Context: an optimization exercise on an open-source flow, tuned for small area. The choices shown serve that exercise and are no tape-out recipe.
Where RTL was checked, it was by simulation tests only, not by an equivalence proof against the original.
Some runs may be left out. An edit can pass the tests and still lose a function that they never use.
For runs 2, 3 and 8, only the layout was checked, not whether the RTL still works.

--- run.sh ---
#!/bin/bash
# synth_recipe.tcl (not shown) runs the flow's synth.tcl, then flattens the netlist and writes it again
# the make line also repeats each setting of config.mk as NAME=value (left out here)
make -C /OpenROAD-flow-scripts/flow DESIGN_CONFIG=/design/flow/config.mk WORK_HOME=/design/flow/orfs CLKGATE_MAP_FILE= SYNTH_SCRIPT=/design/flow/synth_recipe.tcl finish
--- config.mk ---
export PLATFORM = sky130hd
export DESIGN_NAME = memory
export DESIGN_NICKNAME = memory
export VERILOG_FILES = /design/flow/design.v
export SDC_FILE = /design/flow/constraint.sdc
export NUM_CORES = 4
export LEC_CHECK = 0
export CAP_MARGIN = 20
export CORE_MARGIN = 2
export CORE_UTILIZATION = 40
export SLEW_MARGIN = 20
--- constraint.sdc ---
create_clock -name core_clock -period 10.0 [get_ports {clk_100M}]
set_input_delay 2.0000 -clock core_clock [delete_from_list [all_inputs] [get_ports {clk_100M}]]
set_output_delay 2.0000 -clock core_clock [all_outputs]
set_load 0.01 [all_outputs]
--- design.v ---
`timescale 1ns / 10ps
module memory(
    input clk_100M,
    input reset,
    input rst,
    input str,
    input [7:0] sw,
    input debug,
    input entr,
    input bld,
    output reg [3:0] an,
    output reg [6:0] seg,
    output reg [15:0] led,
    output wire out,
    output o_shutdown_n,
    output o_gain,
    output o_connect_n
    );
    assign	o_shutdown_n = 1'b1;
    assign  o_connect_n = 1'b1;
    assign  o_gain = 1'b1;
    reg [31:0] counter;
    reg [3:0] seconds;
    wire [14:0] random;
    wire chk1, chk2, db0;
    wire rst_clean;
    wire chk3, chk4, db1;
    wire str_clean;
    wire chk5, chk6, db2;
    wire entr_clean;
    wire chk7, chk8, db3;
    wire bld_clean;
    reg [31:0] pause_counter, pause_counter2;
    reg enable;
    reg enable1, enable2, enable3, enable4, enable5;
    reg [7:0] sound_sel;
    reg [2:0] level;
    reg [7:0] sequence_1;
    reg [15:0] sequence_2;
    reg [23:0] sequence_3;
    reg [31:0] sequence_4;
    reg [39:0] sequence_5;
    reg [7:0] in_sw1;
    reg [15:0] in_sw2;
    reg [23:0] in_sw3;
    reg [31:0] in_sw4;
    reg [39:0] in_sw5;
    reg cleared1;
    reg stall;
    reg regen;
    reg [31:0] win_counter;
    reg win_enable;
    localparam [31:0] CNT_MAX = 999;
    localparam [31:0] PAUSE1 = 5994;
    localparam [31:0] PAUSE2 = 11988;
    localparam [31:0] PAUSE3 = 17982;
    localparam [31:0] PAUSE4 = 23976;
    localparam [31:0] PAUSE5 = 29970;
    localparam [31:0] WIN_TIME = 11988;
    reg [3:0] bld_cnt;
    always@(posedge clk_100M) begin
        if (reset)
            counter <= 0;
        else begin
        counter <= counter + 1;
        if (counter == CNT_MAX)
            counter <= 0;
        end
    end
    assign random = {counter[7]^counter[5], counter[6]^counter[4], counter[5]^counter[3], 
                     counter[4]^counter[2], counter[3]^counter[1], counter[2]^counter[0],
                     counter[5]^counter[3], counter[7]^counter[5], counter[6]^counter[4],
                     counter[7]^counter[4], counter[6]^counter[3], counter[5]^counter[2],
                     counter[4]^counter[1], counter[3]^counter[0], counter[2]^counter[7]};
    always @(posedge clk_100M) begin
        if (reset) begin
            sequence_1 <= 0;
            sequence_2 <= 0;
            sequence_3 <= 0;
            sequence_4 <= 0;
            sequence_5 <= 0;
        end
        else if (str_clean || rst_clean || regen) begin
            case(random[2:0])
                3'b000: sequence_1 <= 8'b00000001;
                3'b001: sequence_1 <= 8'b00000010;
                3'b010: sequence_1 <= 8'b00000100;
                3'b011: sequence_1 <= 8'b00001000;
                3'b100: sequence_1 <= 8'b00010000;
                3'b101: sequence_1 <= 8'b00100000;
                3'b110: sequence_1 <= 8'b01000000;
                3'b111: sequence_1 <= 8'b10000000;
            endcase
            case(random[5:3])
                3'b000: sequence_2 <= {sequence_1, 8'b00000001};
                3'b001: sequence_2 <= {sequence_1, 8'b00000010};
                3'b010: sequence_2 <= {sequence_1, 8'b00000100};
                3'b011: sequence_2 <= {sequence_1, 8'b00001000};
                3'b100: sequence_2 <= {sequence_1, 8'b00010000};
                3'b101: sequence_2 <= {sequence_1, 8'b00100000};
                3'b110: sequence_2 <= {sequence_1, 8'b01000000};
                3'b111: sequence_2 <= {sequence_1, 8'b10000000};
            endcase
            case(random[8:6])
                3'b000: sequence_3 <= {sequence_2, 8'b00000001};
                3'b001: sequence_3 <= {sequence_2, 8'b00000010};
                3'b010: sequence_3 <= {sequence_2, 8'b00000100};
                3'b011: sequence_3 <= {sequence_2, 8'b00001000};
                3'b100: sequence_3 <= {sequence_2, 8'b00010000};
                3'b101: sequence_3 <= {sequence_2, 8'b00100000};
                3'b110: sequence_3 <= {sequence_2, 8'b01000000};
                3'b111: sequence_3 <= {sequence_2, 8'b10000000};
            endcase
            case(random[11:9])
                3'b000: sequence_4 <= {sequence_3, 8'b00000001};
                3'b001: sequence_4 <= {sequence_3, 8'b00000010};
                3'b010: sequence_4 <= {sequence_3, 8'b00000100};
                3'b011: sequence_4 <= {sequence_3, 8'b00001000};
                3'b100: sequence_4 <= {sequence_3, 8'b00010000};
                3'b101: sequence_4 <= {sequence_3, 8'b00100000};
                3'b110: sequence_4 <= {sequence_3, 8'b01000000};
                3'b111: sequence_4 <= {sequence_3, 8'b10000000};
            endcase
            case(random[14:12])
                3'b000: sequence_5 <= {sequence_4, 8'b00000001};
                3'b001: sequence_5 <= {sequence_4, 8'b00000010};
                3'b010: sequence_5 <= {sequence_4, 8'b00000100};
                3'b011: sequence_5 <= {sequence_4, 8'b00001000};
                3'b100: sequence_5 <= {sequence_4, 8'b00010000};
                3'b101: sequence_5 <= {sequence_4, 8'b00100000};
                3'b110: sequence_5 <= {sequence_4, 8'b01000000};
                3'b111: sequence_5 <= {sequence_4, 8'b10000000};
            endcase   
        end
    end
    always @(posedge clk_100M) begin
      if (reset) begin
        level <= 1;
        seg = 7'b1001111;
        an <= 4'b1110;
        pause_counter <= 0;
        enable <= 0;
        enable1 <= 0;
        enable2 <= 0;
        enable3 <= 0;
        enable4 <= 0;
        enable5 <= 0;
        led <= 16'b0;
        sound_sel <= 0;
        win_counter <= 0;
        win_enable <= 0;
        in_sw1 <= 0;
        bld_cnt <= 0;
        regen <= 0;
        stall <= 0;
      end
      else begin
        case(level)
            3'b001: seg = 7'b1001111;  
            3'b010: seg = 7'b0010010;  
            3'b011: seg = 7'b0000110;  
            3'b100: seg = 7'b1001100;  
            3'b101: seg = 7'b0100100;  
            3'b110: seg = 7'b0100000;  
        endcase
        an <= 4'b1110;
        if (enable1 == 1) begin
            pause_counter <= pause_counter + 1;
            if (pause_counter == PAUSE1) begin
                pause_counter <= 0;
                enable <= 0;
                enable1 <= 0;
                led <= 16'b0;
            end
        end  
        if (enable2 == 1) begin
            pause_counter <= pause_counter + 1;
            if (pause_counter == PAUSE1) begin
                led <= sequence_2[7:0];
                sound_sel <= sequence_2[7:0];
                enable <= 1;
            end
            if (pause_counter == PAUSE2) begin
                pause_counter <= 0;
                enable <= 0;
                enable2 <= 0;
                led <= 16'b0;
            end
        end
        if (enable3 == 1) begin
            pause_counter <= pause_counter + 1;
            if (pause_counter == PAUSE1) begin
                led <= sequence_2[7:0];
                sound_sel <= sequence_2[7:0];
            end
            if (pause_counter == PAUSE2) begin
                led <= sequence_3[7:0];
                sound_sel <= sequence_3[7:0];
                enable <= 1;
            end
            if (pause_counter == PAUSE3) begin
                pause_counter <= 0;
                enable <= 0;
                enable3 <= 0;
                led <= 16'b0;
            end
        end
        if (enable4 == 1) begin
            pause_counter <= pause_counter + 1;
            if (pause_counter == PAUSE1) begin
                led <= sequence_2[7:0];
                sound_sel <= sequence_2[7:0];
            end
            if (pause_counter == PAUSE2) begin
                led <= sequence_3[7:0];
                sound_sel <= sequence_3[7:0];
            end
            if (pause_counter == PAUSE3) begin
                led <= sequence_4[7:0];
                sound_sel <= sequence_4[7:0];
                enable <= 1;
            end
            if (pause_counter == PAUSE4) begin
                pause_counter <= 0;
                enable <= 0;
                enable4 <= 0;
                led <= 16'b0;
            end
        end
        if (enable5 == 1) begin
            pause_counter <= pause_counter + 1;
            if (pause_counter == PAUSE1) begin
                led <= sequence_2[7:0];
                sound_sel <= sequence_2[7:0];
            end
            if (pause_counter == PAUSE2) begin
                led <= sequence_3[7:0];
                sound_sel <= sequence_3[7:0];
            end
            if (pause_counter == PAUSE3) begin
                led <= sequence_4[7:0];
                sound_sel <= sequence_4[7:0];
            end
            if (pause_counter == PAUSE4) begin
                led <= sequence_5[7:0];
                sound_sel <= sequence_5[7:0];
                enable <= 1;
            end
            if (pause_counter == PAUSE5) begin
                pause_counter <= 0;
                enable <= 0;
                enable5 <= 0;
                led <= 16'b0;
            end
        end
        if (win_enable) begin
            win_counter <= win_counter + 1;
            if (win_counter == WIN_TIME) begin
                win_counter <= 0;
                win_enable <= 0;
                led <= 16'b0;
                level <= 1;
            end
        end
        if (bld_clean) begin
            case(level)
            3'b001: in_sw1 <= sw;
            3'b010: bld_cnt <= bld_cnt + 1;
            3'b011: bld_cnt <= bld_cnt + 1;
            3'b100: bld_cnt <= bld_cnt + 1;
            3'b101: bld_cnt <= bld_cnt + 1;
            endcase
        end
        if (entr_clean || rst_clean) begin
            bld_cnt <= 1;
            case(level)
            3'b001: begin
                regen <= 0;
                if (!rst_clean) begin
                    sound_sel <= sequence_1;
                    led <= sequence_1;
                    enable <= 1;    
                    enable1 <= 1; 
                end         
                if (in_sw1 == sequence_1) begin
                    level <= level + 1;
                    stall <= 1;
                end 
                else begin
                    level <= 1;
                end
                if (rst_clean) begin
                    level <= 1;
                end
            end
            3'b010: begin
                if (!rst_clean) begin
                    sound_sel <= sequence_1;
                    led <= sequence_1;
                    enable <= 1;
                    enable2 <= 1;
                end
                if (in_sw2 == {sequence_2[7:0], sequence_1}) begin
                    level <= level + 1;
                end 
                if (rst_clean) begin
                    level <= 1;
                end
            end
            3'b011: begin
                if (!rst_clean) begin
                    sound_sel <= sequence_1;
                    led <= sequence_1;
                    enable <= 1;
                    enable3 <= 1;
                end
                if (in_sw3 == {sequence_3[7:0], sequence_2[7:0], sequence_1}) begin
                    level <= level + 1;
                end 
                if (rst_clean) begin
                    level <= 1;
                end
            end
            3'b100: begin
                if (!rst_clean) begin
                    sound_sel <= sequence_1;
                    led <= sequence_1;
                    enable <= 1;
                    enable4 <= 1;
                end
                if (in_sw4 == {sequence_4[7:0], sequence_3[7:0], sequence_2[7:0], sequence_1}) begin
                    level <= level + 1;
                end
                if (rst_clean) begin
                    level <= 1;
                end
            end
            3'b101: begin
                if (in_sw5 == {sequence_5[7:0], sequence_4[7:0], sequence_3[7:0], sequence_2[7:0], sequence_1}) begin
                    led <= 16'b1111111111111111;
                    win_enable <= 1;
                end
                else begin
                    sound_sel <= sequence_1;
                    led <= sequence_1;
                    enable <= 1;
                    enable5 <= 1;
                end
            end
            endcase
        end
      end
    end
    always@ (posedge clk_100M) begin
      if (reset) begin
        in_sw2 <= 0;
        in_sw3 <= 0;
        in_sw4 <= 0;
        in_sw5 <= 0;
      end
      else
        case (bld_cnt)
            4'b0001: begin
                in_sw2[7:0] <= sw;
                in_sw3[7:0] <= sw;
                in_sw4[7:0] <= sw;
                in_sw5[7:0] <= sw;
            end
            4'b0011: begin
                in_sw2[15:8] <= sw;
                in_sw3[15:8] <= sw;
                in_sw4[15:8] <= sw;
                in_sw5[15:8] <= sw;
            end
            4'b0101: begin 
                in_sw3[23:16] <= sw;
                in_sw4[23:16] <= sw;
                in_sw5[23:16] <= sw;
            end
            4'b0111: begin
                in_sw4[31:24] <= sw;
                in_sw5[31:24] <= sw;
            end
            4'b1001: begin
                in_sw5[39:32] <= sw;
            end
        endcase 
    end
    delay_chk d0(clk_100M, reset, counter[0], rst, db0);
    delay_chk d2(clk_100M, reset, counter[0], db0, chk1);
    delay_chk d3(clk_100M, reset, counter[0], chk1, chk2);
    assign rst_clean = chk1 & ~chk2;
    delay_chk d4(clk_100M, reset, counter[0], str, db1);
    delay_chk d5(clk_100M, reset, counter[0], db1, chk3);
    delay_chk d6(clk_100M, reset, counter[0], chk3, chk4);
    assign str_clean = chk3 & ~chk4;    
    delay_chk d7(clk_100M, reset, counter[0], entr, db2);
    delay_chk d8(clk_100M, reset, counter[0], db2, chk5);
    delay_chk d9(clk_100M, reset, counter[0], chk5, chk6);
    assign entr_clean = chk5 & ~chk6; 
    delay_chk d10(clk_100M, reset, counter[0], bld, db3);
    delay_chk d11(clk_100M, reset, counter[0], db3, chk7);
    delay_chk d12(clk_100M, reset, counter[0], chk7, chk8);
    assign bld_clean = chk7 & ~chk8; 
    fpgaudio_oscillator fo0(clk_100M, reset, sound_sel, enable , out);
endmodule
module delay_chk (input D_clock, reset, slow_clk, D, output reg Q);
    always@(posedge D_clock) begin
        if (reset)
            Q <= 0;
        else if (slow_clk == 1)
            Q <= D;
    end
endmodule
module fpgaudio_oscillator(
  input wire clk,
  input wire reset,
  input wire [7:0] sound_sel,
  input wire enable,
  output wire out
);
    reg [7:0] track;
    reg [7:0] midi;
    wire [6:0] small_midi;
    wire [31:0] cursor0;
    assign cursor0 = 32'd0;
    assign small_midi = midi[6:0];
    reg [383:0] octave;
    always@ (posedge clk) begin
      if (reset) begin
        midi <= 0;
        track <= 0;
        octave <= 0;
      end
      else begin
        midi <= {track[cursor0+7],track[cursor0+6],track[cursor0+5],track[cursor0+4],track[cursor0+3],track[cursor0+2],track[cursor0+1],track[cursor0+0]};
        case(sound_sel)
        8'b00000001: begin
            track <= 8'h40;
            octave <= 384'h000009e200000a7900000b1800000bc100000c7400000d3200000dfb00000ed000000fb1000010a00000119d000012a9;
        end
        8'b00000010: begin
            track <= 8'h42;
            octave <= 384'h000009e200000a7900000b1800000bc100000c7400000d3200000dfb00000ed000000fb1000010a00000119d000012a9;
        end   
        8'b00000100: begin
            track <= 8'h44;
            octave <= 384'h000009e200000a7900000b1800000bc100000c7400000d3200000dfb00000ed000000fb1000010a00000119d000012a9;
        end     
        8'b00001000: begin
            track <= 8'h46;
            octave <= 384'h000009e200000a7900000b1800000bc100000c7400000d3200000dfb00000ed000000fb1000010a00000119d000012a9;
        end
        8'b00010000: begin
            track <= 8'h48;
            octave <= 384'h000009e200000a7900000b1800000bc100000c7400000d3200000dfb00000ed000000fb1000010a00000119d000012a9;
        end
        8'b00100000: begin
            track <= 8'h4A;
            octave <= 384'h000009e200000a7900000b1800000bc100000c7400000d3200000dfb00000ed000000fb1000010a00000119d000012a9;
        end 
        8'b01000000: begin
            track <= 8'h4C;
            octave <= 384'h000009e200000a7900000b1800000bc100000c7400000d3200000dfb00000ed000000fb1000010a00000119d000012a9;
        end
        8'b10000000: begin
            track <= 8'h4E;
            octave <= 384'h000009e200000a7900000b1800000bc100000c7400000d3200000dfb00000ed000000fb1000010a00000119d000012a9;
        end                                       
        endcase
      end
    end
    wire [8:0] i = (small_midi % 12) << 5;
    wire [31:0] base_period = {octave[i+31],octave[i+30],octave[i+29],octave[i+28],octave[i+27],octave[i+26],octave[i+25],octave[i+24],octave[i+23],octave[i+22],octave[i+21],octave[i+20],octave[i+19],octave[i+18],octave[i+17],octave[i+16],octave[i+15],octave[i+14],octave[i+13],octave[i+12],octave[i+11],octave[i+10],octave[i+9],octave[i+8],octave[i+7],octave[i+6],octave[i+5],octave[i+4],octave[i+3],octave[i+2],octave[i+1],octave[i+0]};
    wire [31:0] period = base_period >> (small_midi / 12);
    wire [15:0] internal_out;
    fpgaudio_divider fd_midi(clk, reset, period, internal_out);
    assign out = enable ? internal_out : 1'b0;
endmodule
module fpgaudio_divider(
  input wire clk,
  input wire reset,
  input wire [31:0] period_t,
  output reg dclk
);
reg [31:0] t;
wire [31:0] t_inc = t + 1;
always @(posedge clk) begin
  if (reset) begin
    t <= 0;
    dclk <= 0;
  end
  else if (t_inc >= period_t) begin
    t <= 0;
    dclk <= ~dclk;
  end
  else
    t <= t_inc;
end
endmodule
==> impl_metrics.env, run 1 <==
export IMPL_antenna_cells=0
export IMPL_syn_to_final_growth_pct=10.2
export IMPL_final_net_count=1957
export IMPL_synth_most_common_cell="nor2_1"
export IMPL_synthTopCellsByCount="nor2_1, dfxtp_1, nand2_1"
export IMPL_netlist_instances=1929
export IMPL_drc=0
export IMPL_hold_path_cell_count=2
export IMPL_grt_max_degree=74
export IMPL_yosysTopAreaCell="dfxtp_1"
export IMPL_clock_fmax_ghz=0.250
export IMPL_synth_top_cell_area_share_pct=36.5
export IMPL_syn_area_sq_mm=0.0154
export IMPL_maxCapViolCount=0
export IMPL_fill_cells=3838
export IMPL_grt_util_met1_pct=27.3
export IMPL_avgSynthCellArea_sq_um=7.99
export IMPL_hold_end="fo0.track[2]"
export IMPL_ys_warn_count=5
export IMPL_ys_seq_area_share_pct=36.5
export IMPL_grt_ovfl_total=0
export IMPL_outcome="finished clean"
export IMPL_hold_path_class="flip-flop to flip-flop"
export IMPL_timing_rr_end="led[14]"
export IMPL_numPortBuffers=37
[run 1: cell type report]
class | instances | share of cell area [%]
Multi-Input combinational cell | 1521 | 54.3
Sequential cell | 281 | 33.1
Clock buffer | 48 | 5.24
Tap cell | 511 | 3.77
Timing Repair Buffer | 49 | 2.70
Inverter | 29 | 0.641
Clock inverter | 7 | 0.243
[run 1: cells by family (layout without fill, tap and decap cells)]
family	after synthesis	count (layout)	synth area share, %
multiplexers	49	49	3.22
flip-flops	281	281	36.5
other	2	26	0.0487
adder cells (fa/ha/maj)	29	29	2.35
AND/OR/NAND/NOR	842	842	26.9
buffers and inverters	151	133	4.34
XOR/XNOR	174	174	9.89
AO/OA/AOI/OAI	401	401	16.8
[run 1: stage by stage]
step	utilization, %	area (sq um)	hold WS [ns]	std cells
5_1_grt	44.9	17000	0.479	2446
2_1_floorplan	-	15500	0.432	1953
6_report	44.9	17000	0.448	2446
3_5_place_dp	42.4	16100	0.445	2391
3_3_place_gp	42.4	16100	0.442	2391
4_1_cts	44.9	17000	0.453	2446
[run 1: worst max-delay path, cell delays in order, from the launching register on]
cell      delay [ns]
dfxtp_1         0.55
inv_1           0.16
ha_1            0.35
a21o_1          0.26
or3_1           0.50
o21ai_1         0.63
nor2_1          0.16
nor2_1          0.38
nand4b_1        0.23
nor3_4          0.43
nand2_1         0.10
a21oi_1         0.16
[run 1: layer usage]
layer  up-vias  share of wire [%]
met5         -                  0
met1      6428                 46
met2       418                 45
met4         0                3.3
li1       6706                  -
met3        89                5.5
[run 1: layout by cell type (no fill, tap or decap), types with 46 or more instances in the layout]
master / count
nand3_1: 82
xor2_1: 102
xnor2_1: 72
mux2i_1: 47
dfxtp_1: 281
a21oi_1: 122
nand2_1: 192
o21ai_0: 80
nand4_1: 46
nor2_1: 287
[run 1: worst max path at each step]
stage	startpoint	to	slack [ns]
floorplan	fo0.fd_midi.t[3]	fo0.fd_midi.t[10]	6.86
global placement	reset	counter[25]	5.86
detailed placement	reset	counter[13]	5.83
CTS	level[2]	led[14]	6.13
global route	level[2]	led[14]	5.71
finish	level[2]	led[14]	6.01
[run 1: sequential cells by signal, indices dropped and copies added, names as in the netlist, 3 cells and up]
register / count
counter: 32
fo0.fd_midi.t: 32
pause_counter: 32
win_counter: 32
in_sw2: 16
led: 16
in_sw1: 8
in_sw3: 8
in_sw4: 8
in_sw5: 8
sequence_1: 8
sequence_2: 8
sequence_3: 8
sequence_4: 8
sequence_5: 8
sound_sel: 8
seg: 6
bld_cnt: 4
fo0.midi: 4
fo0.track: 4
level: 3
run_1/gate_families.png
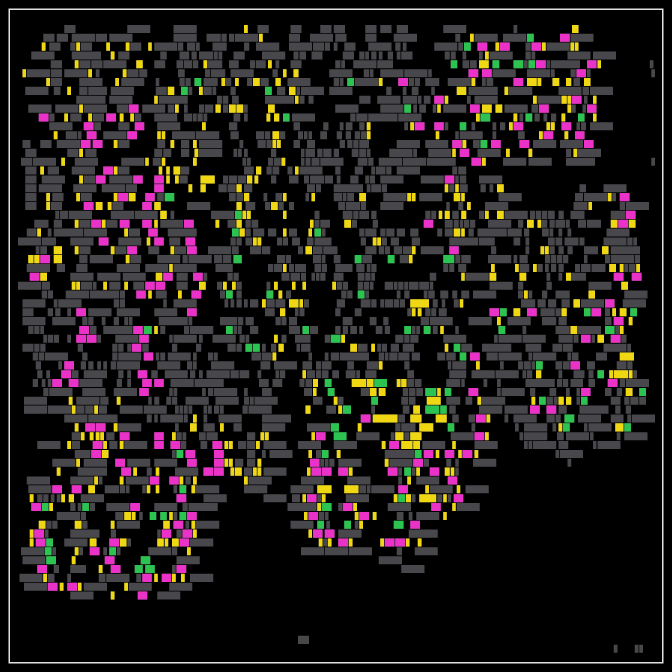
green -> AND and OR gates  # cells 85, most used and3_1, where all over the die
magenta -> XOR/XNOR gates  # cells 174, most used xor2_1, where all over the die
yellow -> NOR gates  # cells 403, most used nor2_1, where all over the die
multi-input gate share of the layout cell area: 54.3%
commonest non-fill, non-tap cell in the layout: nor2_1
Non-Filler Instances: 2,446

run_1/final_clocks.png
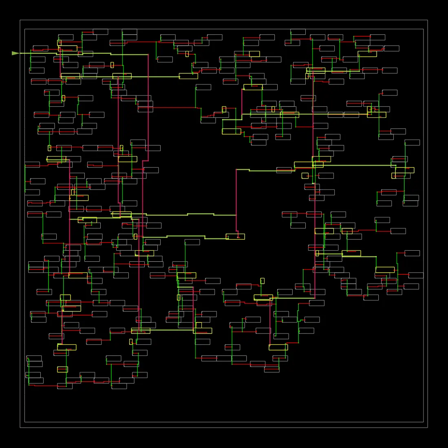
Layout Skew: 0.0231 ns

run_1/final_routing.png
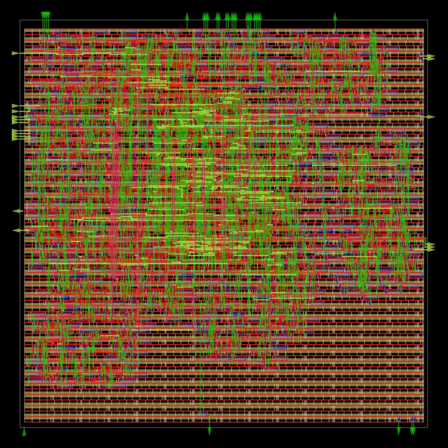
Total Routing Usage GR: 20.1%
detailed-route via count: 13,600
WL met3: 2260 um
Max Used Layer: met4
WL met2: 18,700 um

run_1/cell_classes.png
Fill, decap, tap and diode cells in grey.
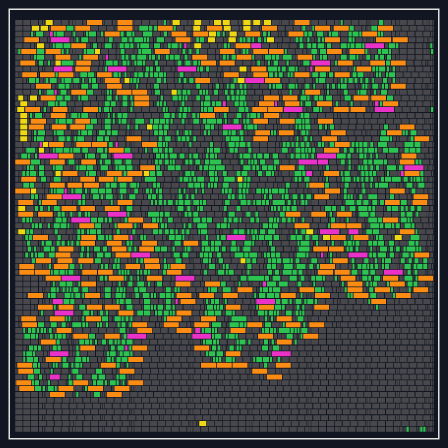
magenta -> clock drivers and dummy loads  # cells 55, share of their area 5.7%
green -> all other logic  # cells 1,550, share of their area 57%
yellow -> other buffers and delay cells  # cells 49, share of their area 2.8%
orange -> flip-flops  # cells 281, share of their area 34%
post-layout util: 44.9%
core area: 0.0378 sq mm
fin area: 0.0170 sq mm

--- run 2 (changed files replaced; the others as in run 1) ---
==> design.v <==
`timescale 1ns / 10ps
module memory(
    input clk_100M,
    input reset,
    input rst,
    input str,
    input [7:0] sw,
    input debug,
    input entr,
    input bld,
    output [3:0] an,
    output reg [6:0] seg,
    output [15:0] led,
    output out,
    output o_shutdown_n,
    output o_gain,
    output o_connect_n
    );
    assign o_shutdown_n = 1'b1;
    assign o_connect_n = 1'b1;
    assign o_gain = 1'b1;
    assign an = 4'b1110;
    localparam [14:0] PAUSE1 = 15'b011100101011111;
    localparam [14:0] PAUSE2 = 15'b001001101110101;
    localparam [14:0] PAUSE3 = 15'b101111000110110;
    localparam [14:0] PAUSE4 = 15'b011010100010001;
    localparam [14:0] PAUSE5 = 15'b000011101110000;
    localparam [13:0] WIN_TIME = 14'b01011100101011;
    reg [9:0] counter;
    always @(posedge clk_100M) begin
        if (reset || (&counter[9:5] && &counter[2:0]))
            counter <= 0;
        else
            counter <= counter + 1'b1;
    end
    reg [3:0] db, c1, c2;
    always @(posedge clk_100M) begin
        if (reset) begin
            db <= 0;
            c1 <= 0;
            c2 <= 0;
        end
        else if (counter[0]) begin
            db <= {bld, entr, str, rst};
            c1 <= db;
            c2 <= c1;
        end
    end
    wire [3:0] cl = c1 & ~c2;
    wire rst_clean = cl[0];
    wire str_clean = cl[1];
    wire entr_clean = cl[2];
    wire bld_clean = cl[3];
    reg drawn;
    reg [7:0] sd;
    always @(posedge clk_100M) begin
        if (reset) begin
            drawn <= 0;
            sd <= 0;
        end
        else if (str_clean || rst_clean) begin
            drawn <= 1;
            sd <= counter[7:0];
        end
    end
    wire [2:0] ix1 = {sd[4]^sd[1], sd[3]^sd[0], sd[2]^sd[7]};
    wire [2:0] ix2 = {sd[7]^sd[4], sd[6]^sd[3], sd[5]^sd[2]};
    wire [2:0] ix3 = {sd[5]^sd[3], sd[7]^sd[5], sd[6]^sd[4]};
    wire [2:0] ix4 = {sd[4]^sd[2], sd[3]^sd[1], sd[2]^sd[0]};
    wire [2:0] ix5 = {sd[7]^sd[5], sd[6]^sd[4], sd[5]^sd[3]};
    wire sw_oh = (sw != 8'd0) && ((sw & (sw - 8'd1)) == 8'd0);
    wire [3:0] sw_code = {sw_oh, sw[7] | sw[6] | sw[5] | sw[4],
                                 sw[7] | sw[6] | sw[3] | sw[2],
                                 sw[7] | sw[5] | sw[3] | sw[1]};
    wire [3:0] q1 = {drawn, ix1};
    wire [3:0] q2 = {drawn, ix2};
    wire [3:0] q3 = {drawn, ix3};
    wire [3:0] q4 = {drawn, ix4};
    wire [3:0] q5 = {drawn, ix5};
    reg [3:0] a1;                        
    reg [3:0] b0, b1, b2, b3, b4;        
    reg [3:0] bld_cnt;
    always @(posedge clk_100M) begin
        if (reset) begin
            b0 <= 0;
            b1 <= 0;
            b2 <= 0;
            b3 <= 0;
            b4 <= 0;
        end
        else
            case (bld_cnt)
                4'd1: b0 <= sw_code;
                4'd3: b1 <= sw_code;
                4'd5: b2 <= sw_code;
                4'd7: b3 <= sw_code;
                4'd9: b4 <= sw_code;
            endcase
    end
    wire m1 = (a1 == q1);
    wire e0 = (b0 == q1);
    wire e1 = (b1 == q2);
    wire e2 = (b2 == q3);
    wire e3 = (b3 == q4);
    wire e4 = (b4 == q5);
    wire m2 = e0 & e1;
    wire m3 = m2 & e2;
    wire m4 = m3 & e3;
    wire m5 = m4 & e4;
    reg [2:0] level, seg_lvl;
    reg [14:0] pc;
    reg [13:0] wc;
    wire [14:0] pc_nx = {pc[13:0], ~(pc[14] ^ pc[13])};
    wire [13:0] wc_nx = {wc[12:0], ~(wc[13] ^ wc[4] ^ wc[2] ^ wc[0])};
    reg enable, win_enable;
    reg [5:1] en;
    reg led_on, led_win, ss_valid;
    reg [2:0] idx;
    always @(*) begin
        case (seg_lvl)
            3'b001: seg = 7'b1001111;
            3'b010: seg = 7'b0010010;
            3'b011: seg = 7'b0000110;
            3'b100: seg = 7'b1001100;
            default: seg = 7'b0100100;
        endcase
    end
    reg [7:0] led_lo;
    always @(*) begin
        led_lo = 8'd0;
        led_lo[idx] = led_on;
        led_lo = led_lo | {8{led_win}};
    end
    assign led = {{8{led_win}}, led_lo};
    always @(posedge clk_100M) begin
        if (reset) begin
            level <= 1;
            seg_lvl <= 1;
            pc <= 0;
            enable <= 0;
            en <= 0;
            led_on <= 0;
            led_win <= 0;
            ss_valid <= 0;
            idx <= 0;
            wc <= 0;
            win_enable <= 0;
            a1 <= 0;
            bld_cnt <= 0;
        end
        else begin
            seg_lvl <= level;
            if (en[1]) begin
                pc <= pc_nx;
                if (pc == PAUSE1) begin
                    pc <= 0; enable <= 0; en[1] <= 0;
                    led_on <= 0; led_win <= 0;
                end
            end
            if (en[2]) begin
                pc <= pc_nx;
                if (pc == PAUSE1) begin
                    led_on <= drawn; led_win <= 0; ss_valid <= drawn; idx <= ix2;
                    enable <= 1;
                end
                if (pc == PAUSE2) begin
                    pc <= 0; enable <= 0; en[2] <= 0;
                    led_on <= 0; led_win <= 0;
                end
            end
            if (en[3]) begin
                pc <= pc_nx;
                if (pc == PAUSE1) begin
                    led_on <= drawn; led_win <= 0; ss_valid <= drawn; idx <= ix2;
                end
                if (pc == PAUSE2) begin
                    led_on <= drawn; led_win <= 0; ss_valid <= drawn; idx <= ix3;
                    enable <= 1;
                end
                if (pc == PAUSE3) begin
                    pc <= 0; enable <= 0; en[3] <= 0;
                    led_on <= 0; led_win <= 0;
                end
            end
            if (en[4]) begin
                pc <= pc_nx;
                if (pc == PAUSE1) begin
                    led_on <= drawn; led_win <= 0; ss_valid <= drawn; idx <= ix2;
                end
                if (pc == PAUSE2) begin
                    led_on <= drawn; led_win <= 0; ss_valid <= drawn; idx <= ix3;
                end
                if (pc == PAUSE3) begin
                    led_on <= drawn; led_win <= 0; ss_valid <= drawn; idx <= ix4;
                    enable <= 1;
                end
                if (pc == PAUSE4) begin
                    pc <= 0; enable <= 0; en[4] <= 0;
                    led_on <= 0; led_win <= 0;
                end
            end
            if (en[5]) begin
                pc <= pc_nx;
                if (pc == PAUSE1) begin
                    led_on <= drawn; led_win <= 0; ss_valid <= drawn; idx <= ix2;
                end
                if (pc == PAUSE2) begin
                    led_on <= drawn; led_win <= 0; ss_valid <= drawn; idx <= ix3;
                end
                if (pc == PAUSE3) begin
                    led_on <= drawn; led_win <= 0; ss_valid <= drawn; idx <= ix4;
                end
                if (pc == PAUSE4) begin
                    led_on <= drawn; led_win <= 0; ss_valid <= drawn; idx <= ix5;
                    enable <= 1;
                end
                if (pc == PAUSE5) begin
                    pc <= 0; enable <= 0; en[5] <= 0;
                    led_on <= 0; led_win <= 0;
                end
            end
            if (win_enable) begin
                wc <= wc_nx;
                if (wc == WIN_TIME) begin
                    wc <= 0;
                    win_enable <= 0;
                    led_on <= 0; led_win <= 0;
                    level <= 1;
                end
            end
            if (bld_clean) begin
                case (level)
                    3'd1: a1 <= sw_code;
                    3'd2, 3'd3, 3'd4, 3'd5: bld_cnt <= bld_cnt + 1'b1;
                endcase
            end
            if (entr_clean || rst_clean) begin
                bld_cnt <= 1;
                case (level)
                    3'd1: begin
                        if (!rst_clean) begin
                            led_on <= drawn; led_win <= 0; ss_valid <= drawn; idx <= ix1;
                            enable <= 1; en[1] <= 1;
                        end
                        if (m1 && !rst_clean) level <= 2;
                        else level <= 1;
                    end
                    3'd2: begin
                        if (!rst_clean) begin
                            led_on <= drawn; led_win <= 0; ss_valid <= drawn; idx <= ix1;
                            enable <= 1; en[2] <= 1;
                        end
                        if (rst_clean) level <= 1;
                        else if (m2) level <= 3;
                    end
                    3'd3: begin
                        if (!rst_clean) begin
                            led_on <= drawn; led_win <= 0; ss_valid <= drawn; idx <= ix1;
                            enable <= 1; en[3] <= 1;
                        end
                        if (rst_clean) level <= 1;
                        else if (m3) level <= 4;
                    end
                    3'd4: begin
                        if (!rst_clean) begin
                            led_on <= drawn; led_win <= 0; ss_valid <= drawn; idx <= ix1;
                            enable <= 1; en[4] <= 1;
                        end
                        if (rst_clean) level <= 1;
                        else if (m4) level <= 5;
                    end
                    3'd5: begin
                        if (m5) begin
                            led_on <= 0; led_win <= 1;
                            win_enable <= 1;
                        end
                        else begin
                            led_on <= drawn; led_win <= 0; ss_valid <= drawn; idx <= ix1;
                            enable <= 1; en[5] <= 1;
                        end
                    end
                endcase
            end
        end
    end
    reg [2:0] tr_idx, mi_idx;
    reg tr_valid;
    always @(posedge clk_100M) begin
        tr_idx <= idx;
        mi_idx <= tr_idx;
        if (reset)
            tr_valid <= 0;
        else
            tr_valid <= ss_valid;
    end
    reg [6:0] tlim;      
    always @(*) begin
        case (mi_idx)
            3'd0: tlim = 7'd117;
            3'd1: tlim = 7'd104;
            3'd2: tlim = 7'd93;
            3'd3: tlim = 7'd82;
            3'd4: tlim = 7'd73;
            3'd5: tlim = 7'd65;
            3'd6: tlim = 7'd58;
            default: tlim = 7'd51;
        endcase
    end
    reg [6:0] t;
    reg dclk;
    always @(posedge clk_100M) begin
        if (reset) begin
            t <= 0;
            dclk <= 0;
        end
        else if (!tr_valid || t >= tlim) begin
            t <= 0;
            dclk <= ~dclk;
        end
        else
            t <= t + 1'b1;
    end
    assign out = enable & dclk;
endmodule
==> impl_metrics.env, run 2 <==
export IMPL_final_common_cell="dfxtp_1"
export IMPL_maxCapViolCount=0
export IMPL_ant_nets=0
export IMPL_synth_ff_type="dfxtp_1"
export IMPL_synth_most_common_cell="dfxtp_1"
export IMPL_cp_max_fo=6
export IMPL_tns_ns=0
export IMPL_hold_path_cell_count=0
export IMPL_gp_congestion=0.936
export IMPL_grt_max_degree=89
export IMPL_synth_top_cell_area_share_pct=36.6
export IMPL_syn_to_final_growth_pct=14.9
export IMPL_clock_fmax_ghz=0.231
export IMPL_layout_common_cells="dfxtp_1, nor2_1, nand2_1"
export IMPL_avgSynthCellArea_sq_um=8.36
export IMPL_numPortBuffers=37
export IMPL_ys_warn_count=1
export IMPL_grt_ovfl_total=0
export IMPL_ys_seq_area_share_pct=36.6
export IMPL_outcome="finished clean"
export IMPL_syn_area_sq_mm=0.00667
export IMPL_die_x_um=133
export IMPL_max_slew_worst_pin_slew_ns=0.937
export IMPL_yosysTopAreaCell="dfxtp_1"
export IMPL_io_pins=46
export IMPL_synthTopCellsByCount="dfxtp_1, nor2_1, nand2_1"
export IMPL_reg_largest_list="pc (15), wc (14), counter (10)"
export IMPL_core_area_sq_mm=0.0164
export IMPL_regMostFlops="pc"
export IMPL_hold_path_class="flip-flop to flip-flop"
export IMPL_drive_gt1_share_pct=6.62
export IMPL_netlist_instances=797
export IMPL_groute_usage_overall_pct=17.8
export IMPL_final_net_count=834
export IMPL_clock_skew_ns=0.00951
export IMPL_largest_reg_flops=15
export IMPL_fill_cells=1580
run 2: cell count changes in the layout (fill, tap and decap cells not counted), moves of 61 or more:
cell / before / now
xor2_1: 102 / 41
o21ai_0: 80 / 18
nor2_1: 287 / 107
dfxtp_1: 281 / 122
a21oi_1: 122 / 41
nand2_1: 192 / 63
run 2: path summary, 6_finish.rpt:
kind | from | endpoint | slack (ns)
worst min register to register | tr_idx[1] | mi_idx[1] | 0.33
worst max-delay path | idx[0] | led[5] | 5.67
worst max register to register | sd[3] | idx[0] | 7.01
worst min-delay path | tr_idx[1] | mi_idx[1] | 0.33
run 2: per-layer routing:
layer / track usage (%) / vias to the layer above / wire, um
met1: 24.6 / 2589 / 7610
met2: 27.6 / 103 / 6950
met5: 0 / - / 0
met3: 4.00 / 18 / 594
li1: - / 2833 / -
met4: 6.32 / 0 / 242
run 2: cell type report:
cell class | instances | share of cell area, %
inverter | 30 | 1.47
sequential | 122 | 31.9
multi-input combinational | 592 | 50.0
timing repair buffer | 43 | 5.39
clock buffer | 21 | 6.14
clock inverter | 8 | 1.57
tap | 220 | 3.59
run 2: worst max-delay path, cell delays in order (launching register included):
cell	delay [ns]
dfxtp_1	0.42
inv_1	0.10
ha_1	0.37
inv_1	0.11
o31ai_1	0.32
clkdlybuf4s50_1	0.59
run 2: cell families after synthesis:
group	after synthesis	share of synthesized area, %
AOI/OAI and AO/OA	164	17.8
other	2	0.113
buffers and inverters	88	6.23
and+or+nand+nor	325	25.3
muxes	26	3.92
DFF	122	36.6
xor gates and xnor gates	56	7.36
adders and majority gates	14	2.59
run 2: per-stage QoR:
step | area, sq um | setup WS [ns] | instances | hold WS, ns | util, %
detailed placement | 7070 | 5.87 | 1007 | 0.317 | 43.1
finish | 7660 | 5.67 | 1036 | 0.329 | 46.7
floorplan | 6690 | 6.53 | 802 | 0.310 | -
CTS | 7660 | 5.66 | 1036 | 0.331 | 46.7
global placement | 7070 | 5.89 | 1007 | 0.313 | 43.1
global route | 7660 | 5.48 | 1036 | 0.339 | 46.7
run_2/gate_families.png
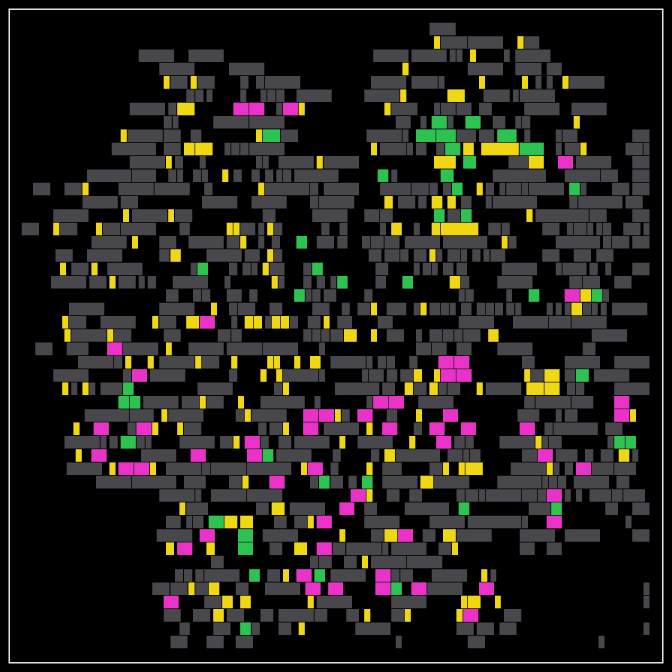
magenta -> XOR/XNOR gates  # cells 56, most used xor2_1
green -> AND and OR gates  # cells 42, most used or3_1
yellow -> NOR gates  # cells 156, most used nor2_1, where all over the die
multi-input gate share of the layout cell area: 50.0%
Non-Filler Instances: 1,036

run_2/met2.png
Bar = 50 um.
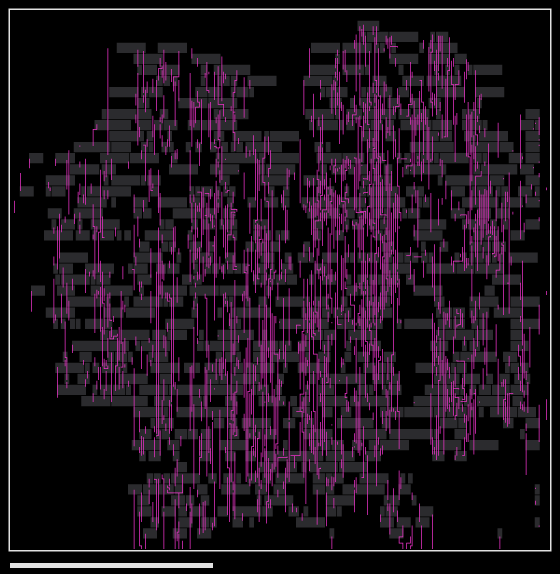
longest straight run = 55.4 um
main direction = vertical
detailed-route via count: 5,543
met2 GRT Util: 27.6%
routed wire length: 15,400 um

run_2/cell_classes.png
Fill, decap, tap and diode cells in grey.
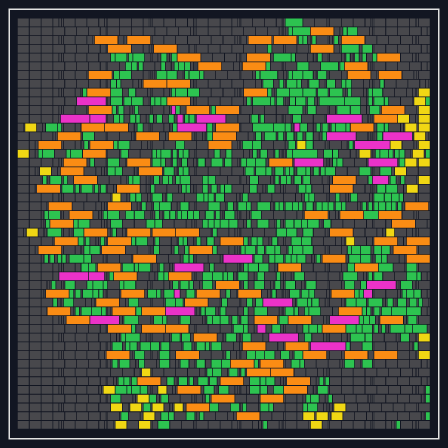
green -> all other logic  # cells 622, share of their area 53%
magenta -> clock drivers and dummy loads  # cells 29, share of their area 8.0%
yellow -> other buffers and delay cells  # cells 43, share of their area 5.6%
orange -> flip-flops  # cells 122, share of their area 33%

==> run 2 -> run 3 <==
--- a/config.mk
+++ b/config.mk
@@ -5,7 +5,8 @@
 export SDC_FILE = /design/flow/constraint.sdc
 export NUM_CORES = 4
 export LEC_CHECK = 0
+export ABC_AREA = 1
 export CAP_MARGIN = 20
 export CORE_MARGIN = 2
-export CORE_UTILIZATION = 40
+export CORE_UTILIZATION = 75
 export SLEW_MARGIN = 20
==> impl_metrics.env, run 3 <==
export IMPL_outcome="finished clean"
export IMPL_cp_max_fo=5
export IMPL_layout_common_cells="nand2_1, dfxtp_1, inv_1"
export IMPL_clock_fmax_ghz=0.230
export IMPL_die_x_um=98.2
export IMPL_grt_use_met2_pct=62.0
export IMPL_final_net_count=1037
export IMPL_synth_ff_type="dfxtp_1"
export IMPL_groute_usage_overall_pct=36.0
export IMPL_postLayoutCoreUtil_pct=86.7
export IMPL_yosysTopAreaCell="dfxtp_1"
export IMPL_netlist_instances=989
export IMPL_numPortBuffers=37
export IMPL_slowest_stage="clkdlybuf4s50_1"
export IMPL_dpl_cell_area_sq_mm=0.00696
export IMPL_grt_max_degree=51
export IMPL_reg_largest_list="pc (15), wc (14), counter (10)"
export IMPL_syn_to_final_growth_pct=13.1
export IMPL_postLayoutCellArea_sq_mm=0.00752
export IMPL_grt_util_met1_pct=42.8
export IMPL_regMostFlops="pc"
export IMPL_ys_warn_count=1
export IMPL_grt_ovfl_total=0
export IMPL_maxCapViolCount=0
export IMPL_core_area_sq_mm=0.00868
export IMPL_drive_gt1_share_pct=7.83
export IMPL_synth_most_common_cell="nand2_1"
export IMPL_avgSynthCellArea_sq_um=6.73
export IMPL_tns_ns=0
export IMPL_grt_busiest_layer="met2"
export IMPL_syn_area_sq_mm=0.00666
export IMPL_io_pins=46
export IMPL_largest_reg_flops=15
export IMPL_use_met3_pct=8.45
export IMPL_critPathMaxStageDelay_ns=0.55
export IMPL_max_slew_worst_pin_slew_ns=0.907
export IMPL_final_common_cell="nand2_1"
export IMPL_ant_nets=0
[run 3: cell count changes in the layout (fill, tap and decap cells not counted), moves of 10 or more]
cell / change
nand2_1: +148
inv_1: +87
o21ai_0: +80
a21oi_1: +49
xor2_1: -30
mux2i_1: -25
a211oi_1: -20
nand3_1: +18
nand2_2: +15
or3_1: -13
nor2_1: -12
nand4_1: +11
nor2_2: +10
[run 3: area by class of cell]
| cell class | instances | area (sq um) | area share, % |
|---|---|---|---|
| clock buffers | 17 | 414 | 5.50 |
| clock inverters | 15 | 151 | 2.01 |
| inverters | 123 | 462 | 6.14 |
| multi-input cells | 706 | 3530 | 47.0 |
| flip-flops and latches | 122 | 2440 | 32.5 |
| well taps | 108 | 135 | 1.80 |
| repair buffers | 39 | 385 | 5.12 |
[run 3: final timing paths]
check | start | end | slack [ns] | cells after the start
worst max-delay path | idx[0] | led[0] | 5.65 | 6
worst min-delay path | tr_idx[2] | mi_idx[2] | 0.34 | 0
worst max register to register | mi_idx[1] | t[6] | 7.76 | 12
worst min register to register | tr_idx[2] | mi_idx[2] | 0.34 | 0
[run 3: kinds of logic (layout without fill, tap and decap cells)]
logic type	Yosys count	after routing	share of synthesized area (%)
other	2	7	0.113
DFF	122	122	36.7
and+or+nand+nor	450	450	30.0
adders and majority gates	13	13	2.44
xor gates and xnor gates	24	24	3.27
buffers and inverters	166	194	10.5
AOI/OAI and AO/OA	212	212	17.0
[run 3: through the flow]
step | hold slack (ns) | setup slack, ns | cells
floorplan | 0.310 | 6.79 | 994
global placement | 0.315 | 6.05 | 1098
detailed placement | 0.318 | 5.95 | 1098
CTS | 0.333 | 5.66 | 1130
global route | 0.346 | 5.43 | 1130
finish | 0.336 | 5.65 | 1130
[run 3: worst max-delay path, delay by kind of cell, from the launching register on]
kind,cells,cell delay [ns]
AOI/OAI and AO/OA,1,0.18
adders and majority gates,1,0.34
buffers and inverters,3,0.75
DFF,1,0.43
and+or+nand+nor,1,0.11
[run 3: layer usage]
metal	up-vias	share of wire, %
met5	-	0
met1	3013	40
li1	3247	-
met3	66	7.4
met4	0	3.2
met2	312	49
run_3/final_routing.png
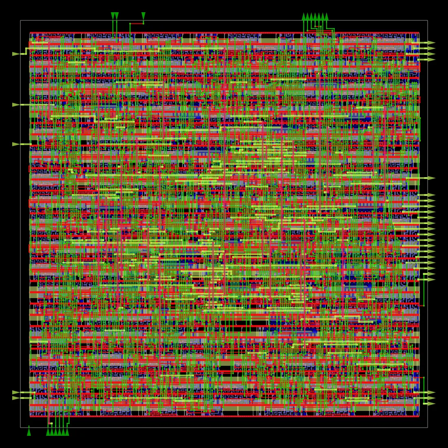
WL met2: 8240 um
WL met3: 1230 um
met1 wire length: 6640 um
detailed-route via count: 6,638

run_3/final_clocks.png
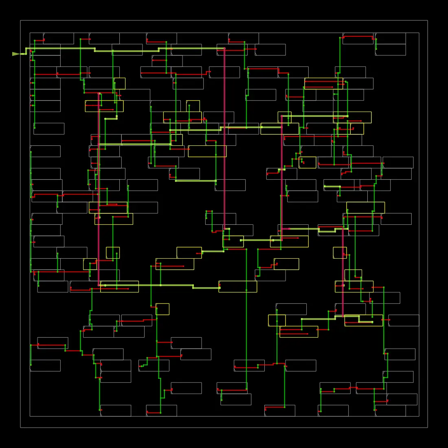
clk sink count: 122
Layout Skew: 0.0122 ns
FF+latch count: 122
Inserted Clock Buffers: 17

run_3/met2.png
Bar = 20 um.
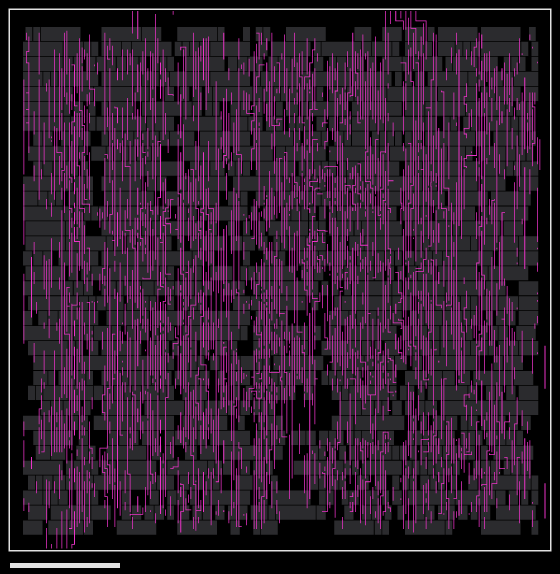
share of all routed wire = 49%
wire length on this layer = 8,240 um
main direction = vertical
longest straight run = 39.1 um
nets with wire on the layer = 860

--- run 4 (changed files replaced; the others as in run 3) ---
removed: run.sh
==> design.v <==
`timescale 1ns / 10ps
module memory(
    input clk_100M,
    input reset,
    input rst,
    input str,
    input [7:0] sw,
    input debug,
    input entr,
    input bld,
    output [3:0] an,
    output reg [6:0] seg,
    output [15:0] led,
    output out,
    output o_shutdown_n,
    output o_gain,
    output o_connect_n
    );
    assign o_shutdown_n = 1'b1;
    assign o_connect_n = 1'b1;
    assign o_gain = 1'b1;
    assign an = 4'b1110;
    localparam [14:0] PAUSE1 = 15'b011100101011111;
    localparam [14:0] PAUSE2 = 15'b001001101110101;
    localparam [14:0] PAUSE3 = 15'b101111000110110;
    localparam [14:0] PAUSE4 = 15'b011010100010001;
    localparam [14:0] PAUSE5 = 15'b000011101110000;
    localparam [13:0] WIN_TIME = 14'b01011100101011;
    reg [9:0] counter;
    always @(posedge clk_100M) begin
        if (reset || (&counter[9:5] && &counter[2:0]))
            counter <= 0;
        else
            counter <= counter + 1'b1;
    end
    reg [3:0] db, c1, c2;
    always @(posedge clk_100M) begin
        if (reset) begin
            db <= 0;
            c1 <= 0;
            c2 <= 0;
        end
        else if (counter[0]) begin
            db <= {bld, entr, str, rst};
            c1 <= db;
            c2 <= c1;
        end
    end
    wire [3:0] cl = c1 & ~c2;
    wire rst_clean = cl[0];
    wire str_clean = cl[1];
    wire entr_clean = cl[2];
    wire bld_clean = cl[3];
    reg drawn;
    reg [7:0] sd;
    always @(posedge clk_100M) begin
        if (reset) begin
            drawn <= 0;
            sd <= 0;
        end
        else if (str_clean || rst_clean) begin
            drawn <= 1;
            sd <= counter[7:0];
        end
    end
    wire [2:0] ix1 = {sd[4]^sd[1], sd[3]^sd[0], sd[2]^sd[7]};
    wire [2:0] ix2 = {sd[7]^sd[4], sd[6]^sd[3], sd[5]^sd[2]};
    wire [2:0] ix3 = {sd[5]^sd[3], sd[7]^sd[5], sd[6]^sd[4]};
    wire [2:0] ix4 = {sd[4]^sd[2], sd[3]^sd[1], sd[2]^sd[0]};
    wire [2:0] ix5 = {sd[7]^sd[5], sd[6]^sd[4], sd[5]^sd[3]};
    wire sw_oh = (sw != 8'd0) && ((sw & (sw - 8'd1)) == 8'd0);
    wire [3:0] sw_code = {sw_oh, sw[7] | sw[6] | sw[5] | sw[4],
                                 sw[7] | sw[6] | sw[3] | sw[2],
                                 sw[7] | sw[5] | sw[3] | sw[1]};
    wire [3:0] q1 = {drawn, ix1};
    wire [3:0] q2 = {drawn, ix2};
    wire [3:0] q3 = {drawn, ix3};
    wire [3:0] q4 = {drawn, ix4};
    wire [3:0] q5 = {drawn, ix5};
    reg [3:0] a1;                        
    reg [3:0] b0, b1, b2, b3, b4;        
    reg [3:0] bld_cnt;
    always @(posedge clk_100M) begin
        if (reset) begin
            b0 <= 0;
            b1 <= 0;
            b2 <= 0;
            b3 <= 0;
            b4 <= 0;
        end
        else
            case (bld_cnt)
                4'd1: b0 <= sw_code;
                4'd3: b1 <= sw_code;
                4'd5: b2 <= sw_code;
                4'd7: b3 <= sw_code;
                4'd9: b4 <= sw_code;
            endcase
    end
    wire m1 = (a1 == q1);
    wire e0 = (b0 == q1);
    wire e1 = (b1 == q2);
    wire e2 = (b2 == q3);
    wire e3 = (b3 == q4);
    wire e4 = (b4 == q5);
    wire m2 = e0 & e1;
    wire m3 = m2 & e2;
    wire m4 = m3 & e3;
    wire m5 = m4 & e4;
    reg [2:0] level, seg_lvl;
    reg [14:0] pc;
    reg [13:0] wc;
    reg enable, win_enable;
    reg [5:1] en;
    reg led_on, led_win, ss_valid;
    reg [2:0] idx;
    wire [14:0] pc_nx = {pc[13:0], ~(pc[14] ^ pc[13])};
    wire [13:0] wc_nx = {wc[12:0], ~(wc[13] ^ wc[4] ^ wc[2] ^ wc[0])};
    always @(*) begin
        case (seg_lvl)
            3'b001: seg = 7'b1001111;
            3'b010: seg = 7'b0010010;
            3'b011: seg = 7'b0000110;
            3'b100: seg = 7'b1001100;
            default: seg = 7'b0100100;
        endcase
    end
    reg [7:0] led_lo;
    always @(*) begin
        led_lo = 8'd0;
        led_lo[idx] = led_on;
        led_lo = led_lo | {8{led_win}};
    end
    assign led = {{8{led_win}}, led_lo};
    wire [5:1] hit = {pc == PAUSE5, pc == PAUSE4, pc == PAUSE3, pc == PAUSE2, pc == PAUSE1};
    wire [4:1] hi = {en[5], |en[5:4], |en[5:3], |en[5:2]};    
    wire [5:1] sel = {hit[4:1] & hi[4:1], 1'b0};              
    wire pw = |sel;
    wire pclr = |(hit & en & ~{1'b0, hi});                    
    wire en_s = |(hit[4:1] & en[5:2]);
    wire en_c = |(hit & en & ~{1'b0, en[5:2]});
    wire we = win_enable && wc == WIN_TIME;
    wire ent = entr_clean | rst_clean;
    wire lv1 = level == 3'd1;
    wire lv5 = level == 3'd5;
    wire ew = ent & (lv5 ? ~m5 : ~rst_clean);                 
    wire wst = ent & lv5 & m5;                                
    reg mL;
    always @(*) begin
        case (level)
            3'd2: mL = m2;
            3'd3: mL = m3;
            default: mL = m4;
        endcase
    end
    always @(posedge clk_100M) begin
        if (reset) begin
            level <= 1;
            seg_lvl <= 1;
            pc <= 0;
            enable <= 0;
            en <= 0;
            led_on <= 0;
            led_win <= 0;
            ss_valid <= 0;
            idx <= 0;
            wc <= 0;
            win_enable <= 0;
            a1 <= 0;
            bld_cnt <= 0;
        end
        else begin
            seg_lvl <= level;
            pc <= (pclr || en == 5'd0) ? 15'd0 : pc_nx;
            wc <= (win_enable && !we) ? wc_nx : 14'd0;
            win_enable <= wst | (win_enable & ~we);
            en <= (en & ~hit) | ({5{ew}} & {lv5, level == 3'd4, level == 3'd3, level == 3'd2, lv1});
            ss_valid <= ss_valid | ((ew | pw) & drawn);
            if (ew | en_s)
                enable <= 1;
            else if (en_c)
                enable <= 0;
            if (ew)
                idx <= ix1;
            else if (sel[2])
                idx <= ix2;
            else if (sel[3])
                idx <= ix3;
            else if (sel[4])
                idx <= ix4;
            else if (sel[5])
                idx <= ix5;
            if (wst) begin
                led_on <= 0; led_win <= 1;
            end
            else if (ew) begin
                led_on <= drawn; led_win <= 0;
            end
            else if (we) begin
                led_on <= 0; led_win <= 0;
            end
            else if (pw) begin
                led_on <= drawn; led_win <= 0;
            end
            else if (pclr) begin
                led_on <= 0; led_win <= 0;
            end
            if (ent) begin
                if (lv1)
                    level <= (m1 && !rst_clean) ? 3'd2 : 3'd1;
                else if (!lv5 && rst_clean)
                    level <= 1;
                else if (!lv5 && mL)
                    level <= level + 1'b1;
                else if (we)
                    level <= 1;
            end
            else if (we)
                level <= 1;
            if (ent)
                bld_cnt <= 1;
            else if (bld_clean && !lv1)
                bld_cnt <= bld_cnt + 1'b1;
            if (bld_clean && lv1)
                a1 <= sw_code;
        end
    end
    reg [6:0] tlim;      
    always @(*) begin
        case (idx)
            3'd0: tlim = 7'd117;
            3'd1: tlim = 7'd104;
            3'd2: tlim = 7'd93;
            3'd3: tlim = 7'd82;
            3'd4: tlim = 7'd73;
            3'd5: tlim = 7'd65;
            3'd6: tlim = 7'd58;
            default: tlim = 7'd51;
        endcase
    end
    reg [6:0] t;
    reg tg, gb, dclk;
    always @(posedge clk_100M) begin
        if (tg)
            t <= 7'd2;
        else
            t <= t + 1'b1;
        gb <= !tg && t >= tlim;
        if (reset) begin
            tg <= 1;
            dclk <= 0;
        end
        else begin
            tg <= !ss_valid || (!tg && gb);
            if (tg)
                dclk <= ~dclk;
        end
    end
    assign out = enable & dclk;
endmodule
==> flow/run.sh <==
#!/bin/bash
# Layout flow: the standard flow (standard.sh) with two changes:
#  - synthesis maps with an area-oriented ABC script (abc_area.script here)
#    in place of ORFS's; everything else in synthesis is the standard flow's script
#  - port buffers are sky130_fd_sc_hd__buf_1
# Each tool's output goes to a log file of its own in the work folder.
set -euo pipefail
cd "$(dirname "$0")/.."
W=$(pwd)
{
  echo 'proc abc {args} {'
  echo '  set i [lsearch -exact $args -script]'
  echo "  if {\$i >= 0} { lset args [expr {\$i + 1}] $W/flow/abc_area.script }"
  echo '  yosys abc {*}$args'
  echo '}'
  cat "$W/synth_recipe.tcl"
} > "$W/synth_area.tcl"
VARS=("SYNTH_SCRIPT=$W/synth_area.tcl" "BUFFER_PORTS_ARGS=-buffer_cell sky130_fd_sc_hd__buf_1")
bash standard.sh "${VARS[@]}" synth > "$W/log_synth.txt" 2>&1
bash standard.sh "${VARS[@]}" finish > "$W/log_layout.txt" 2>&1
==> flow/abc_area.script <==
strash
&get -n
&deepsyn -T 60
&put
dch -f
map -a
topo
==> standard.sh <==
#!/bin/bash
# synth_recipe.tcl (not shown) runs the flow's synth.tcl, then flattens the netlist and writes it again
# the make line also repeats each setting of config.mk as NAME=value (left out here)
make -C /OpenROAD-flow-scripts/flow DESIGN_CONFIG=/design/flow/config.mk WORK_HOME=/design/flow/orfs CLKGATE_MAP_FILE= SYNTH_SCRIPT=/design/flow/synth_recipe.tcl "${@:-finish}"
==> config.mk <==
export PLATFORM = sky130hd
export DESIGN_NAME = memory
export DESIGN_NICKNAME = memory
export VERILOG_FILES = /design/flow/design.v
export SDC_FILE = /design/flow/constraint.sdc
export NUM_CORES = 4
export LEC_CHECK = 0
export CAP_MARGIN = 20
export CORE_MARGIN = 2
export CORE_UTILIZATION = 40
export SLEW_MARGIN = 20
==> impl_metrics.env, run 4 <==
export IMPL_cp_max_fo=6
export IMPL_dp_slack_ns=5.86
export IMPL_drive_gt1_share_pct=5.65
export IMPL_cts_sinks=117
export IMPL_fill_cells=1338
export IMPL_regMostFlops="pc"
export IMPL_hold_path_class="flip-flop to flip-flop"
export IMPL_grt_ovfl_total=0
export IMPL_avgSynthCellArea_sq_um=7.73
export IMPL_tns_ns=0
export IMPL_synth_ff_type="dfxtp_1"
export IMPL_io_pins=46
export IMPL_reg2reg_from="idx[0]"
export IMPL_min_from="ss_valid"
export IMPL_vias=4781
export IMPL_syn_area_sq_mm=0.00540
export IMPL_outcome="finished clean"
export IMPL_ys_warn_count=1
export IMPL_cp_startpoint="idx[0]"
export IMPL_final_net_count=785
export IMPL_hold_worst_slack_ns=0.411
export IMPL_crit_top_cell="ha_1"
export IMPL_path_cells="clkinv_1, ha_1, ha_1, or2_2, o21ai_0, buf_1"
export IMPL_critPathMaxStageDelay_ns=0.44
export IMPL_ant_nets=0
export IMPL_syn_to_final_growth_pct=16.2
export IMPL_gp_congestion=0.890
export IMPL_clock_skew_ns=0.00734
export IMPL_dpl_cell_area_sq_mm=0.00568
export IMPL_drt_wl_total_um=12100
export IMPL_netlist_instances=699
export IMPL_layout_common_cells="clkinv_1, dfxtp_1, nor2_1"
export IMPL_reg2regPathDepth=17
export IMPL_reg_largest_list="pc (15), wc (14), counter (10)"
export IMPL_synthTopCellsByCount="clkinv_1, dfxtp_1, nor2_1"
export IMPL_drc=0
export IMPL_grt_max_degree=48
[run 4: cell count changes in the layout (fill, tap and decap cells not counted), sizes merged, moves of 7 or more]
cell           change
ha                 +9
nor2              -24
nand2            -159
clkinv           +115
nor4               +7
o22ai             +26
nand3             -15
o21ai             -40
xor2               -8
buf               +39
clkdlybuf4s50     -37
a21oi             -67
inv              -129
[run 4: final timing paths]
path | slack (ns) | to
max reg2reg | 6.45 | gb
min | 0.41 | tg
min reg2reg | 0.41 | tg
max | 5.67 | led[6]
[run 4: final cells by class]
| class | instances | area [sq um] | share of cell area, % |
|---|---|---|---|
| multi-input cells | 454 | 2520 | 40.2 |
| flip-flops and latches | 117 | 2340 | 37.3 |
| clock buffers | 23 | 488 | 7.78 |
| inverters | 117 | 439 | 7.00 |
| well taps | 176 | 220 | 3.51 |
| repair buffers | 41 | 166 | 2.65 |
| clock inverters | 9 | 100 | 1.59 |
[run 4: critical path, delay by kind of cell, from the launching register on]
kind / cells / cell delay (ns)
flip-flops: 1 / 0.44
adder cells (fa/ha/maj): 2 / 0.63
AND/OR/NAND/NOR: 1 / 0.33
AO/OA/AOI/OAI: 1 / 0.16
buffers and inverters: 2 / 0.38
[run 4: cell families (layout without fill, tap and decap cells)]
family	Yosys count	in the layout	share of synthesized area [%]
flops	117	117	43.4
other cells	2	7	0.139
xor+xnor	21	21	3.40
buf+inv	133	190	10.4
compound gates	150	150	16.6
simple gates	254	254	21.1
fa+ha+maj	22	22	5.09
[run 4: metrics by stage]
step	util [%]	std cells
global placement	42.9	904
detailed placement	42.9	904
global route	47.4	937
finish	47.4	937
CTS	47.4	936
floorplan	-	704
[run 4: routing by layer]
metal	wire (um)	global-route usage, %
met1	5670	22.7
met3	526	5.05
met5	0	0
met2	5780	30.3
met4	148	5.74
run_4/registers.png
Bar = 20 um. Other sequential cells in the stronger grey, the rest of the logic in the fainter grey.
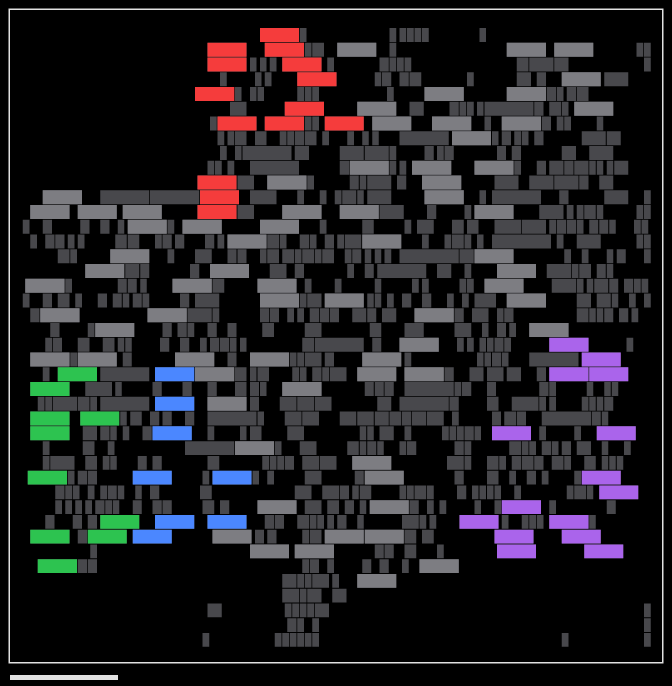
red -> `wc`  # placed flops 14
blue -> `sd`  # placed flops 8, where south-west
purple -> `pc`  # placed flops 15, where south-east
green -> `counter`  # placed flops 10
not coloured = 70
Seq. cell area: 0.00234 sq mm
post-layout util: 47.4%
sequential cell area share: 37.3%

run_4/gate_families.png
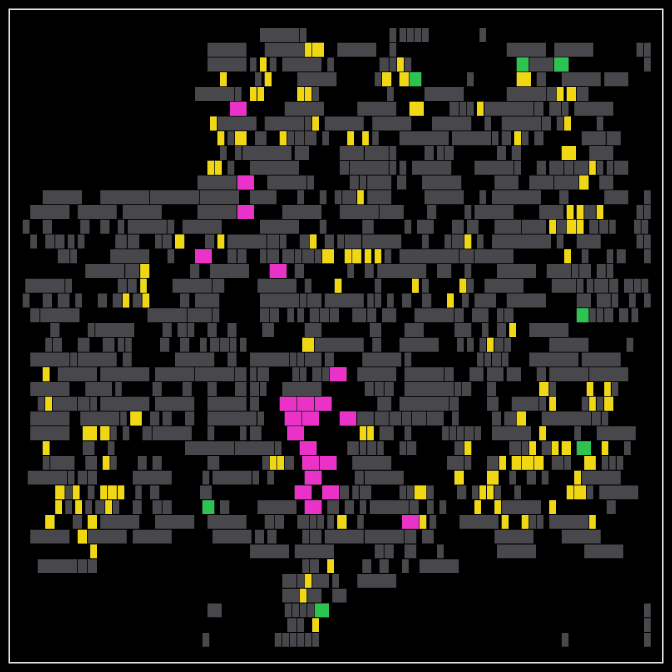
magenta -> XOR/XNOR gates  # cells 21, most used xnor2_1
yellow -> NOR gates  # cells 120, most used nor2_1, where all over the die
green -> AND and OR gates  # cells 7, most used or2_2

run_4/cell_classes.png
Fill, decap, tap and diode cells in grey.
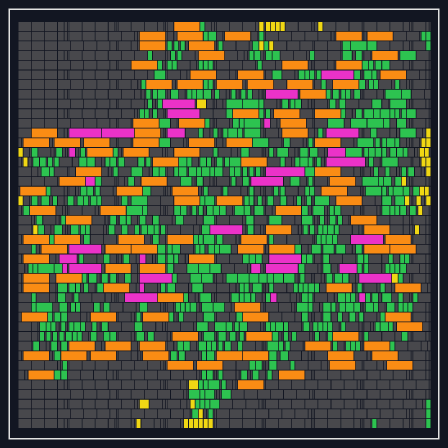
magenta -> clock drivers and dummy loads  # cells 32, share of their area 9.7%
green -> all other logic  # cells 571, share of their area 49%
yellow -> other buffers and delay cells  # cells 41, share of their area 2.7%
orange -> flip-flops  # cells 117, share of their area 39%
FP Rows: 42
core area: 0.0132 sq mm
fin area: 0.00628 sq mm

==> run 4 -> run 5 <==
--- a/config.mk
+++ b/config.mk
@@ -8,4 +8,7 @@
 export CAP_MARGIN = 20
 export CORE_MARGIN = 2
 export CORE_UTILIZATION = 40
+export CTS_BUF_LIST = sky130_fd_sc_hd__clkbuf_4 sky130_fd_sc_hd__clkbuf_8
+export CTS_CLUSTER_DIAMETER = 200
+export CTS_CLUSTER_SIZE = 40
 export SLEW_MARGIN = 20
==> impl_metrics.env, run 5 <==
export IMPL_groute_usage_overall_pct=18.2
export IMPL_hold_path_class="flip-flop to flip-flop"
export IMPL_drc=0
export IMPL_avgSynthCellArea_sq_um=7.73
export IMPL_clock_fmax_ghz=0.230
export IMPL_vias=4826
export IMPL_numPortBuffers=37
export IMPL_yosysTopAreaCell="dfxtp_1"
export IMPL_die_x_um=120
export IMPL_drt_wl_total_um=12200
export IMPL_netlist_instances=699
export IMPL_cts_buffers_inserted=17
export IMPL_tns_ns=0
export IMPL_outcome="finished clean"
export IMPL_critPathMaxStageDelay_ns=0.44
export IMPL_ant_nets=0
export IMPL_gp_congestion=0.890
export IMPL_crit_top_cell="ha_1"
export IMPL_num_rows=42
export IMPL_reg_largest_list="pc (15), wc (14), counter (10)"
export IMPL_grt_max_degree=48
export IMPL_fill_cells=1367
export IMPL_ys_seq_area_share_pct=43.4
export IMPL_syn_to_final_growth_pct=12.8
export IMPL_io_pins=46
export IMPL_grt_ovfl_total=0
export IMPL_regMostFlops="pc"
run 5: cell counts after synthesis:
No cell type changed its count.
run 5: cell type report:
class	count	share of cell area [%]
Inverter	117	7.21
Clock buffer	23	4.99
Timing Repair Buffer	41	2.73
Sequential cell	117	38.4
Multi-Input combinational cell	454	41.4
Tap cell	176	3.61
Clock inverter	9	1.64
run 5: path summary, 6_finish.rpt:
check | startpoint | to | slack (ns) | cells past startpoint
worst max-delay path | idx[0] | led[6] | 5.65 | 6
worst min-delay path | ss_valid | tg | 0.42 | 1
worst max register to register | idx[0] | gb | 6.46 | 17
worst min register to register | ss_valid | tg | 0.42 | 1
run 5: cell families after synthesis:
family          after synthesis  share of synthesized area (%)
compound gates              150                           16.6
xor+xnor                     21                           3.40
fa+ha+maj                    22                           5.09
buf+inv                     133                           10.4
flops                       117                           43.4
other cells                   2                          0.139
simple gates                254                           21.1
run 5: per-layer routing:
layer / track usage [%] / routed length [um]
met5: 0 / 0
met4: 6.10 / 180
met3: 5.14 / 543
met2: 30.2 / 5750
met1: 22.8 / 5720
run 5: metrics by stage:
step           cell area [sq um]  setup slack (ns)  utilization [%]  hold WS (ns)
6_report                    6090              5.65             46.0         0.417
5_1_grt                     6090              5.50             46.0         0.428
4_1_cts                     6090              5.62             46.0         0.420
3_5_place_dp                5680              5.86             42.9         0.398
3_3_place_gp                5680              5.89             42.9         0.392
2_1_floorplan               5420              6.26                -         0.385
run 5: worst reg2reg max path: stages (launching register included):
cell      delay [ns]
dfxtp_1         0.44
clkinv_1        0.21
ha_1            0.29
ha_1            0.23
nor3_1          0.20
nor2_1          0.09
nor3b_1         0.46
a21oi_1         0.11
o21ai_0         0.11
ha_1            0.26
clkinv_1        0.04
a21boi_0        0.08
o21a_1          0.18
o21a_1          0.16
o21a_1          0.16
o21a_1          0.15
o21ai_0         0.15
a21oi_1         0.09
run_5/cell_classes.png
Fill, decap, tap and diode cells in grey.
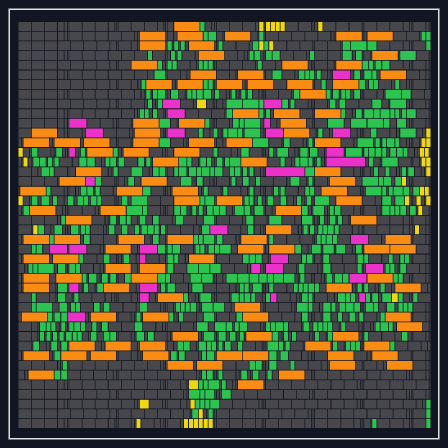
magenta -> clock drivers and dummy loads  # cells 32, share of their area 6.9%
orange -> flip-flops  # cells 117, share of their area 40%
green -> all other logic  # cells 571, share of their area 50%
yellow -> other buffers and delay cells  # cells 41, share of their area 2.8%

run_5/gate_families.png
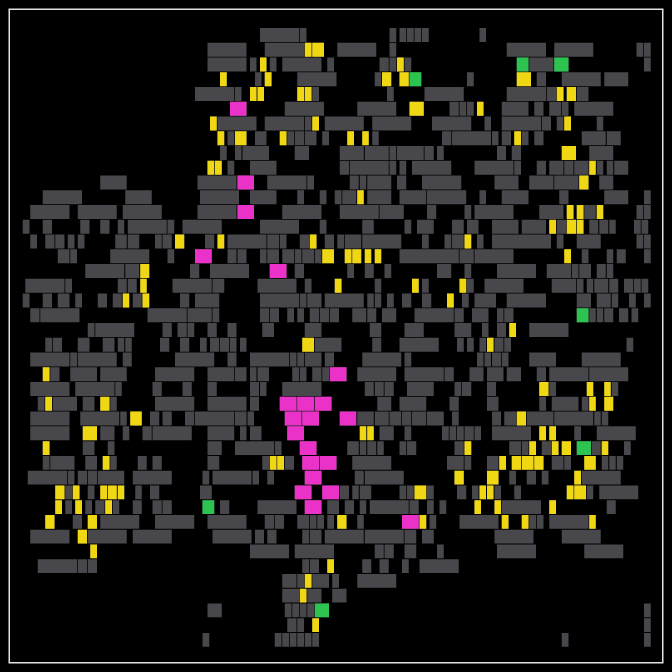
green -> AND and OR gates  # cells 7, most used or2_2
yellow -> NOR gates  # cells 120, most used nor2_1, where all over the die
magenta -> XOR/XNOR gates  # cells 21, most used xnor2_1
multi-input gate share of the layout cell area: 41.4%
Non-Filler Instances: 937

run_5/met2.png
Bar = 20 um.
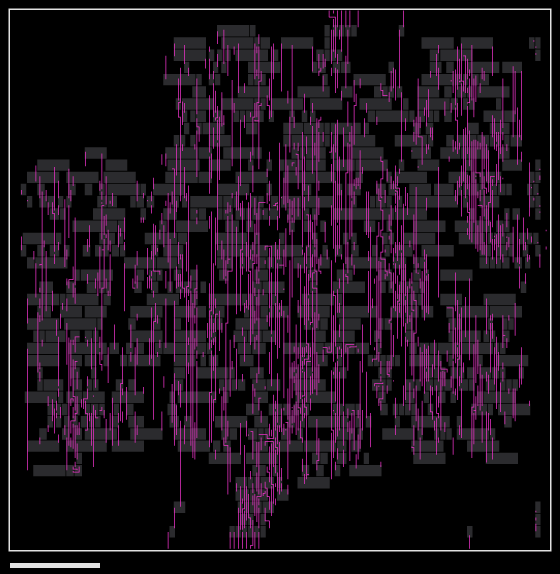
nets with wire on the layer = 663
longest straight run = 40.8 um
main direction = vertical

==> run 5 -> run 6 <==
==> flow/run.sh (replaced) <==
#!/bin/bash
# Layout flow: the standard flow (standard.sh) with these changes:
#  - synthesis: ABC maps with the area-oriented script abc_area.script (in
#    this folder) in place of ORFS's, and ORFS's adder extraction is off
#    (ADDER_MAP_FILE empty); everything else is the standard flow's synthesis script
#  - port buffers are sky130_fd_sc_hd__buf_1
#  - clock tree: larger sink clusters (CTS_ARGS below)
# Each tool's output goes to a log file of its own in the work folder.
set -euo pipefail
cd "$(dirname "$0")/.."
W=$(pwd)
{
  echo 'proc abc {args} {'
  echo '  set i [lsearch -exact $args -script]'
  echo "  if {\$i >= 0} { lset args [expr {\$i + 1}] $W/flow/abc_area.script }"
  echo '  yosys abc {*}$args'
  echo '}'
  cat "$W/synth_recipe.tcl"
} > "$W/synth_area.tcl"
VARS=("SYNTH_SCRIPT=$W/synth_area.tcl" "ADDER_MAP_FILE="
      "BUFFER_PORTS_ARGS=-buffer_cell sky130_fd_sc_hd__buf_1"
      "CTS_ARGS=-sink_clustering_enable -repair_clock_nets -sink_clustering_size 30 -sink_clustering_max_diameter 150 -sink_buffer_max_cap_derate 1.0 -buf_list sky130_fd_sc_hd__clkbuf_8")
bash standard.sh "${VARS[@]}" synth > "$W/log_synth.txt" 2>&1
bash standard.sh "${VARS[@]}" finish > "$W/log_layout.txt" 2>&1
==> flow/abc_area.script (replaced) <==
strash
&get -n
&deepsyn -T 60
&put
dch -f
amap
topo
--- a/config.mk
+++ b/config.mk
@@ -8,7 +8,5 @@
 export CAP_MARGIN = 20
 export CORE_MARGIN = 2
 export CORE_UTILIZATION = 40
-export CTS_BUF_LIST = sky130_fd_sc_hd__clkbuf_4 sky130_fd_sc_hd__clkbuf_8
-export CTS_CLUSTER_DIAMETER = 200
-export CTS_CLUSTER_SIZE = 40
+export GPL_TIMING_DRIVEN = 0
 export SLEW_MARGIN = 20
==> impl_metrics.env, run 6 <==
export IMPL_largest_reg_flops=15
export IMPL_cp_depth=4
export IMPL_numPortBuffers=37
export IMPL_setup_ws_ns=5.86
export IMPL_path_cells="buf_1, clkinv_1, o21ai_0, o22ai_1"
export IMPL_cp_startpoint="reset"
export IMPL_outcome="finished clean"
export IMPL_cp_max_fo=21
export IMPL_cts_sinks=117
export IMPL_grt_max_degree=22
export IMPL_synth_most_common_cell="dfxtp_1"
export IMPL_netlist_instances=609
export IMPL_path_buf_inv=2
export IMPL_avgSynthCellArea_sq_um=8.01
export IMPL_ys_warn_count=1
export IMPL_core_area_sq_mm=0.0120
export IMPL_grt_ovfl_total=0
export IMPL_clock_skew_ns=0.0124
export IMPL_drt_wl_total_um=11300
export IMPL_reg2reg_from="drawn"
export IMPL_synth_ff_type="dfxtp_1"
export IMPL_antenna_cells=0
export IMPL_maxCapViolCount=0
export IMPL_hold_path_class="flip-flop to flip-flop"
==> run 6: changes by cell type after synthesis, moves of 6 or more <==
| cell | change |
|---|---|
| ha_1 | -22 |
| a211oi_1 | +11 |
| o21ai_0 | -33 |
| o22ai_1 | +32 |
| nor4_1 | -6 |
| nor2_1 | -9 |
| a21oi_1 | -10 |
| nor3_1 | -7 |
| xnor2_1 | -18 |
| nand3_1 | -31 |
| nor2b_1 | +12 |
| nand2_1 | -15 |
==> run 6: final cells by class <==
class	instances	area, sq um
clock inverters	13	164
clock buffers	19	262
inverters	114	428
well taps	147	184
fillers	1182	6310
flip-flops and latches	117	2340
plain buffers	16	120
repair buffers	37	139
multi-input cells	367	2020
==> run 6: logic make-up after synthesis <==
| kind of cell | Yosys count | share of synthesized area, % |
|---|---|---|
| buffers and inverters | 130 | 11.2 |
| and+or+nand+nor | 196 | 18.0 |
| other | 2 | 0.154 |
| DFF | 117 | 48.0 |
| AOI/OAI and AO/OA | 164 | 22.6 |
==> run 6: worst min path at each step <==
stage	from	endpoint
2_1_floorplan	wc[9]	wc[10]
3_3_place_gp	wc[9]	wc[10]
3_5_place_dp	wc[10]	wc[11]
4_1_cts	wc[10]	wc[11]
5_1_grt	pc[7]	pc[8]
6_report	pc[7]	pc[8]
==> run 6: metrics by stage <==
step                      area, sq um  instances
after floorplan                  4900        614
after global placement           5220        798
after detailed placement         5230        798
after CTS                        5660        830
after global routing             5660        830
final                            5660        830
==> run 6: worst reg2reg max path, delay by kind of cell, from the launching register on <==
family / cells / cell delay [ns]
buf+inv: 2 / 0.56
flops: 1 / 0.57
compound gates: 5 / 1.73
simple gates: 5 / 1.07
==> run 6: routing by layer <==
layer  routed length [um]  up-vias  global-route usage, %
met5                    0        -                      0
met3                  628       21                   5.45
met2                 5300      117                   28.9
met4                  204        0                   7.15
met1                 5150     2037                   22.2
li1                     -     2270                      -
run_6/gate_families.png
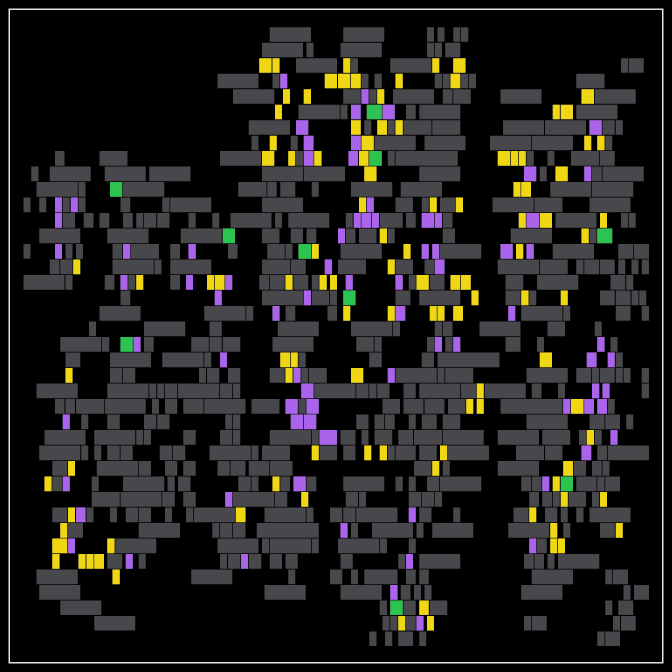
purple -> NAND gates  # cells 79, most used nand2_1
yellow -> NOR gates  # cells 107, most used nor2_1, where all over the die
green -> AND and OR gates  # cells 10, most used or2_0

run_6/registers.png
Bar = 20 um. Other sequential cells in the stronger grey, the rest of the logic in the fainter grey.
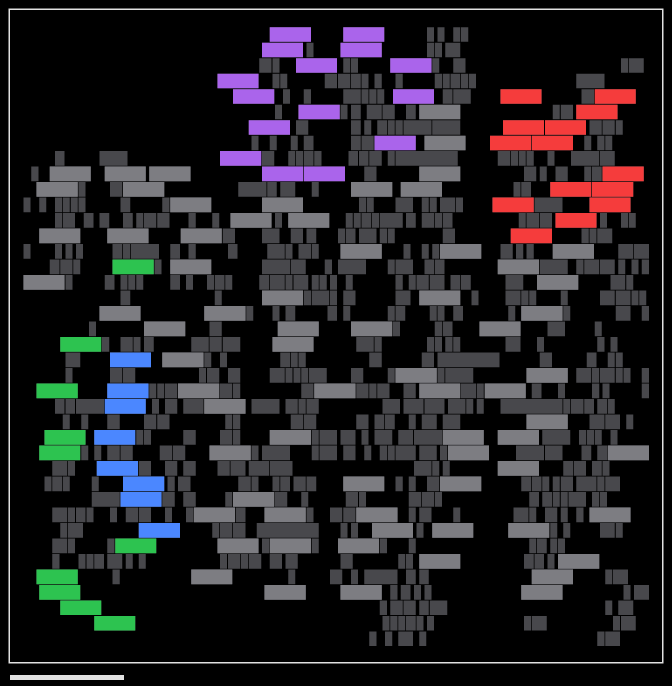
green -> `counter`  # placed flops 10
purple -> `pc`  # placed flops 15, where north
blue -> `sd`  # placed flops 8
red -> `wc`  # placed flops 14, where north-east
post-layout util: 47.3%
sequential cell area share: 41.4%

run_6/cell_classes.png
Fill, decap, tap and diode cells in grey.
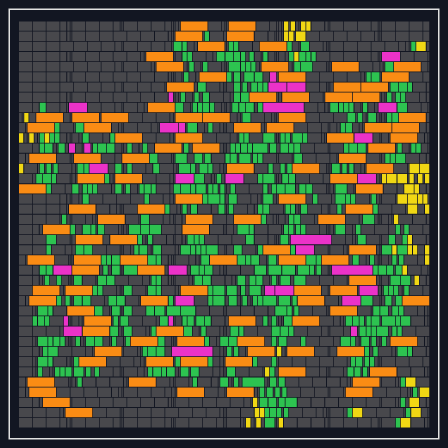
magenta -> clock drivers and dummy loads  # cells 32, share of their area 7.8%
orange -> flip-flops  # cells 117, share of their area 43%
yellow -> other buffers and delay cells  # cells 53, share of their area 4.7%
green -> all other logic  # cells 481, share of their area 45%

==> run 6 -> run 7 <==
--- a/flow/run.sh
+++ b/flow/run.sh
@@ -4,7 +4,7 @@
 #    this folder) in place of ORFS's, and ORFS's adder extraction is off
 #    (ADDER_MAP_FILE empty); everything else is the standard flow's synthesis script
 #  - port buffers are sky130_fd_sc_hd__buf_1
-#  - clock tree: larger sink clusters (CTS_ARGS below)
+#  - clock tree: sky130_fd_sc_hd__clkbuf_4 buffers and no dummy clock loads
 # Each tool's output goes to a log file of its own in the work folder.
 set -euo pipefail
 cd "$(dirname "$0")/.."
@@ -19,6 +19,7 @@
 } > "$W/synth_area.tcl"
 VARS=("SYNTH_SCRIPT=$W/synth_area.tcl" "ADDER_MAP_FILE="
       "BUFFER_PORTS_ARGS=-buffer_cell sky130_fd_sc_hd__buf_1"
-      "CTS_ARGS=-sink_clustering_enable -repair_clock_nets -sink_clustering_size 30 -sink_clustering_max_diameter 150 -sink_buffer_max_cap_derate 1.0 -buf_list sky130_fd_sc_hd__clkbuf_8")
+      "REMOVE_ABC_BUFFERS=1" "SKIP_REPAIR_TIE_FANOUT=1"
+      "CTS_ARGS=-sink_clustering_enable -repair_clock_nets -dont_use_dummy_load -buf_list sky130_fd_sc_hd__clkbuf_4")
 bash standard.sh "${VARS[@]}" synth > "$W/log_synth.txt" 2>&1
 bash standard.sh "${VARS[@]}" finish > "$W/log_layout.txt" 2>&1
==> impl_metrics.env, run 7 <==
export IMPL_drive_gt1_share_pct=2.78
export IMPL_grt_ovfl_total=0
export IMPL_layout_common_cells="dfxtp_1, clkinv_1, nor2_1"
export IMPL_path_buf_inv=2
export IMPL_reg_largest_list="pc (15), wc (14), counter (10)"
export IMPL_syn_area_sq_mm=0.00488
export IMPL_io_pins=46
export IMPL_antenna_cells=0
export IMPL_largest_reg_flops=15
export IMPL_cts_buffers_inserted=17
export IMPL_ant_nets=0
export IMPL_synthTopCellsByCount="dfxtp_1, clkinv_1, nor2_1"
export IMPL_numPortBuffers=37
export IMPL_netlist_instances=609
export IMPL_final_net_count=664
export IMPL_ys_seq_area_share_pct=48.0
export IMPL_ys_warn_count=1
export IMPL_grt_max_degree=22
export IMPL_hold_path_class="flip-flop to flip-flop"
export IMPL_outcome="finished clean"
export IMPL_final_common_cell="dfxtp_1"
export IMPL_avgSynthCellArea_sq_um=8.01
export IMPL_synth_ff_type="dfxtp_1"
export IMPL_regMostFlops="pc"
export IMPL_dp_slack_ns=5.31
export IMPL_vias=4341
export IMPL_groute_usage_overall_pct=17.8
export IMPL_cts_sinks=117
export IMPL_setup_ws_ns=5.88
export IMPL_critPathMaxStageDelay_ns=0.85
export IMPL_drt_wl_total_um=10900
-- run 7: cell counts after synthesis --
Identical to the previous run, type by type.
-- run 7: path summary, 6_finish.rpt --
check        startpoint  endpoint  slack [ns]  cells past startpoint
min               wc[9]    wc[10]        0.42                      2
min reg2reg       wc[9]    wc[10]        0.42                      2
max reg2reg       drawn    led_on        6.08                     12
max               reset     b2[3]        5.88                      4
-- run 7: area by class of cell --
class	instances	area (sq um)	share of cell area (%)
Timing Repair Buffer	37	139	2.66
Sequential cell	117	2340	44.9
Clock buffer	17	128	2.45
Tap cell	147	184	3.52
Inverter	114	428	8.20
Multi-Input combinational cell	362	2000	38.3
-- run 7: per-layer routing --
layer  part of all wire [%]  track usage, %  vias up
li1                       -               -     2219
met2                     47            28.6      102
met1                     46            22.4     2005
met3                    5.7            5.66       15
met5                      0               0        -
met4                    1.2            6.26        0
-- run 7: per-stage QoR --
step / instance area, sq um / util (%) / std cells
6_report: 5220 / 43.6 / 794
3_3_place_gp: 5080 / 42.5 / 777
4_1_cts: 5220 / 43.6 / 794
2_1_floorplan: 4760 / - / 593
5_1_grt: 5220 / 43.6 / 794
3_5_place_dp: 5090 / 42.6 / 777
-- run 7: worst register-to-register path: cells and delay by family (launching register included) --
family,cells,cell delay (ns)
AO/OA/AOI/OAI,5,1.67
AND/OR/NAND/NOR,5,1.08
flip-flops,1,0.56
buffers and inverters,2,0.53
-- run 7: cells by family after synthesis --
group           count (synthesis)  share of synthesized area, %
buf+inv                       130                          11.2
flops                         117                          48.0
simple gates                  196                          18.0
compound gates                164                          22.6
other cells                     2                         0.154
run_7/gate_families.png
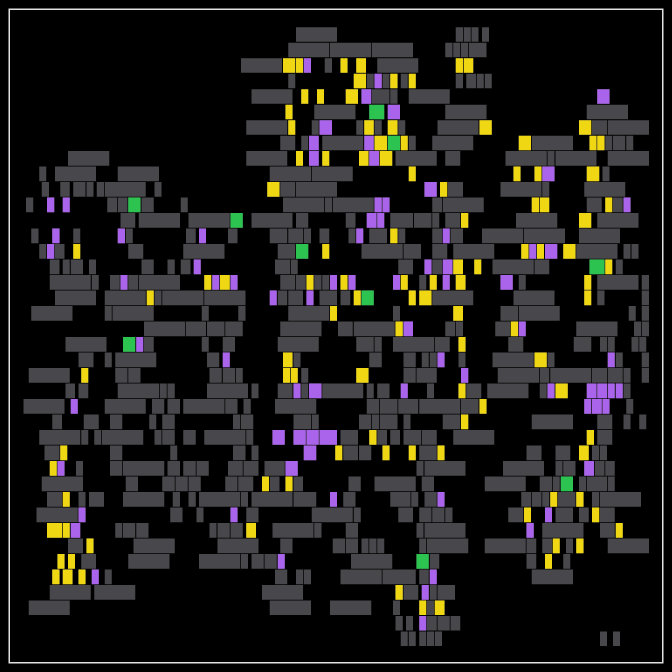
yellow -> NOR gates  # cells 107, most used nor2_1, where all over the die
purple -> NAND gates  # cells 79, most used nand2_1
green -> AND and OR gates  # cells 10, most used or2_0

run_7/final_clocks.png
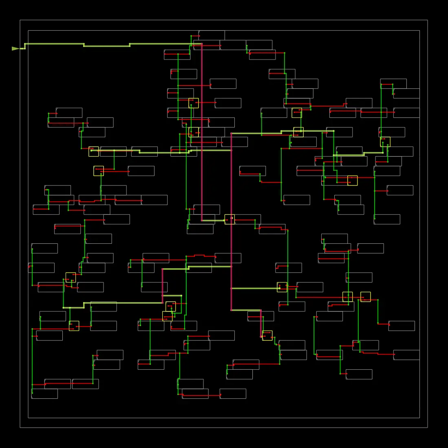
Layout Skew: 0.0267 ns
worst skew pair latency: 0.52 ns
number of clock buffers in the layout: 17

run_7/cell_classes.png
Fill, decap, tap and diode cells in grey.
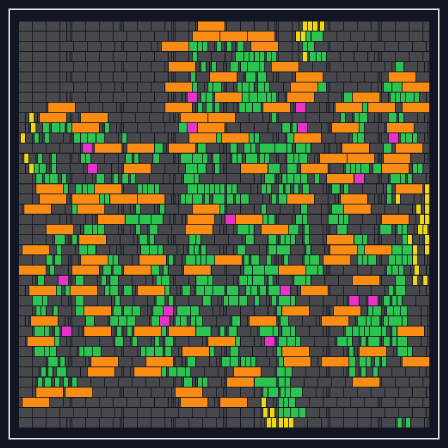
green -> all other logic  # cells 476, share of their area 48%
orange -> flip-flops  # cells 117, share of their area 47%
yellow -> other buffers and delay cells  # cells 37, share of their area 2.8%
magenta -> cells driving clock nets  # cells 17, share of their area 2.5%
FP Rows: 40
core area: 0.0120 sq mm

==> run 7 -> run 8 <==
--- a/design.v
+++ b/design.v
@@ -33,20 +33,19 @@
         else
             counter <= counter + 1'b1;
     end
-    reg [3:0] db, c1, c2;
+    reg [3:0] db, c1, cl;
     always @(posedge clk_100M) begin
         if (reset) begin
             db <= 0;
             c1 <= 0;
-            c2 <= 0;
+            cl <= 0;
         end
         else if (counter[0]) begin
             db <= {bld, entr, str, rst};
             c1 <= db;
-            c2 <= c1;
-        end
-    end
-    wire [3:0] cl = c1 & ~c2;
+            cl <= db & ~c1;
+        end
+    end
     wire rst_clean = cl[0];
     wire str_clean = cl[1];
     wire entr_clean = cl[2];
==> impl_metrics.env, run 8 <==
export IMPL_tns_ns=0
export IMPL_synth_ff_type="dfxtp_1"
export IMPL_netlist_instances=614
export IMPL_synth_xor_area_share_pct=0
export IMPL_num_rows=40
export IMPL_drc=0
export IMPL_synth_simple_area_share_pct=18.0
export IMPL_cts_sinks=117
export IMPL_antenna_cells=0
export IMPL_synth_most_common_cell="dfxtp_1"
export IMPL_core_area_sq_mm=0.0120
export IMPL_cts_tree="built"
export IMPL_synth_compound_area_share_pct=23.3
export IMPL_die_x_um=115
export IMPL_synth_top_cell_area_share_pct=47.5
export IMPL_grt_ovfl_total=0
export IMPL_ys_warn_count=1
export IMPL_cp_max_fo=28
export IMPL_clock_latency_ns=0.53
export IMPL_yosysTopAreaCell="dfxtp_1"
export IMPL_outcome="finished clean"
export IMPL_ys_seq_area_share_pct=47.5
export IMPL_layout_common_cells="dfxtp_1, clkinv_1, nor2_1"
export IMPL_synthMuxAreaShare_pct=0
export IMPL_drive_gt1_share_pct=3.06
export IMPL_io_pins=46
export IMPL_fill_cells=1244
export IMPL_dp_cells=782
export IMPL_synthAdderAreaFrac_pct=0
export IMPL_avgSynthCellArea_sq_um=8.02
export IMPL_clock_skew_ns=0.0289
export IMPL_synthTopCellsByCount="dfxtp_1, clkinv_1, nor2_1"
export IMPL_regMostFlops="pc"
export IMPL_maxCapViolCount=0
export IMPL_groute_usage_overall_pct=18.6
export IMPL_hold_path_class="flip-flop to flip-flop"
export IMPL_syn_area_sq_mm=0.00493
export IMPL_cts_buffers_inserted=17
export IMPL_syn_to_final_growth_pct=6.98
export IMPL_largest_reg_flops=15
export IMPL_ant_nets=0
export IMPL_synth_top_family_by_area="compound AO/OA/AOI/OAI gates"
export IMPL_setup_ws_ns=5.17
[run 8: changes by cell type after synthesis, sizes merged, moves of 4 or more]
cell    delta
nand2     -13
nor2      +10
nor3       +7
a22oi      +6
o22ai      -6
a21oi      +5
a32o       +4
o221ai     -4
[run 8: final timing paths]
path,from,end,slack [ns],depth (start not counted)
setup reg to reg,sd[5],led_on,5.77,15
setup / recovery,reset,b2[3],5.17,7
hold / removal,wc[10],wc[11],0.42,2
hold reg to reg,wc[10],wc[11],0.42,2
[run 8: kinds of logic (layout without fill, tap and decap cells)]
kind of cell | Yosys count | count (layout)
other | 2 | 2
AOI/OAI and AO/OA | 171 | 171
buffers and inverters | 128 | 167
DFF | 117 | 117
and+or+nand+nor | 196 | 196
[run 8: through the flow]
step	hold WS (ns)	area, sq um	util (%)
final	0.420	5270	43.9
after global routing	0.449	5270	43.9
after CTS	0.425	5270	43.8
after floorplan	0.398	4810	-
after global placement	0.412	5130	42.7
after detailed placement	0.413	5140	42.8
[run 8: cell type report]
cell class	instances	area (sq um)	area share, %
Multi-Input combinational cell	369	2050	38.9
Inverter	112	420	7.98
Tap cell	147	184	3.49
Timing Repair Buffer	38	145	2.75
Clock buffer	17	128	2.42
Sequential cell	117	2340	44.4
[run 8: layer usage]
layer / global-route usage, % / vias up / part of all wire, %
li1: - / 2243 / -
met1: 22.3 / 2036 / 45
met2: 30.5 / 120 / 47
met3: 6.38 / 20 / 6.1
met4: 7.71 / 0 / 1.8
met5: 0 / - / 0
[run 8: worst max-delay path, cell delays in order]
cell      delay (ns)
buf_2           0.40
clkinv_1        0.86
o21ai_0         0.81
clkinv_1        0.17
o21a_1          0.22
or4_1           0.58
o22ai_1         0.20
run_8/final_routing.png
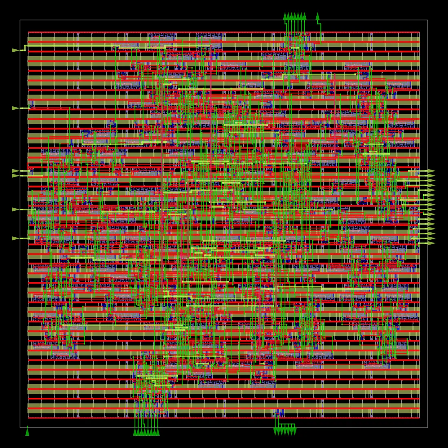
WL met3: 696 um
detailed-route via count: 4,419
Routed WL per cell: 14.3 um
routed wire length: 11,500 um
WL met2: 5420 um

run_8/gate_families.png
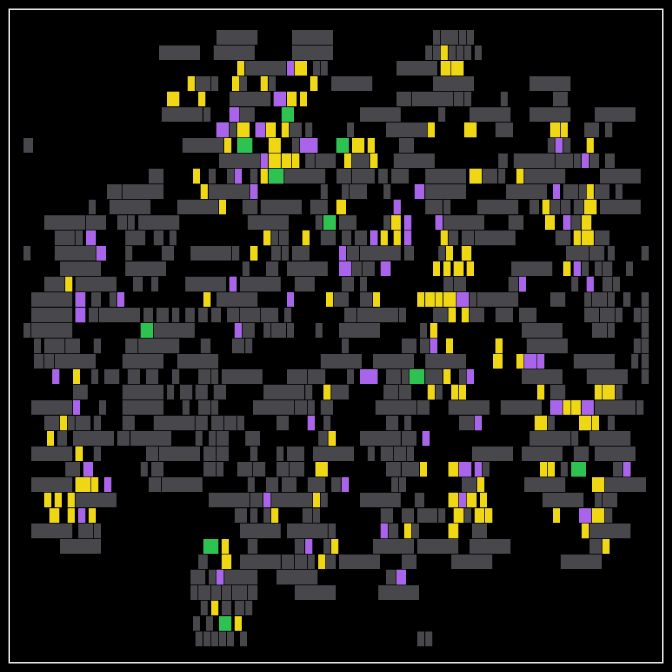
yellow -> NOR gates  # cells 126, most used nor2_1, where all over the die
green -> AND and OR gates  # cells 10, most used or4_1
purple -> NAND gates  # cells 60, most used nand2_1
multi-input gate share of the layout cell area: 38.9%
Non-Filler Instances: 800
commonest non-fill, non-tap cell in the layout: dfxtp_1

run_8/registers.png
Bar = 20 um. Other sequential cells in the stronger grey, the rest of the logic in the fainter grey.
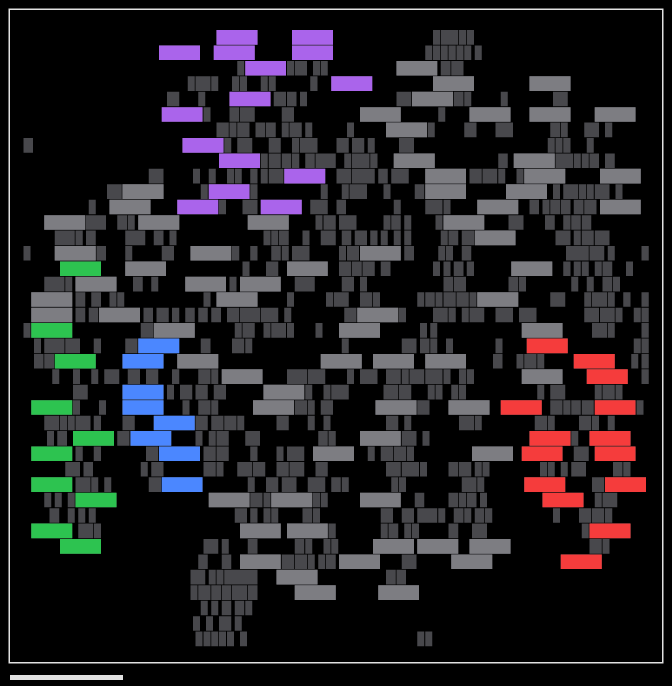
red -> `wc`  # placed flops 14
purple -> `pc`  # placed flops 15
green -> `counter`  # placed flops 10
blue -> `sd`  # placed flops 8
not coloured = 70
post-layout util: 43.9%
sequential cell area share: 44.4%

==> run 8 -> run 9 <==
--- a/design.v
+++ b/design.v
@@ -25,7 +25,7 @@
     localparam [14:0] PAUSE3 = 15'b101111000110110;
     localparam [14:0] PAUSE4 = 15'b011010100010001;
     localparam [14:0] PAUSE5 = 15'b000011101110000;
-    localparam [13:0] WIN_TIME = 14'b01011100101011;
+    localparam [13:0] WIN_END = 14'b10111001010110;   
     reg [9:0] counter;
     always @(posedge clk_100M) begin
         if (reset || (&counter[9:5] && &counter[2:0]))
@@ -33,19 +33,20 @@
         else
             counter <= counter + 1'b1;
     end
-    reg [3:0] db, c1, cl;
+    reg [3:0] db, c1, c2;
     always @(posedge clk_100M) begin
         if (reset) begin
             db <= 0;
             c1 <= 0;
-            cl <= 0;
+            c2 <= 0;
         end
         else if (counter[0]) begin
             db <= {bld, entr, str, rst};
             c1 <= db;
-            cl <= db & ~c1;
-        end
-    end
+            c2 <= c1;
+        end
+    end
+    wire [3:0] cl = c1 & ~c2;
     wire rst_clean = cl[0];
     wire str_clean = cl[1];
     wire entr_clean = cl[2];
@@ -109,7 +110,7 @@
     reg [2:0] level, seg_lvl;
     reg [14:0] pc;
     reg [13:0] wc;
-    reg enable, win_enable;
+    reg enable;
     reg [5:1] en;
     reg led_on, led_win, ss_valid;
     reg [2:0] idx;
@@ -138,7 +139,8 @@
     wire pclr = |(hit & en & ~{1'b0, hi});                    
     wire en_s = |(hit[4:1] & en[5:2]);
     wire en_c = |(hit & en & ~{1'b0, en[5:2]});
-    wire we = win_enable && wc == WIN_TIME;
+    wire win_enable = wc != 14'd0;
+    wire we = wc == WIN_END;
     wire ent = entr_clean | rst_clean;
     wire lv1 = level == 3'd1;
     wire lv5 = level == 3'd5;
@@ -164,15 +166,16 @@
             ss_valid <= 0;
             idx <= 0;
             wc <= 0;
-            win_enable <= 0;
             a1 <= 0;
             bld_cnt <= 0;
         end
         else begin
             seg_lvl <= level;
             pc <= (pclr || en == 5'd0) ? 15'd0 : pc_nx;
-            wc <= (win_enable && !we) ? wc_nx : 14'd0;
-            win_enable <= wst | (win_enable & ~we);
+            if (we)
+                wc <= wst ? 14'd1 : 14'd0;
+            else if (win_enable || wst)
+                wc <= wc_nx;
             en <= (en & ~hit) | ({5{ew}} & {lv5, level == 3'd4, level == 3'd3, level == 3'd2, lv1});
             ss_valid <= ss_valid | ((ew | pw) & drawn);
             if (ew | en_s)
==> impl_metrics.env, run 9 <==
export IMPL_syn_area_sq_mm=0.00484
export IMPL_synth_ff_type="dfxtp_1"
export IMPL_cts_tree="built"
export IMPL_drc=0
export IMPL_path_buf_inv=2
export IMPL_synth_most_common_cell="dfxtp_1"
export IMPL_maxCapViolCount=0
export IMPL_clock_fmax_ghz=0.249
export IMPL_clock_skew_ns=0.0282
export IMPL_reg_largest_list="pc (15), wc (14), counter (10)"
export IMPL_clock_latency_ns=0.52
export IMPL_yosysTopAreaCell="dfxtp_1"
export IMPL_hold_path_class="flip-flop to flip-flop"
export IMPL_cts_sinks=116
export IMPL_crit_top_cell="nor2_1"
export IMPL_grt_ovfl_total=0
export IMPL_outcome="finished clean"
export IMPL_groute_usage_overall_pct=18.2
export IMPL_antenna_cells=0
export IMPL_final_net_count=663
export IMPL_ant_nets=0
export IMPL_synth_top_cell_area_share_pct=48.0
export IMPL_tns_ns=0
export IMPL_syn_to_final_growth_pct=7.19
export IMPL_layout_common_cells="dfxtp_1, clkinv_1, nor2_1"
export IMPL_crit_family="compound AO/OA/AOI/OAI gates"
export IMPL_die_x_um=114
export IMPL_num_rows=40
export IMPL_regMostFlops="pc"
export IMPL_final_common_cell="dfxtp_1"
export IMPL_ys_warn_count=1
export IMPL_slowest_stage="a2111oi_1"
export IMPL_critPathMaxStageDelay_ns=0.69
export IMPL_cts_buffers_inserted=17
export IMPL_wl_per_cell_um=14.1
export IMPL_max_slew_worst_pin_slew_ns=1.04
export IMPL_netlist_instances=607
export IMPL_cp_max_fo=6
export IMPL_dp_slack_ns=5.77
export IMPL_r2r_slack_ns=5.98
export IMPL_path_cells="clkinv_1, o22ai_1, o221ai_1, a2111oi_1, nand3b_1, nor3_1, nor2_1, o21ai_0, clkinv_1, nor2_1, nor2_1, a31oi_1, a211oi_1"
export IMPL_setup_ws_ns=5.98
export IMPL_io_pins=46
export IMPL_ys_seq_area_share_pct=48.0
export IMPL_synthTopCellsByCount="dfxtp_1, clkinv_1, nor2_1"
export IMPL_largest_reg_flops=15
[run 9: kinds of logic after synthesis]
kind of cell | after synthesis | synth area share (%)
and+or+nand+nor | 186 | 17.3
AOI/OAI and AO/OA | 175 | 23.4
buffers and inverters | 128 | 11.2
DFF | 116 | 48.0
other | 2 | 0.155
[run 9: final cells by class]
| cell class | count | area, sq um |
|---|---|---|
| timing repair buffer | 38 | 148 |
| fill | 1205 | 6720 |
| clock buffer | 17 | 128 |
| tap | 147 | 184 |
| multi-input combinational | 363 | 1990 |
| sequential | 116 | 2320 |
| inverter | 112 | 420 |
[run 9: routing by layer]
layer	vias up	track usage (%)	wire length, um
met1	1992	22.2	5270
met4	0	9.19	360
met3	34	7.33	681
li1	2216	-	-
met2	102	27.9	4870
met5	-	0	0
[run 9: final timing paths]
path / cells past startpoint / endpoint / from
min reg2reg: 1 / tg / ss_valid
max reg2reg: 13 / led_on / sd[4]
min: 1 / tg / ss_valid
max: 13 / led_on / sd[4]
[run 9: through the flow]
| stage | area, sq um | hold WS [ns] | cells | utilization, % |
|---|---|---|---|---|
| floorplan | 4720 | 0.385 | 591 | - |
| global placement | 5040 | 0.394 | 775 | 42.3 |
| detailed placement | 5060 | 0.398 | 776 | 42.5 |
| CTS | 5190 | 0.423 | 793 | 43.5 |
| global route | 5190 | 0.441 | 793 | 43.6 |
| finish | 5190 | 0.420 | 793 | 43.6 |
run_9/gate_families.png
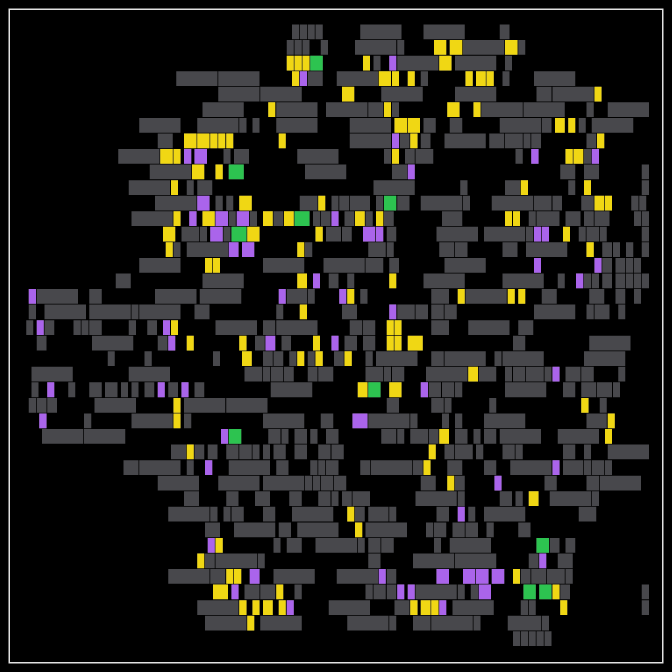
yellow -> NOR gates  # cells 117, most used nor2_1
purple -> NAND gates  # cells 59, most used nand2_1
green -> AND and OR gates  # cells 10
multi-input gate share of the layout cell area: 38.3%
Non-Filler Instances: 793

run_9/registers.png
Bar = 20 um. Other sequential cells in the stronger grey, the rest of the logic in the fainter grey.
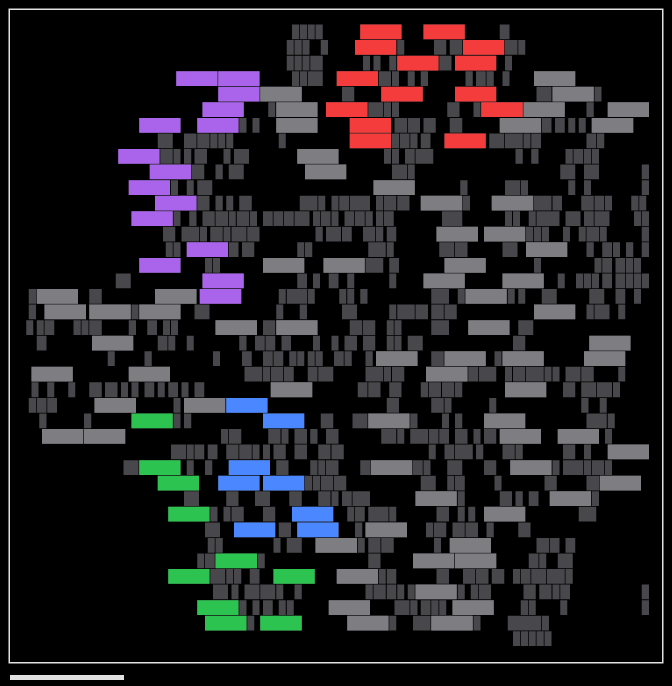
red -> `wc`  # placed flops 14, where north
blue -> `sd`  # placed flops 8, where south
purple -> `pc`  # placed flops 15
green -> `counter`  # placed flops 10
not coloured = 69

run_9/final_routing.png
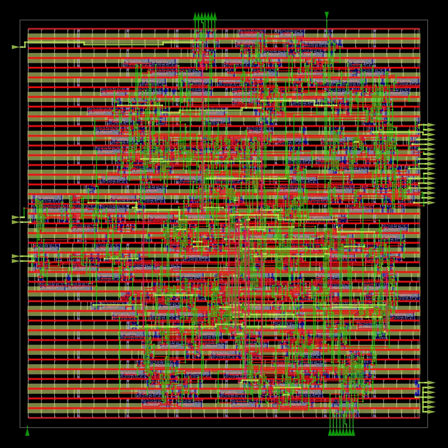
WL met2: 4870 um
routed wire length: 11,200 um
WL met3: 681 um

==> run 9 -> run 10 <==
--- a/design.v
+++ b/design.v
@@ -33,20 +33,20 @@
         else
             counter <= counter + 1'b1;
     end
-    reg [3:0] db, c1, c2;
-    always @(posedge clk_100M) begin
-        if (reset) begin
-            db <= 0;
-            c1 <= 0;
+    reg [3:0] dbn, c1n, c2;
+    always @(posedge clk_100M) begin
+        if (reset) begin
+            dbn <= 4'hf;
+            c1n <= 4'hf;
             c2 <= 0;
         end
         else if (counter[0]) begin
-            db <= {bld, entr, str, rst};
-            c1 <= db;
-            c2 <= c1;
-        end
-    end
-    wire [3:0] cl = c1 & ~c2;
+            dbn <= ~{bld, entr, str, rst};
+            c1n <= dbn;
+            c2 <= ~c1n;
+        end
+    end
+    wire [3:0] cl = ~c1n & ~c2;
     wire rst_clean = cl[0];
     wire str_clean = cl[1];
     wire entr_clean = cl[2];
@@ -69,24 +69,24 @@
     wire [2:0] ix4 = {sd[4]^sd[2], sd[3]^sd[1], sd[2]^sd[0]};
     wire [2:0] ix5 = {sd[7]^sd[5], sd[6]^sd[4], sd[5]^sd[3]};
     wire sw_oh = (sw != 8'd0) && ((sw & (sw - 8'd1)) == 8'd0);
-    wire [3:0] sw_code = {sw_oh, sw[7] | sw[6] | sw[5] | sw[4],
+    wire [3:0] sw_code = {sw_oh, ~{ sw[7] | sw[6] | sw[5] | sw[4],
                                  sw[7] | sw[6] | sw[3] | sw[2],
-                                 sw[7] | sw[5] | sw[3] | sw[1]};
-    wire [3:0] q1 = {drawn, ix1};
-    wire [3:0] q2 = {drawn, ix2};
-    wire [3:0] q3 = {drawn, ix3};
-    wire [3:0] q4 = {drawn, ix4};
-    wire [3:0] q5 = {drawn, ix5};
+                                 sw[7] | sw[5] | sw[3] | sw[1]}};
+    wire [3:0] q1 = {drawn, ~ix1};
+    wire [3:0] q2 = {drawn, ~ix2};
+    wire [3:0] q3 = {drawn, ~ix3};
+    wire [3:0] q4 = {drawn, ~ix4};
+    wire [3:0] q5 = {drawn, ~ix5};
     reg [3:0] a1;                        
     reg [3:0] b0, b1, b2, b3, b4;        
     reg [3:0] bld_cnt;
     always @(posedge clk_100M) begin
         if (reset) begin
-            b0 <= 0;
-            b1 <= 0;
-            b2 <= 0;
-            b3 <= 0;
-            b4 <= 0;
+            b0 <= 4'b0111;
+            b1 <= 4'b0111;
+            b2 <= 4'b0111;
+            b3 <= 4'b0111;
+            b4 <= 4'b0111;
         end
         else
             case (bld_cnt)
@@ -166,7 +166,7 @@
             ss_valid <= 0;
             idx <= 0;
             wc <= 0;
-            a1 <= 0;
+            a1 <= 4'b0111;
             bld_cnt <= 0;
         end
         else begin
==> impl_metrics.env, run 10 <==
export IMPL_outcome="finished clean"
export IMPL_grt_max_degree=28
export IMPL_synth_compound_area_share_pct=22.5
export IMPL_gp_congestion=0.876
export IMPL_cts_sinks=116
export IMPL_tns_ns=0
export IMPL_max_slew_worst_pin_slew_ns=1.02
export IMPL_clock_skew_ns=0.0297
export IMPL_crit_family="simple AND/OR/NAND/NOR gates"
export IMPL_clock_latency_ns=0.52
export IMPL_synth_most_common_cell="dfxtp_1"
export IMPL_path_cells="clkinv_1, o22ai_1, nor2_1, a21oi_1, o2111ai_1, nor4_1, a21oi_1, or4_1, nor4_1, nor2_1, nor3_1, a21oi_1, a21oi_1"
export IMPL_clock_fmax_ghz=0.248
export IMPL_maxCapViolCount=0
export IMPL_grt_ovfl_total=0
export IMPL_antenna_cells=0
export IMPL_core_area_sq_mm=0.0119
export IMPL_syn_to_final_growth_pct=6.88
export IMPL_cts_buffers_inserted=17
export IMPL_synth_simple_area_share_pct=20.3
export IMPL_crit_top_cell="a21oi_1"
export IMPL_synthAdderAreaFrac_pct=0
export IMPL_hold_end="wc[7]"
export IMPL_netlist_instances=589
export IMPL_syn_area_sq_mm=0.00482
export IMPL_cp_max_fo=6
export IMPL_cts_tree="built"
export IMPL_ys_seq_area_share_pct=48.2
export IMPL_yosysTopAreaCell="dfxtp_1"
export IMPL_reg_largest_list="pc (15), wc (14), counter (10)"
export IMPL_largest_reg_flops=15
export IMPL_vias=4209
export IMPL_numPortBuffers=37
export IMPL_path_buf_inv=1
export IMPL_layout_common_cells="dfxtp_1, nor2_1, clkinv_1"
export IMPL_ant_nets=0
export IMPL_slowest_stage="nor4_1"
export IMPL_final_common_cell="dfxtp_1"
export IMPL_dp_slack_ns=5.77
export IMPL_timing_rr_end="led_on"
export IMPL_drive_gt1_share_pct=2.87
export IMPL_synth_top_family_by_area="compound AO/OA/AOI/OAI gates"
export IMPL_regMostFlops="pc"
export IMPL_setup_ws_ns=5.97
export IMPL_final_net_count=644
export IMPL_critPathMaxStageDelay_ns=0.60
export IMPL_io_pins=46
export IMPL_drc=0
export IMPL_synthTopCellsByCount="dfxtp_1, nor2_1, clkinv_1"
export IMPL_synth_top_cell_area_share_pct=48.2
[run 10: cell types whose count changed in the layout (fill, tap and decap cells not counted), sizes merged, moves of 5 or more]
cell,delta
a211oi,-5
nand2,+9
clkinv,-33
o21ai,-6
o221ai,-6
a31oi,-5
o22ai,-23
nor2,+5
o22a,+21
nand3,+13
nand4,-6
o31ai,+6
[run 10: tightest hold or removal path, cell delays in order (launching register included)]
cell      delay [ns]
dfxtp_1         0.31
clkinv_1        0.05
nor2_1          0.04
[run 10: cells by family (layout without fill, tap and decap cells)]
kind of cell / count (synthesis) / in the layout
xor gates and xnor gates: 1 / 1
other: 2 / 2
DFF: 116 / 116
buffers and inverters: 95 / 133
and+or+nand+nor: 217 / 217
AOI/OAI and AO/OA: 158 / 158
[run 10: layout make-up]
cell class | count | area (sq um)
repair buffers | 37 | 140
multi-input cells | 378 | 2080
flip-flops and latches | 116 | 2320
well taps | 147 | 184
clock buffers | 17 | 128
inverters | 79 | 297
fillers | 1199 | 6760
[run 10: how the worst max path moves through the flow]
stage / startpoint / to / slack, ns / depth (start not counted)
6_report: sd[4] / led_on / 5.97 / 13
5_1_grt: sd[4] / led_on / 5.64 / 13
3_3_place_gp: reset / b4[3] / 4.92 / 6
3_5_place_dp: reset / b4[3] / 5.77 / 6
4_1_cts: sd[4] / led_on / 6.05 / 13
2_1_floorplan: sw[5] / b1[3] / 6.45 / 7
[run 10: per-layer routing]
metal	wire length (um)	up-vias	global-route usage (%)
met5	0	-	0
met4	220	0	7.72
met3	582	22	5.95
met2	4960	105	28.9
met1	5120	1910	23.2
li1	-	2172	-
[run 10: through the flow]
stage / cells / hold WS, ns / area [sq um]
2_1_floorplan: 573 / 0.385 / 4700
3_3_place_gp: 757 / 0.392 / 5020
3_5_place_dp: 757 / 0.405 / 5030
4_1_cts: 774 / 0.422 / 5150
5_1_grt: 774 / 0.441 / 5150
6_report: 774 / 0.422 / 5150
run_10/registers.png
Bar = 20 um. Other sequential cells in the stronger grey, the rest of the logic in the fainter grey.
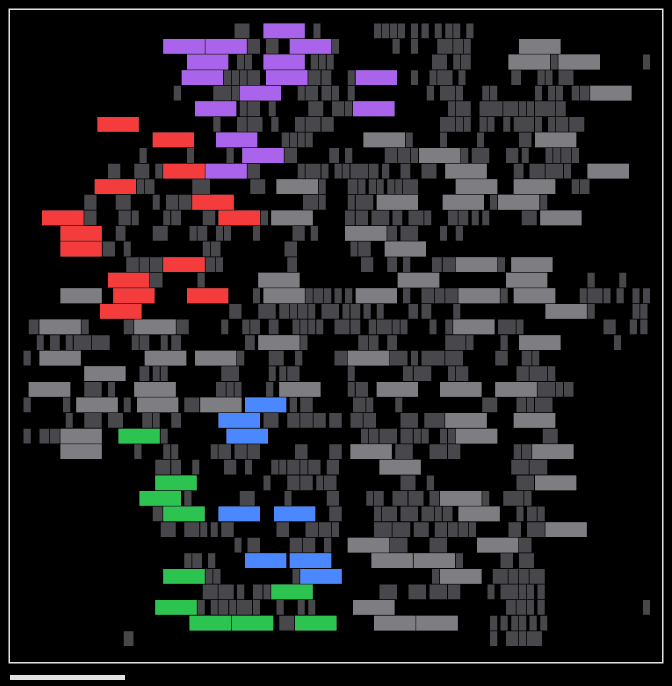
purple -> `pc`  # placed flops 15, where north
red -> `wc`  # placed flops 14
green -> `counter`  # placed flops 10, where south-west
blue -> `sd`  # placed flops 8, where south
post-layout util: 43.3%
Seq. cell area: 0.00232 sq mm
sequential cell area share: 45.1%

run_10/final_routing.png
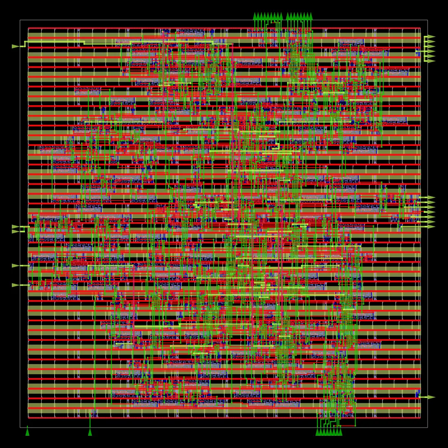
WL met3: 582 um
Total Routing Usage GR: 18.4%
Routed WL per cell: 14.1 um
met1 wire length: 5120 um

run_10/gate_families.png
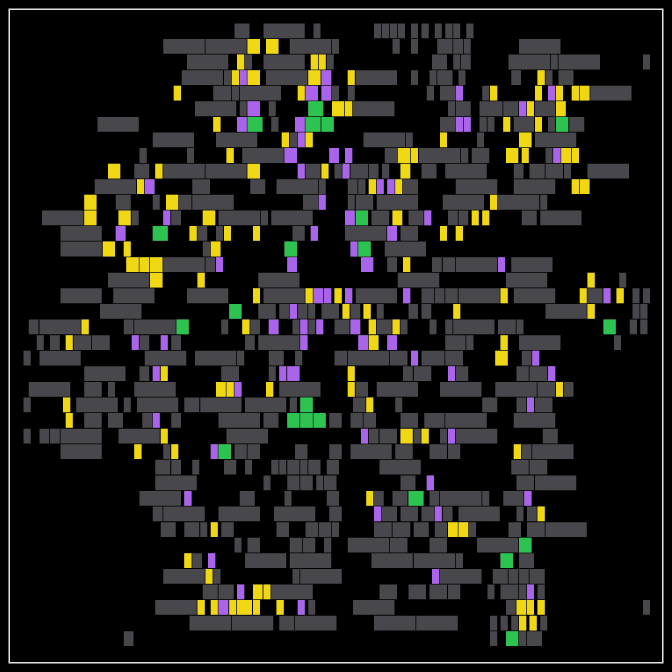
green -> AND and OR gates  # cells 21, most used or2_0
yellow -> NOR gates  # cells 123, most used nor2_1, where all over the die
purple -> NAND gates  # cells 73, most used nand2_1
Non-Filler Instances: 774
multi-input gate share of the layout cell area: 40.4%


==> screenshots <==
Sequential cells grouped by signal name.
(a)
Bar = 20 um. Other sequential cells in the stronger grey, the rest of the logic in the fainter grey.
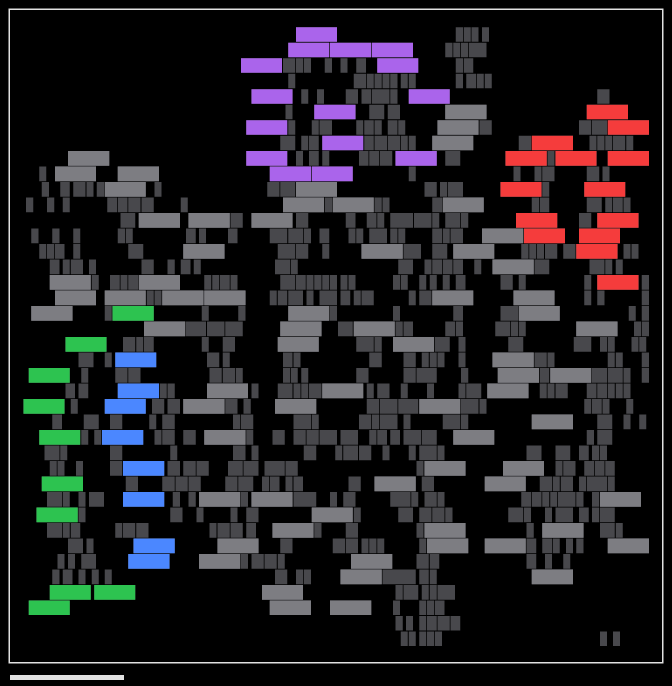
(b)
Bar = 20 um. Other sequential cells in the stronger grey, the rest of the logic in the fainter grey.
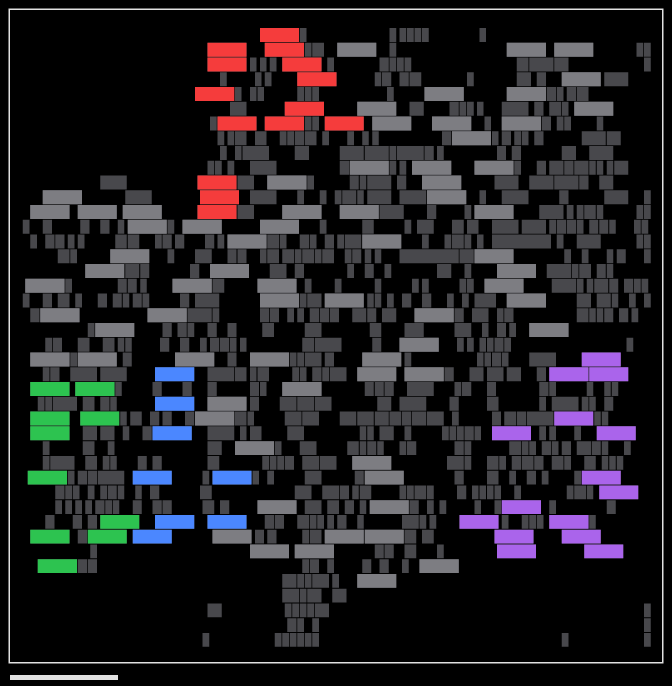
(c)
Bar = 50 um. Other sequential cells in the stronger grey, the rest of the logic in the fainter grey.
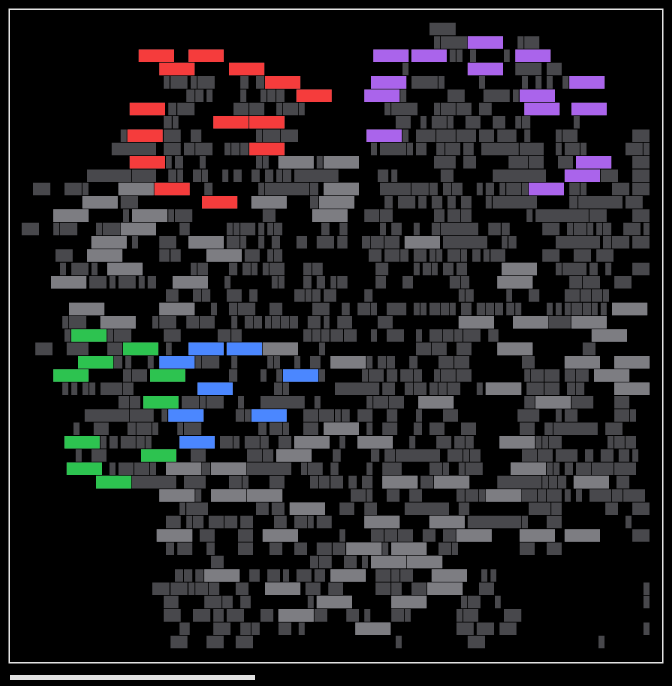
(d)
Bar = 20 um. Other sequential cells in the stronger grey, the rest of the logic in the fainter grey.
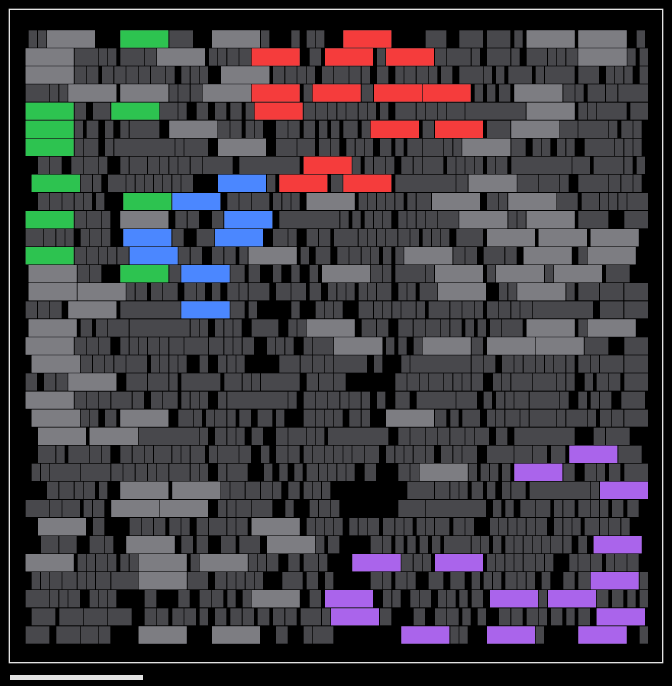
For run 5, see (b).
For run 2, see (c).
For run 7, see (a).
For run 3, see (d).
Of these, smallest die: (d)
Of these, largest die: (c)

Key to (c):
red -> `wc`  # placed flops 14
blue -> `sd`  # placed flops 8
purple -> `pc`  # placed flops 15, where north-east
green -> `counter`  # placed flops 10, where west
not coloured = 75


==> notes/layouts.md <==
Pictures saved along the way, in no particular order.

Clock routing.
image #1
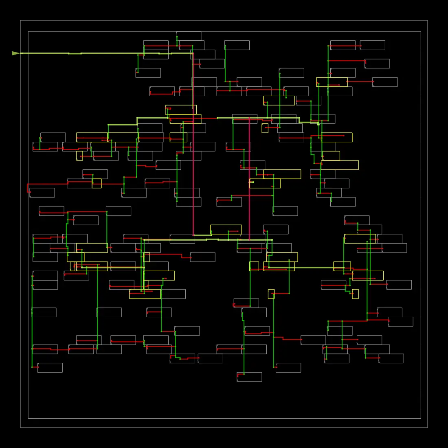
image #2
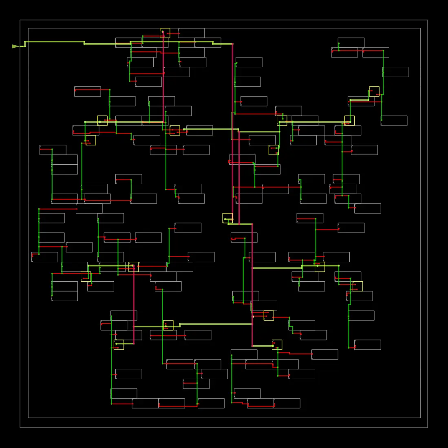
image #3
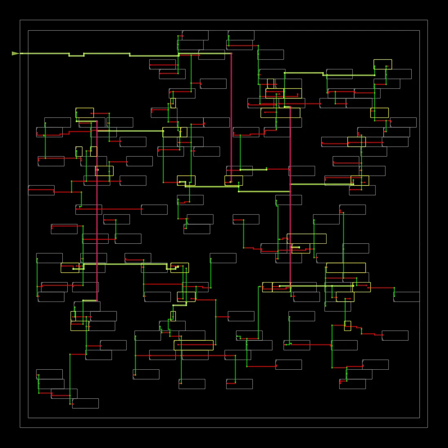
image #4
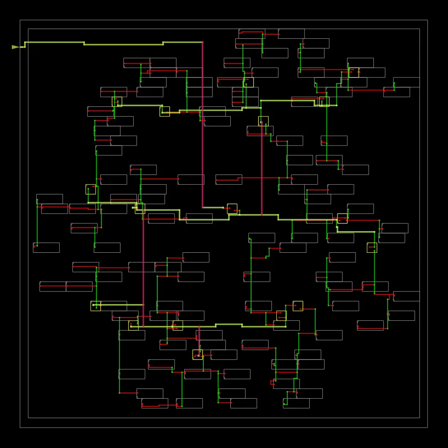
image #5
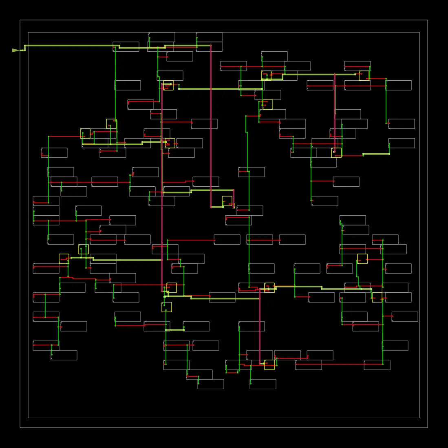
image #6
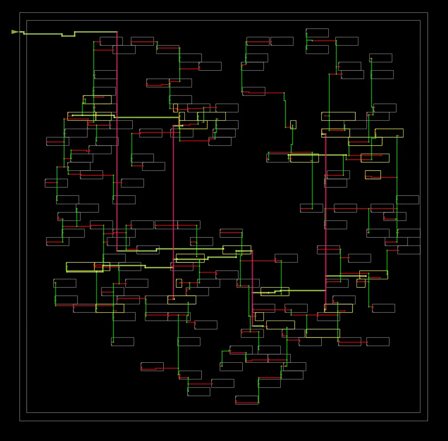
image #6 -> run 2
image #1 -> run 4
image #5 -> run 8
image #4 -> run 9
image #2 -> run 10
image #3 -> run 6

-- what the ideal ports hide --
No port has a modelled driver above. Below, the same layouts with a new extraction and two added sets of constraints. Step 1 (the two cells are an assumption about what drives the block):
set clk [get_ports {clk_100M}]
set_driving_cell -lib_cell sky130_fd_sc_hd__clkbuf_16 $clk
set_driving_cell -lib_cell sky130_fd_sc_hd__buf_2 [delete_from_list [all_inputs] $clk]
Step 2 also shifts input and output timing later by t, the mid clock arrival at the registers, as if the neighbouring blocks saw the same clock. a / b / c = no drivers / after step 1 / after step 2; a / b = the first two.
| run | shift t [ns] | setup WS [ns] | clock arrival spread, ns | worst register clock-pin slew, ns | cell pins on the clock port's net |
|---|---|---|---|---|---|
| run 1 | 0.625 | 6.006 / 6.006 / 5.825 | 0.024 / 0.024 | 0.06 / 0.06 | 1 |
| run 2 | 0.464 | 5.674 / 5.627 / 5.890 | 0.010 / 0.009 | 0.06 / 0.06 | 1 |
| run 3 | 0.569 | 5.651 / 5.613 / 5.882 | 0.013 / 0.013 | 0.07 / 0.07 | 1 |
| run 4 | 0.438 | 5.672 / 5.631 / 5.848 | 0.008 / 0.008 | 0.05 / 0.05 | 1 |
| run 5 | 0.457 | 5.650 / 5.614 / 5.826 | 0.011 / 0.011 | 0.07 / 0.07 | 1 |
| run 6 | 0.468 | 5.861 / 5.861 / 5.393 | 0.013 / 0.013 | 0.07 / 0.07 | 1 |
| run 7 | 0.542 | 5.884 / 5.887 / 5.345 | 0.030 / 0.031 | 0.10 / 0.10 | 1 |
| run 8 | 0.552 | 5.170 / 5.182 / 4.629 | 0.029 / 0.029 | 0.10 / 0.10 | 1 |
| run 9 | 0.541 | 5.984 / 5.984 / 5.770 | 0.029 / 0.030 | 0.09 / 0.09 | 1 |
| run 10 | 0.540 | 5.970 / 5.970 / 5.809 | 0.036 / 0.036 | 0.10 / 0.10 | 1 |
After both steps setup and hold are still met in every run listed. The setup slack of run 8, which loses most, moves by +0.012 ns with the drivers and by -0.541 ns with both steps.
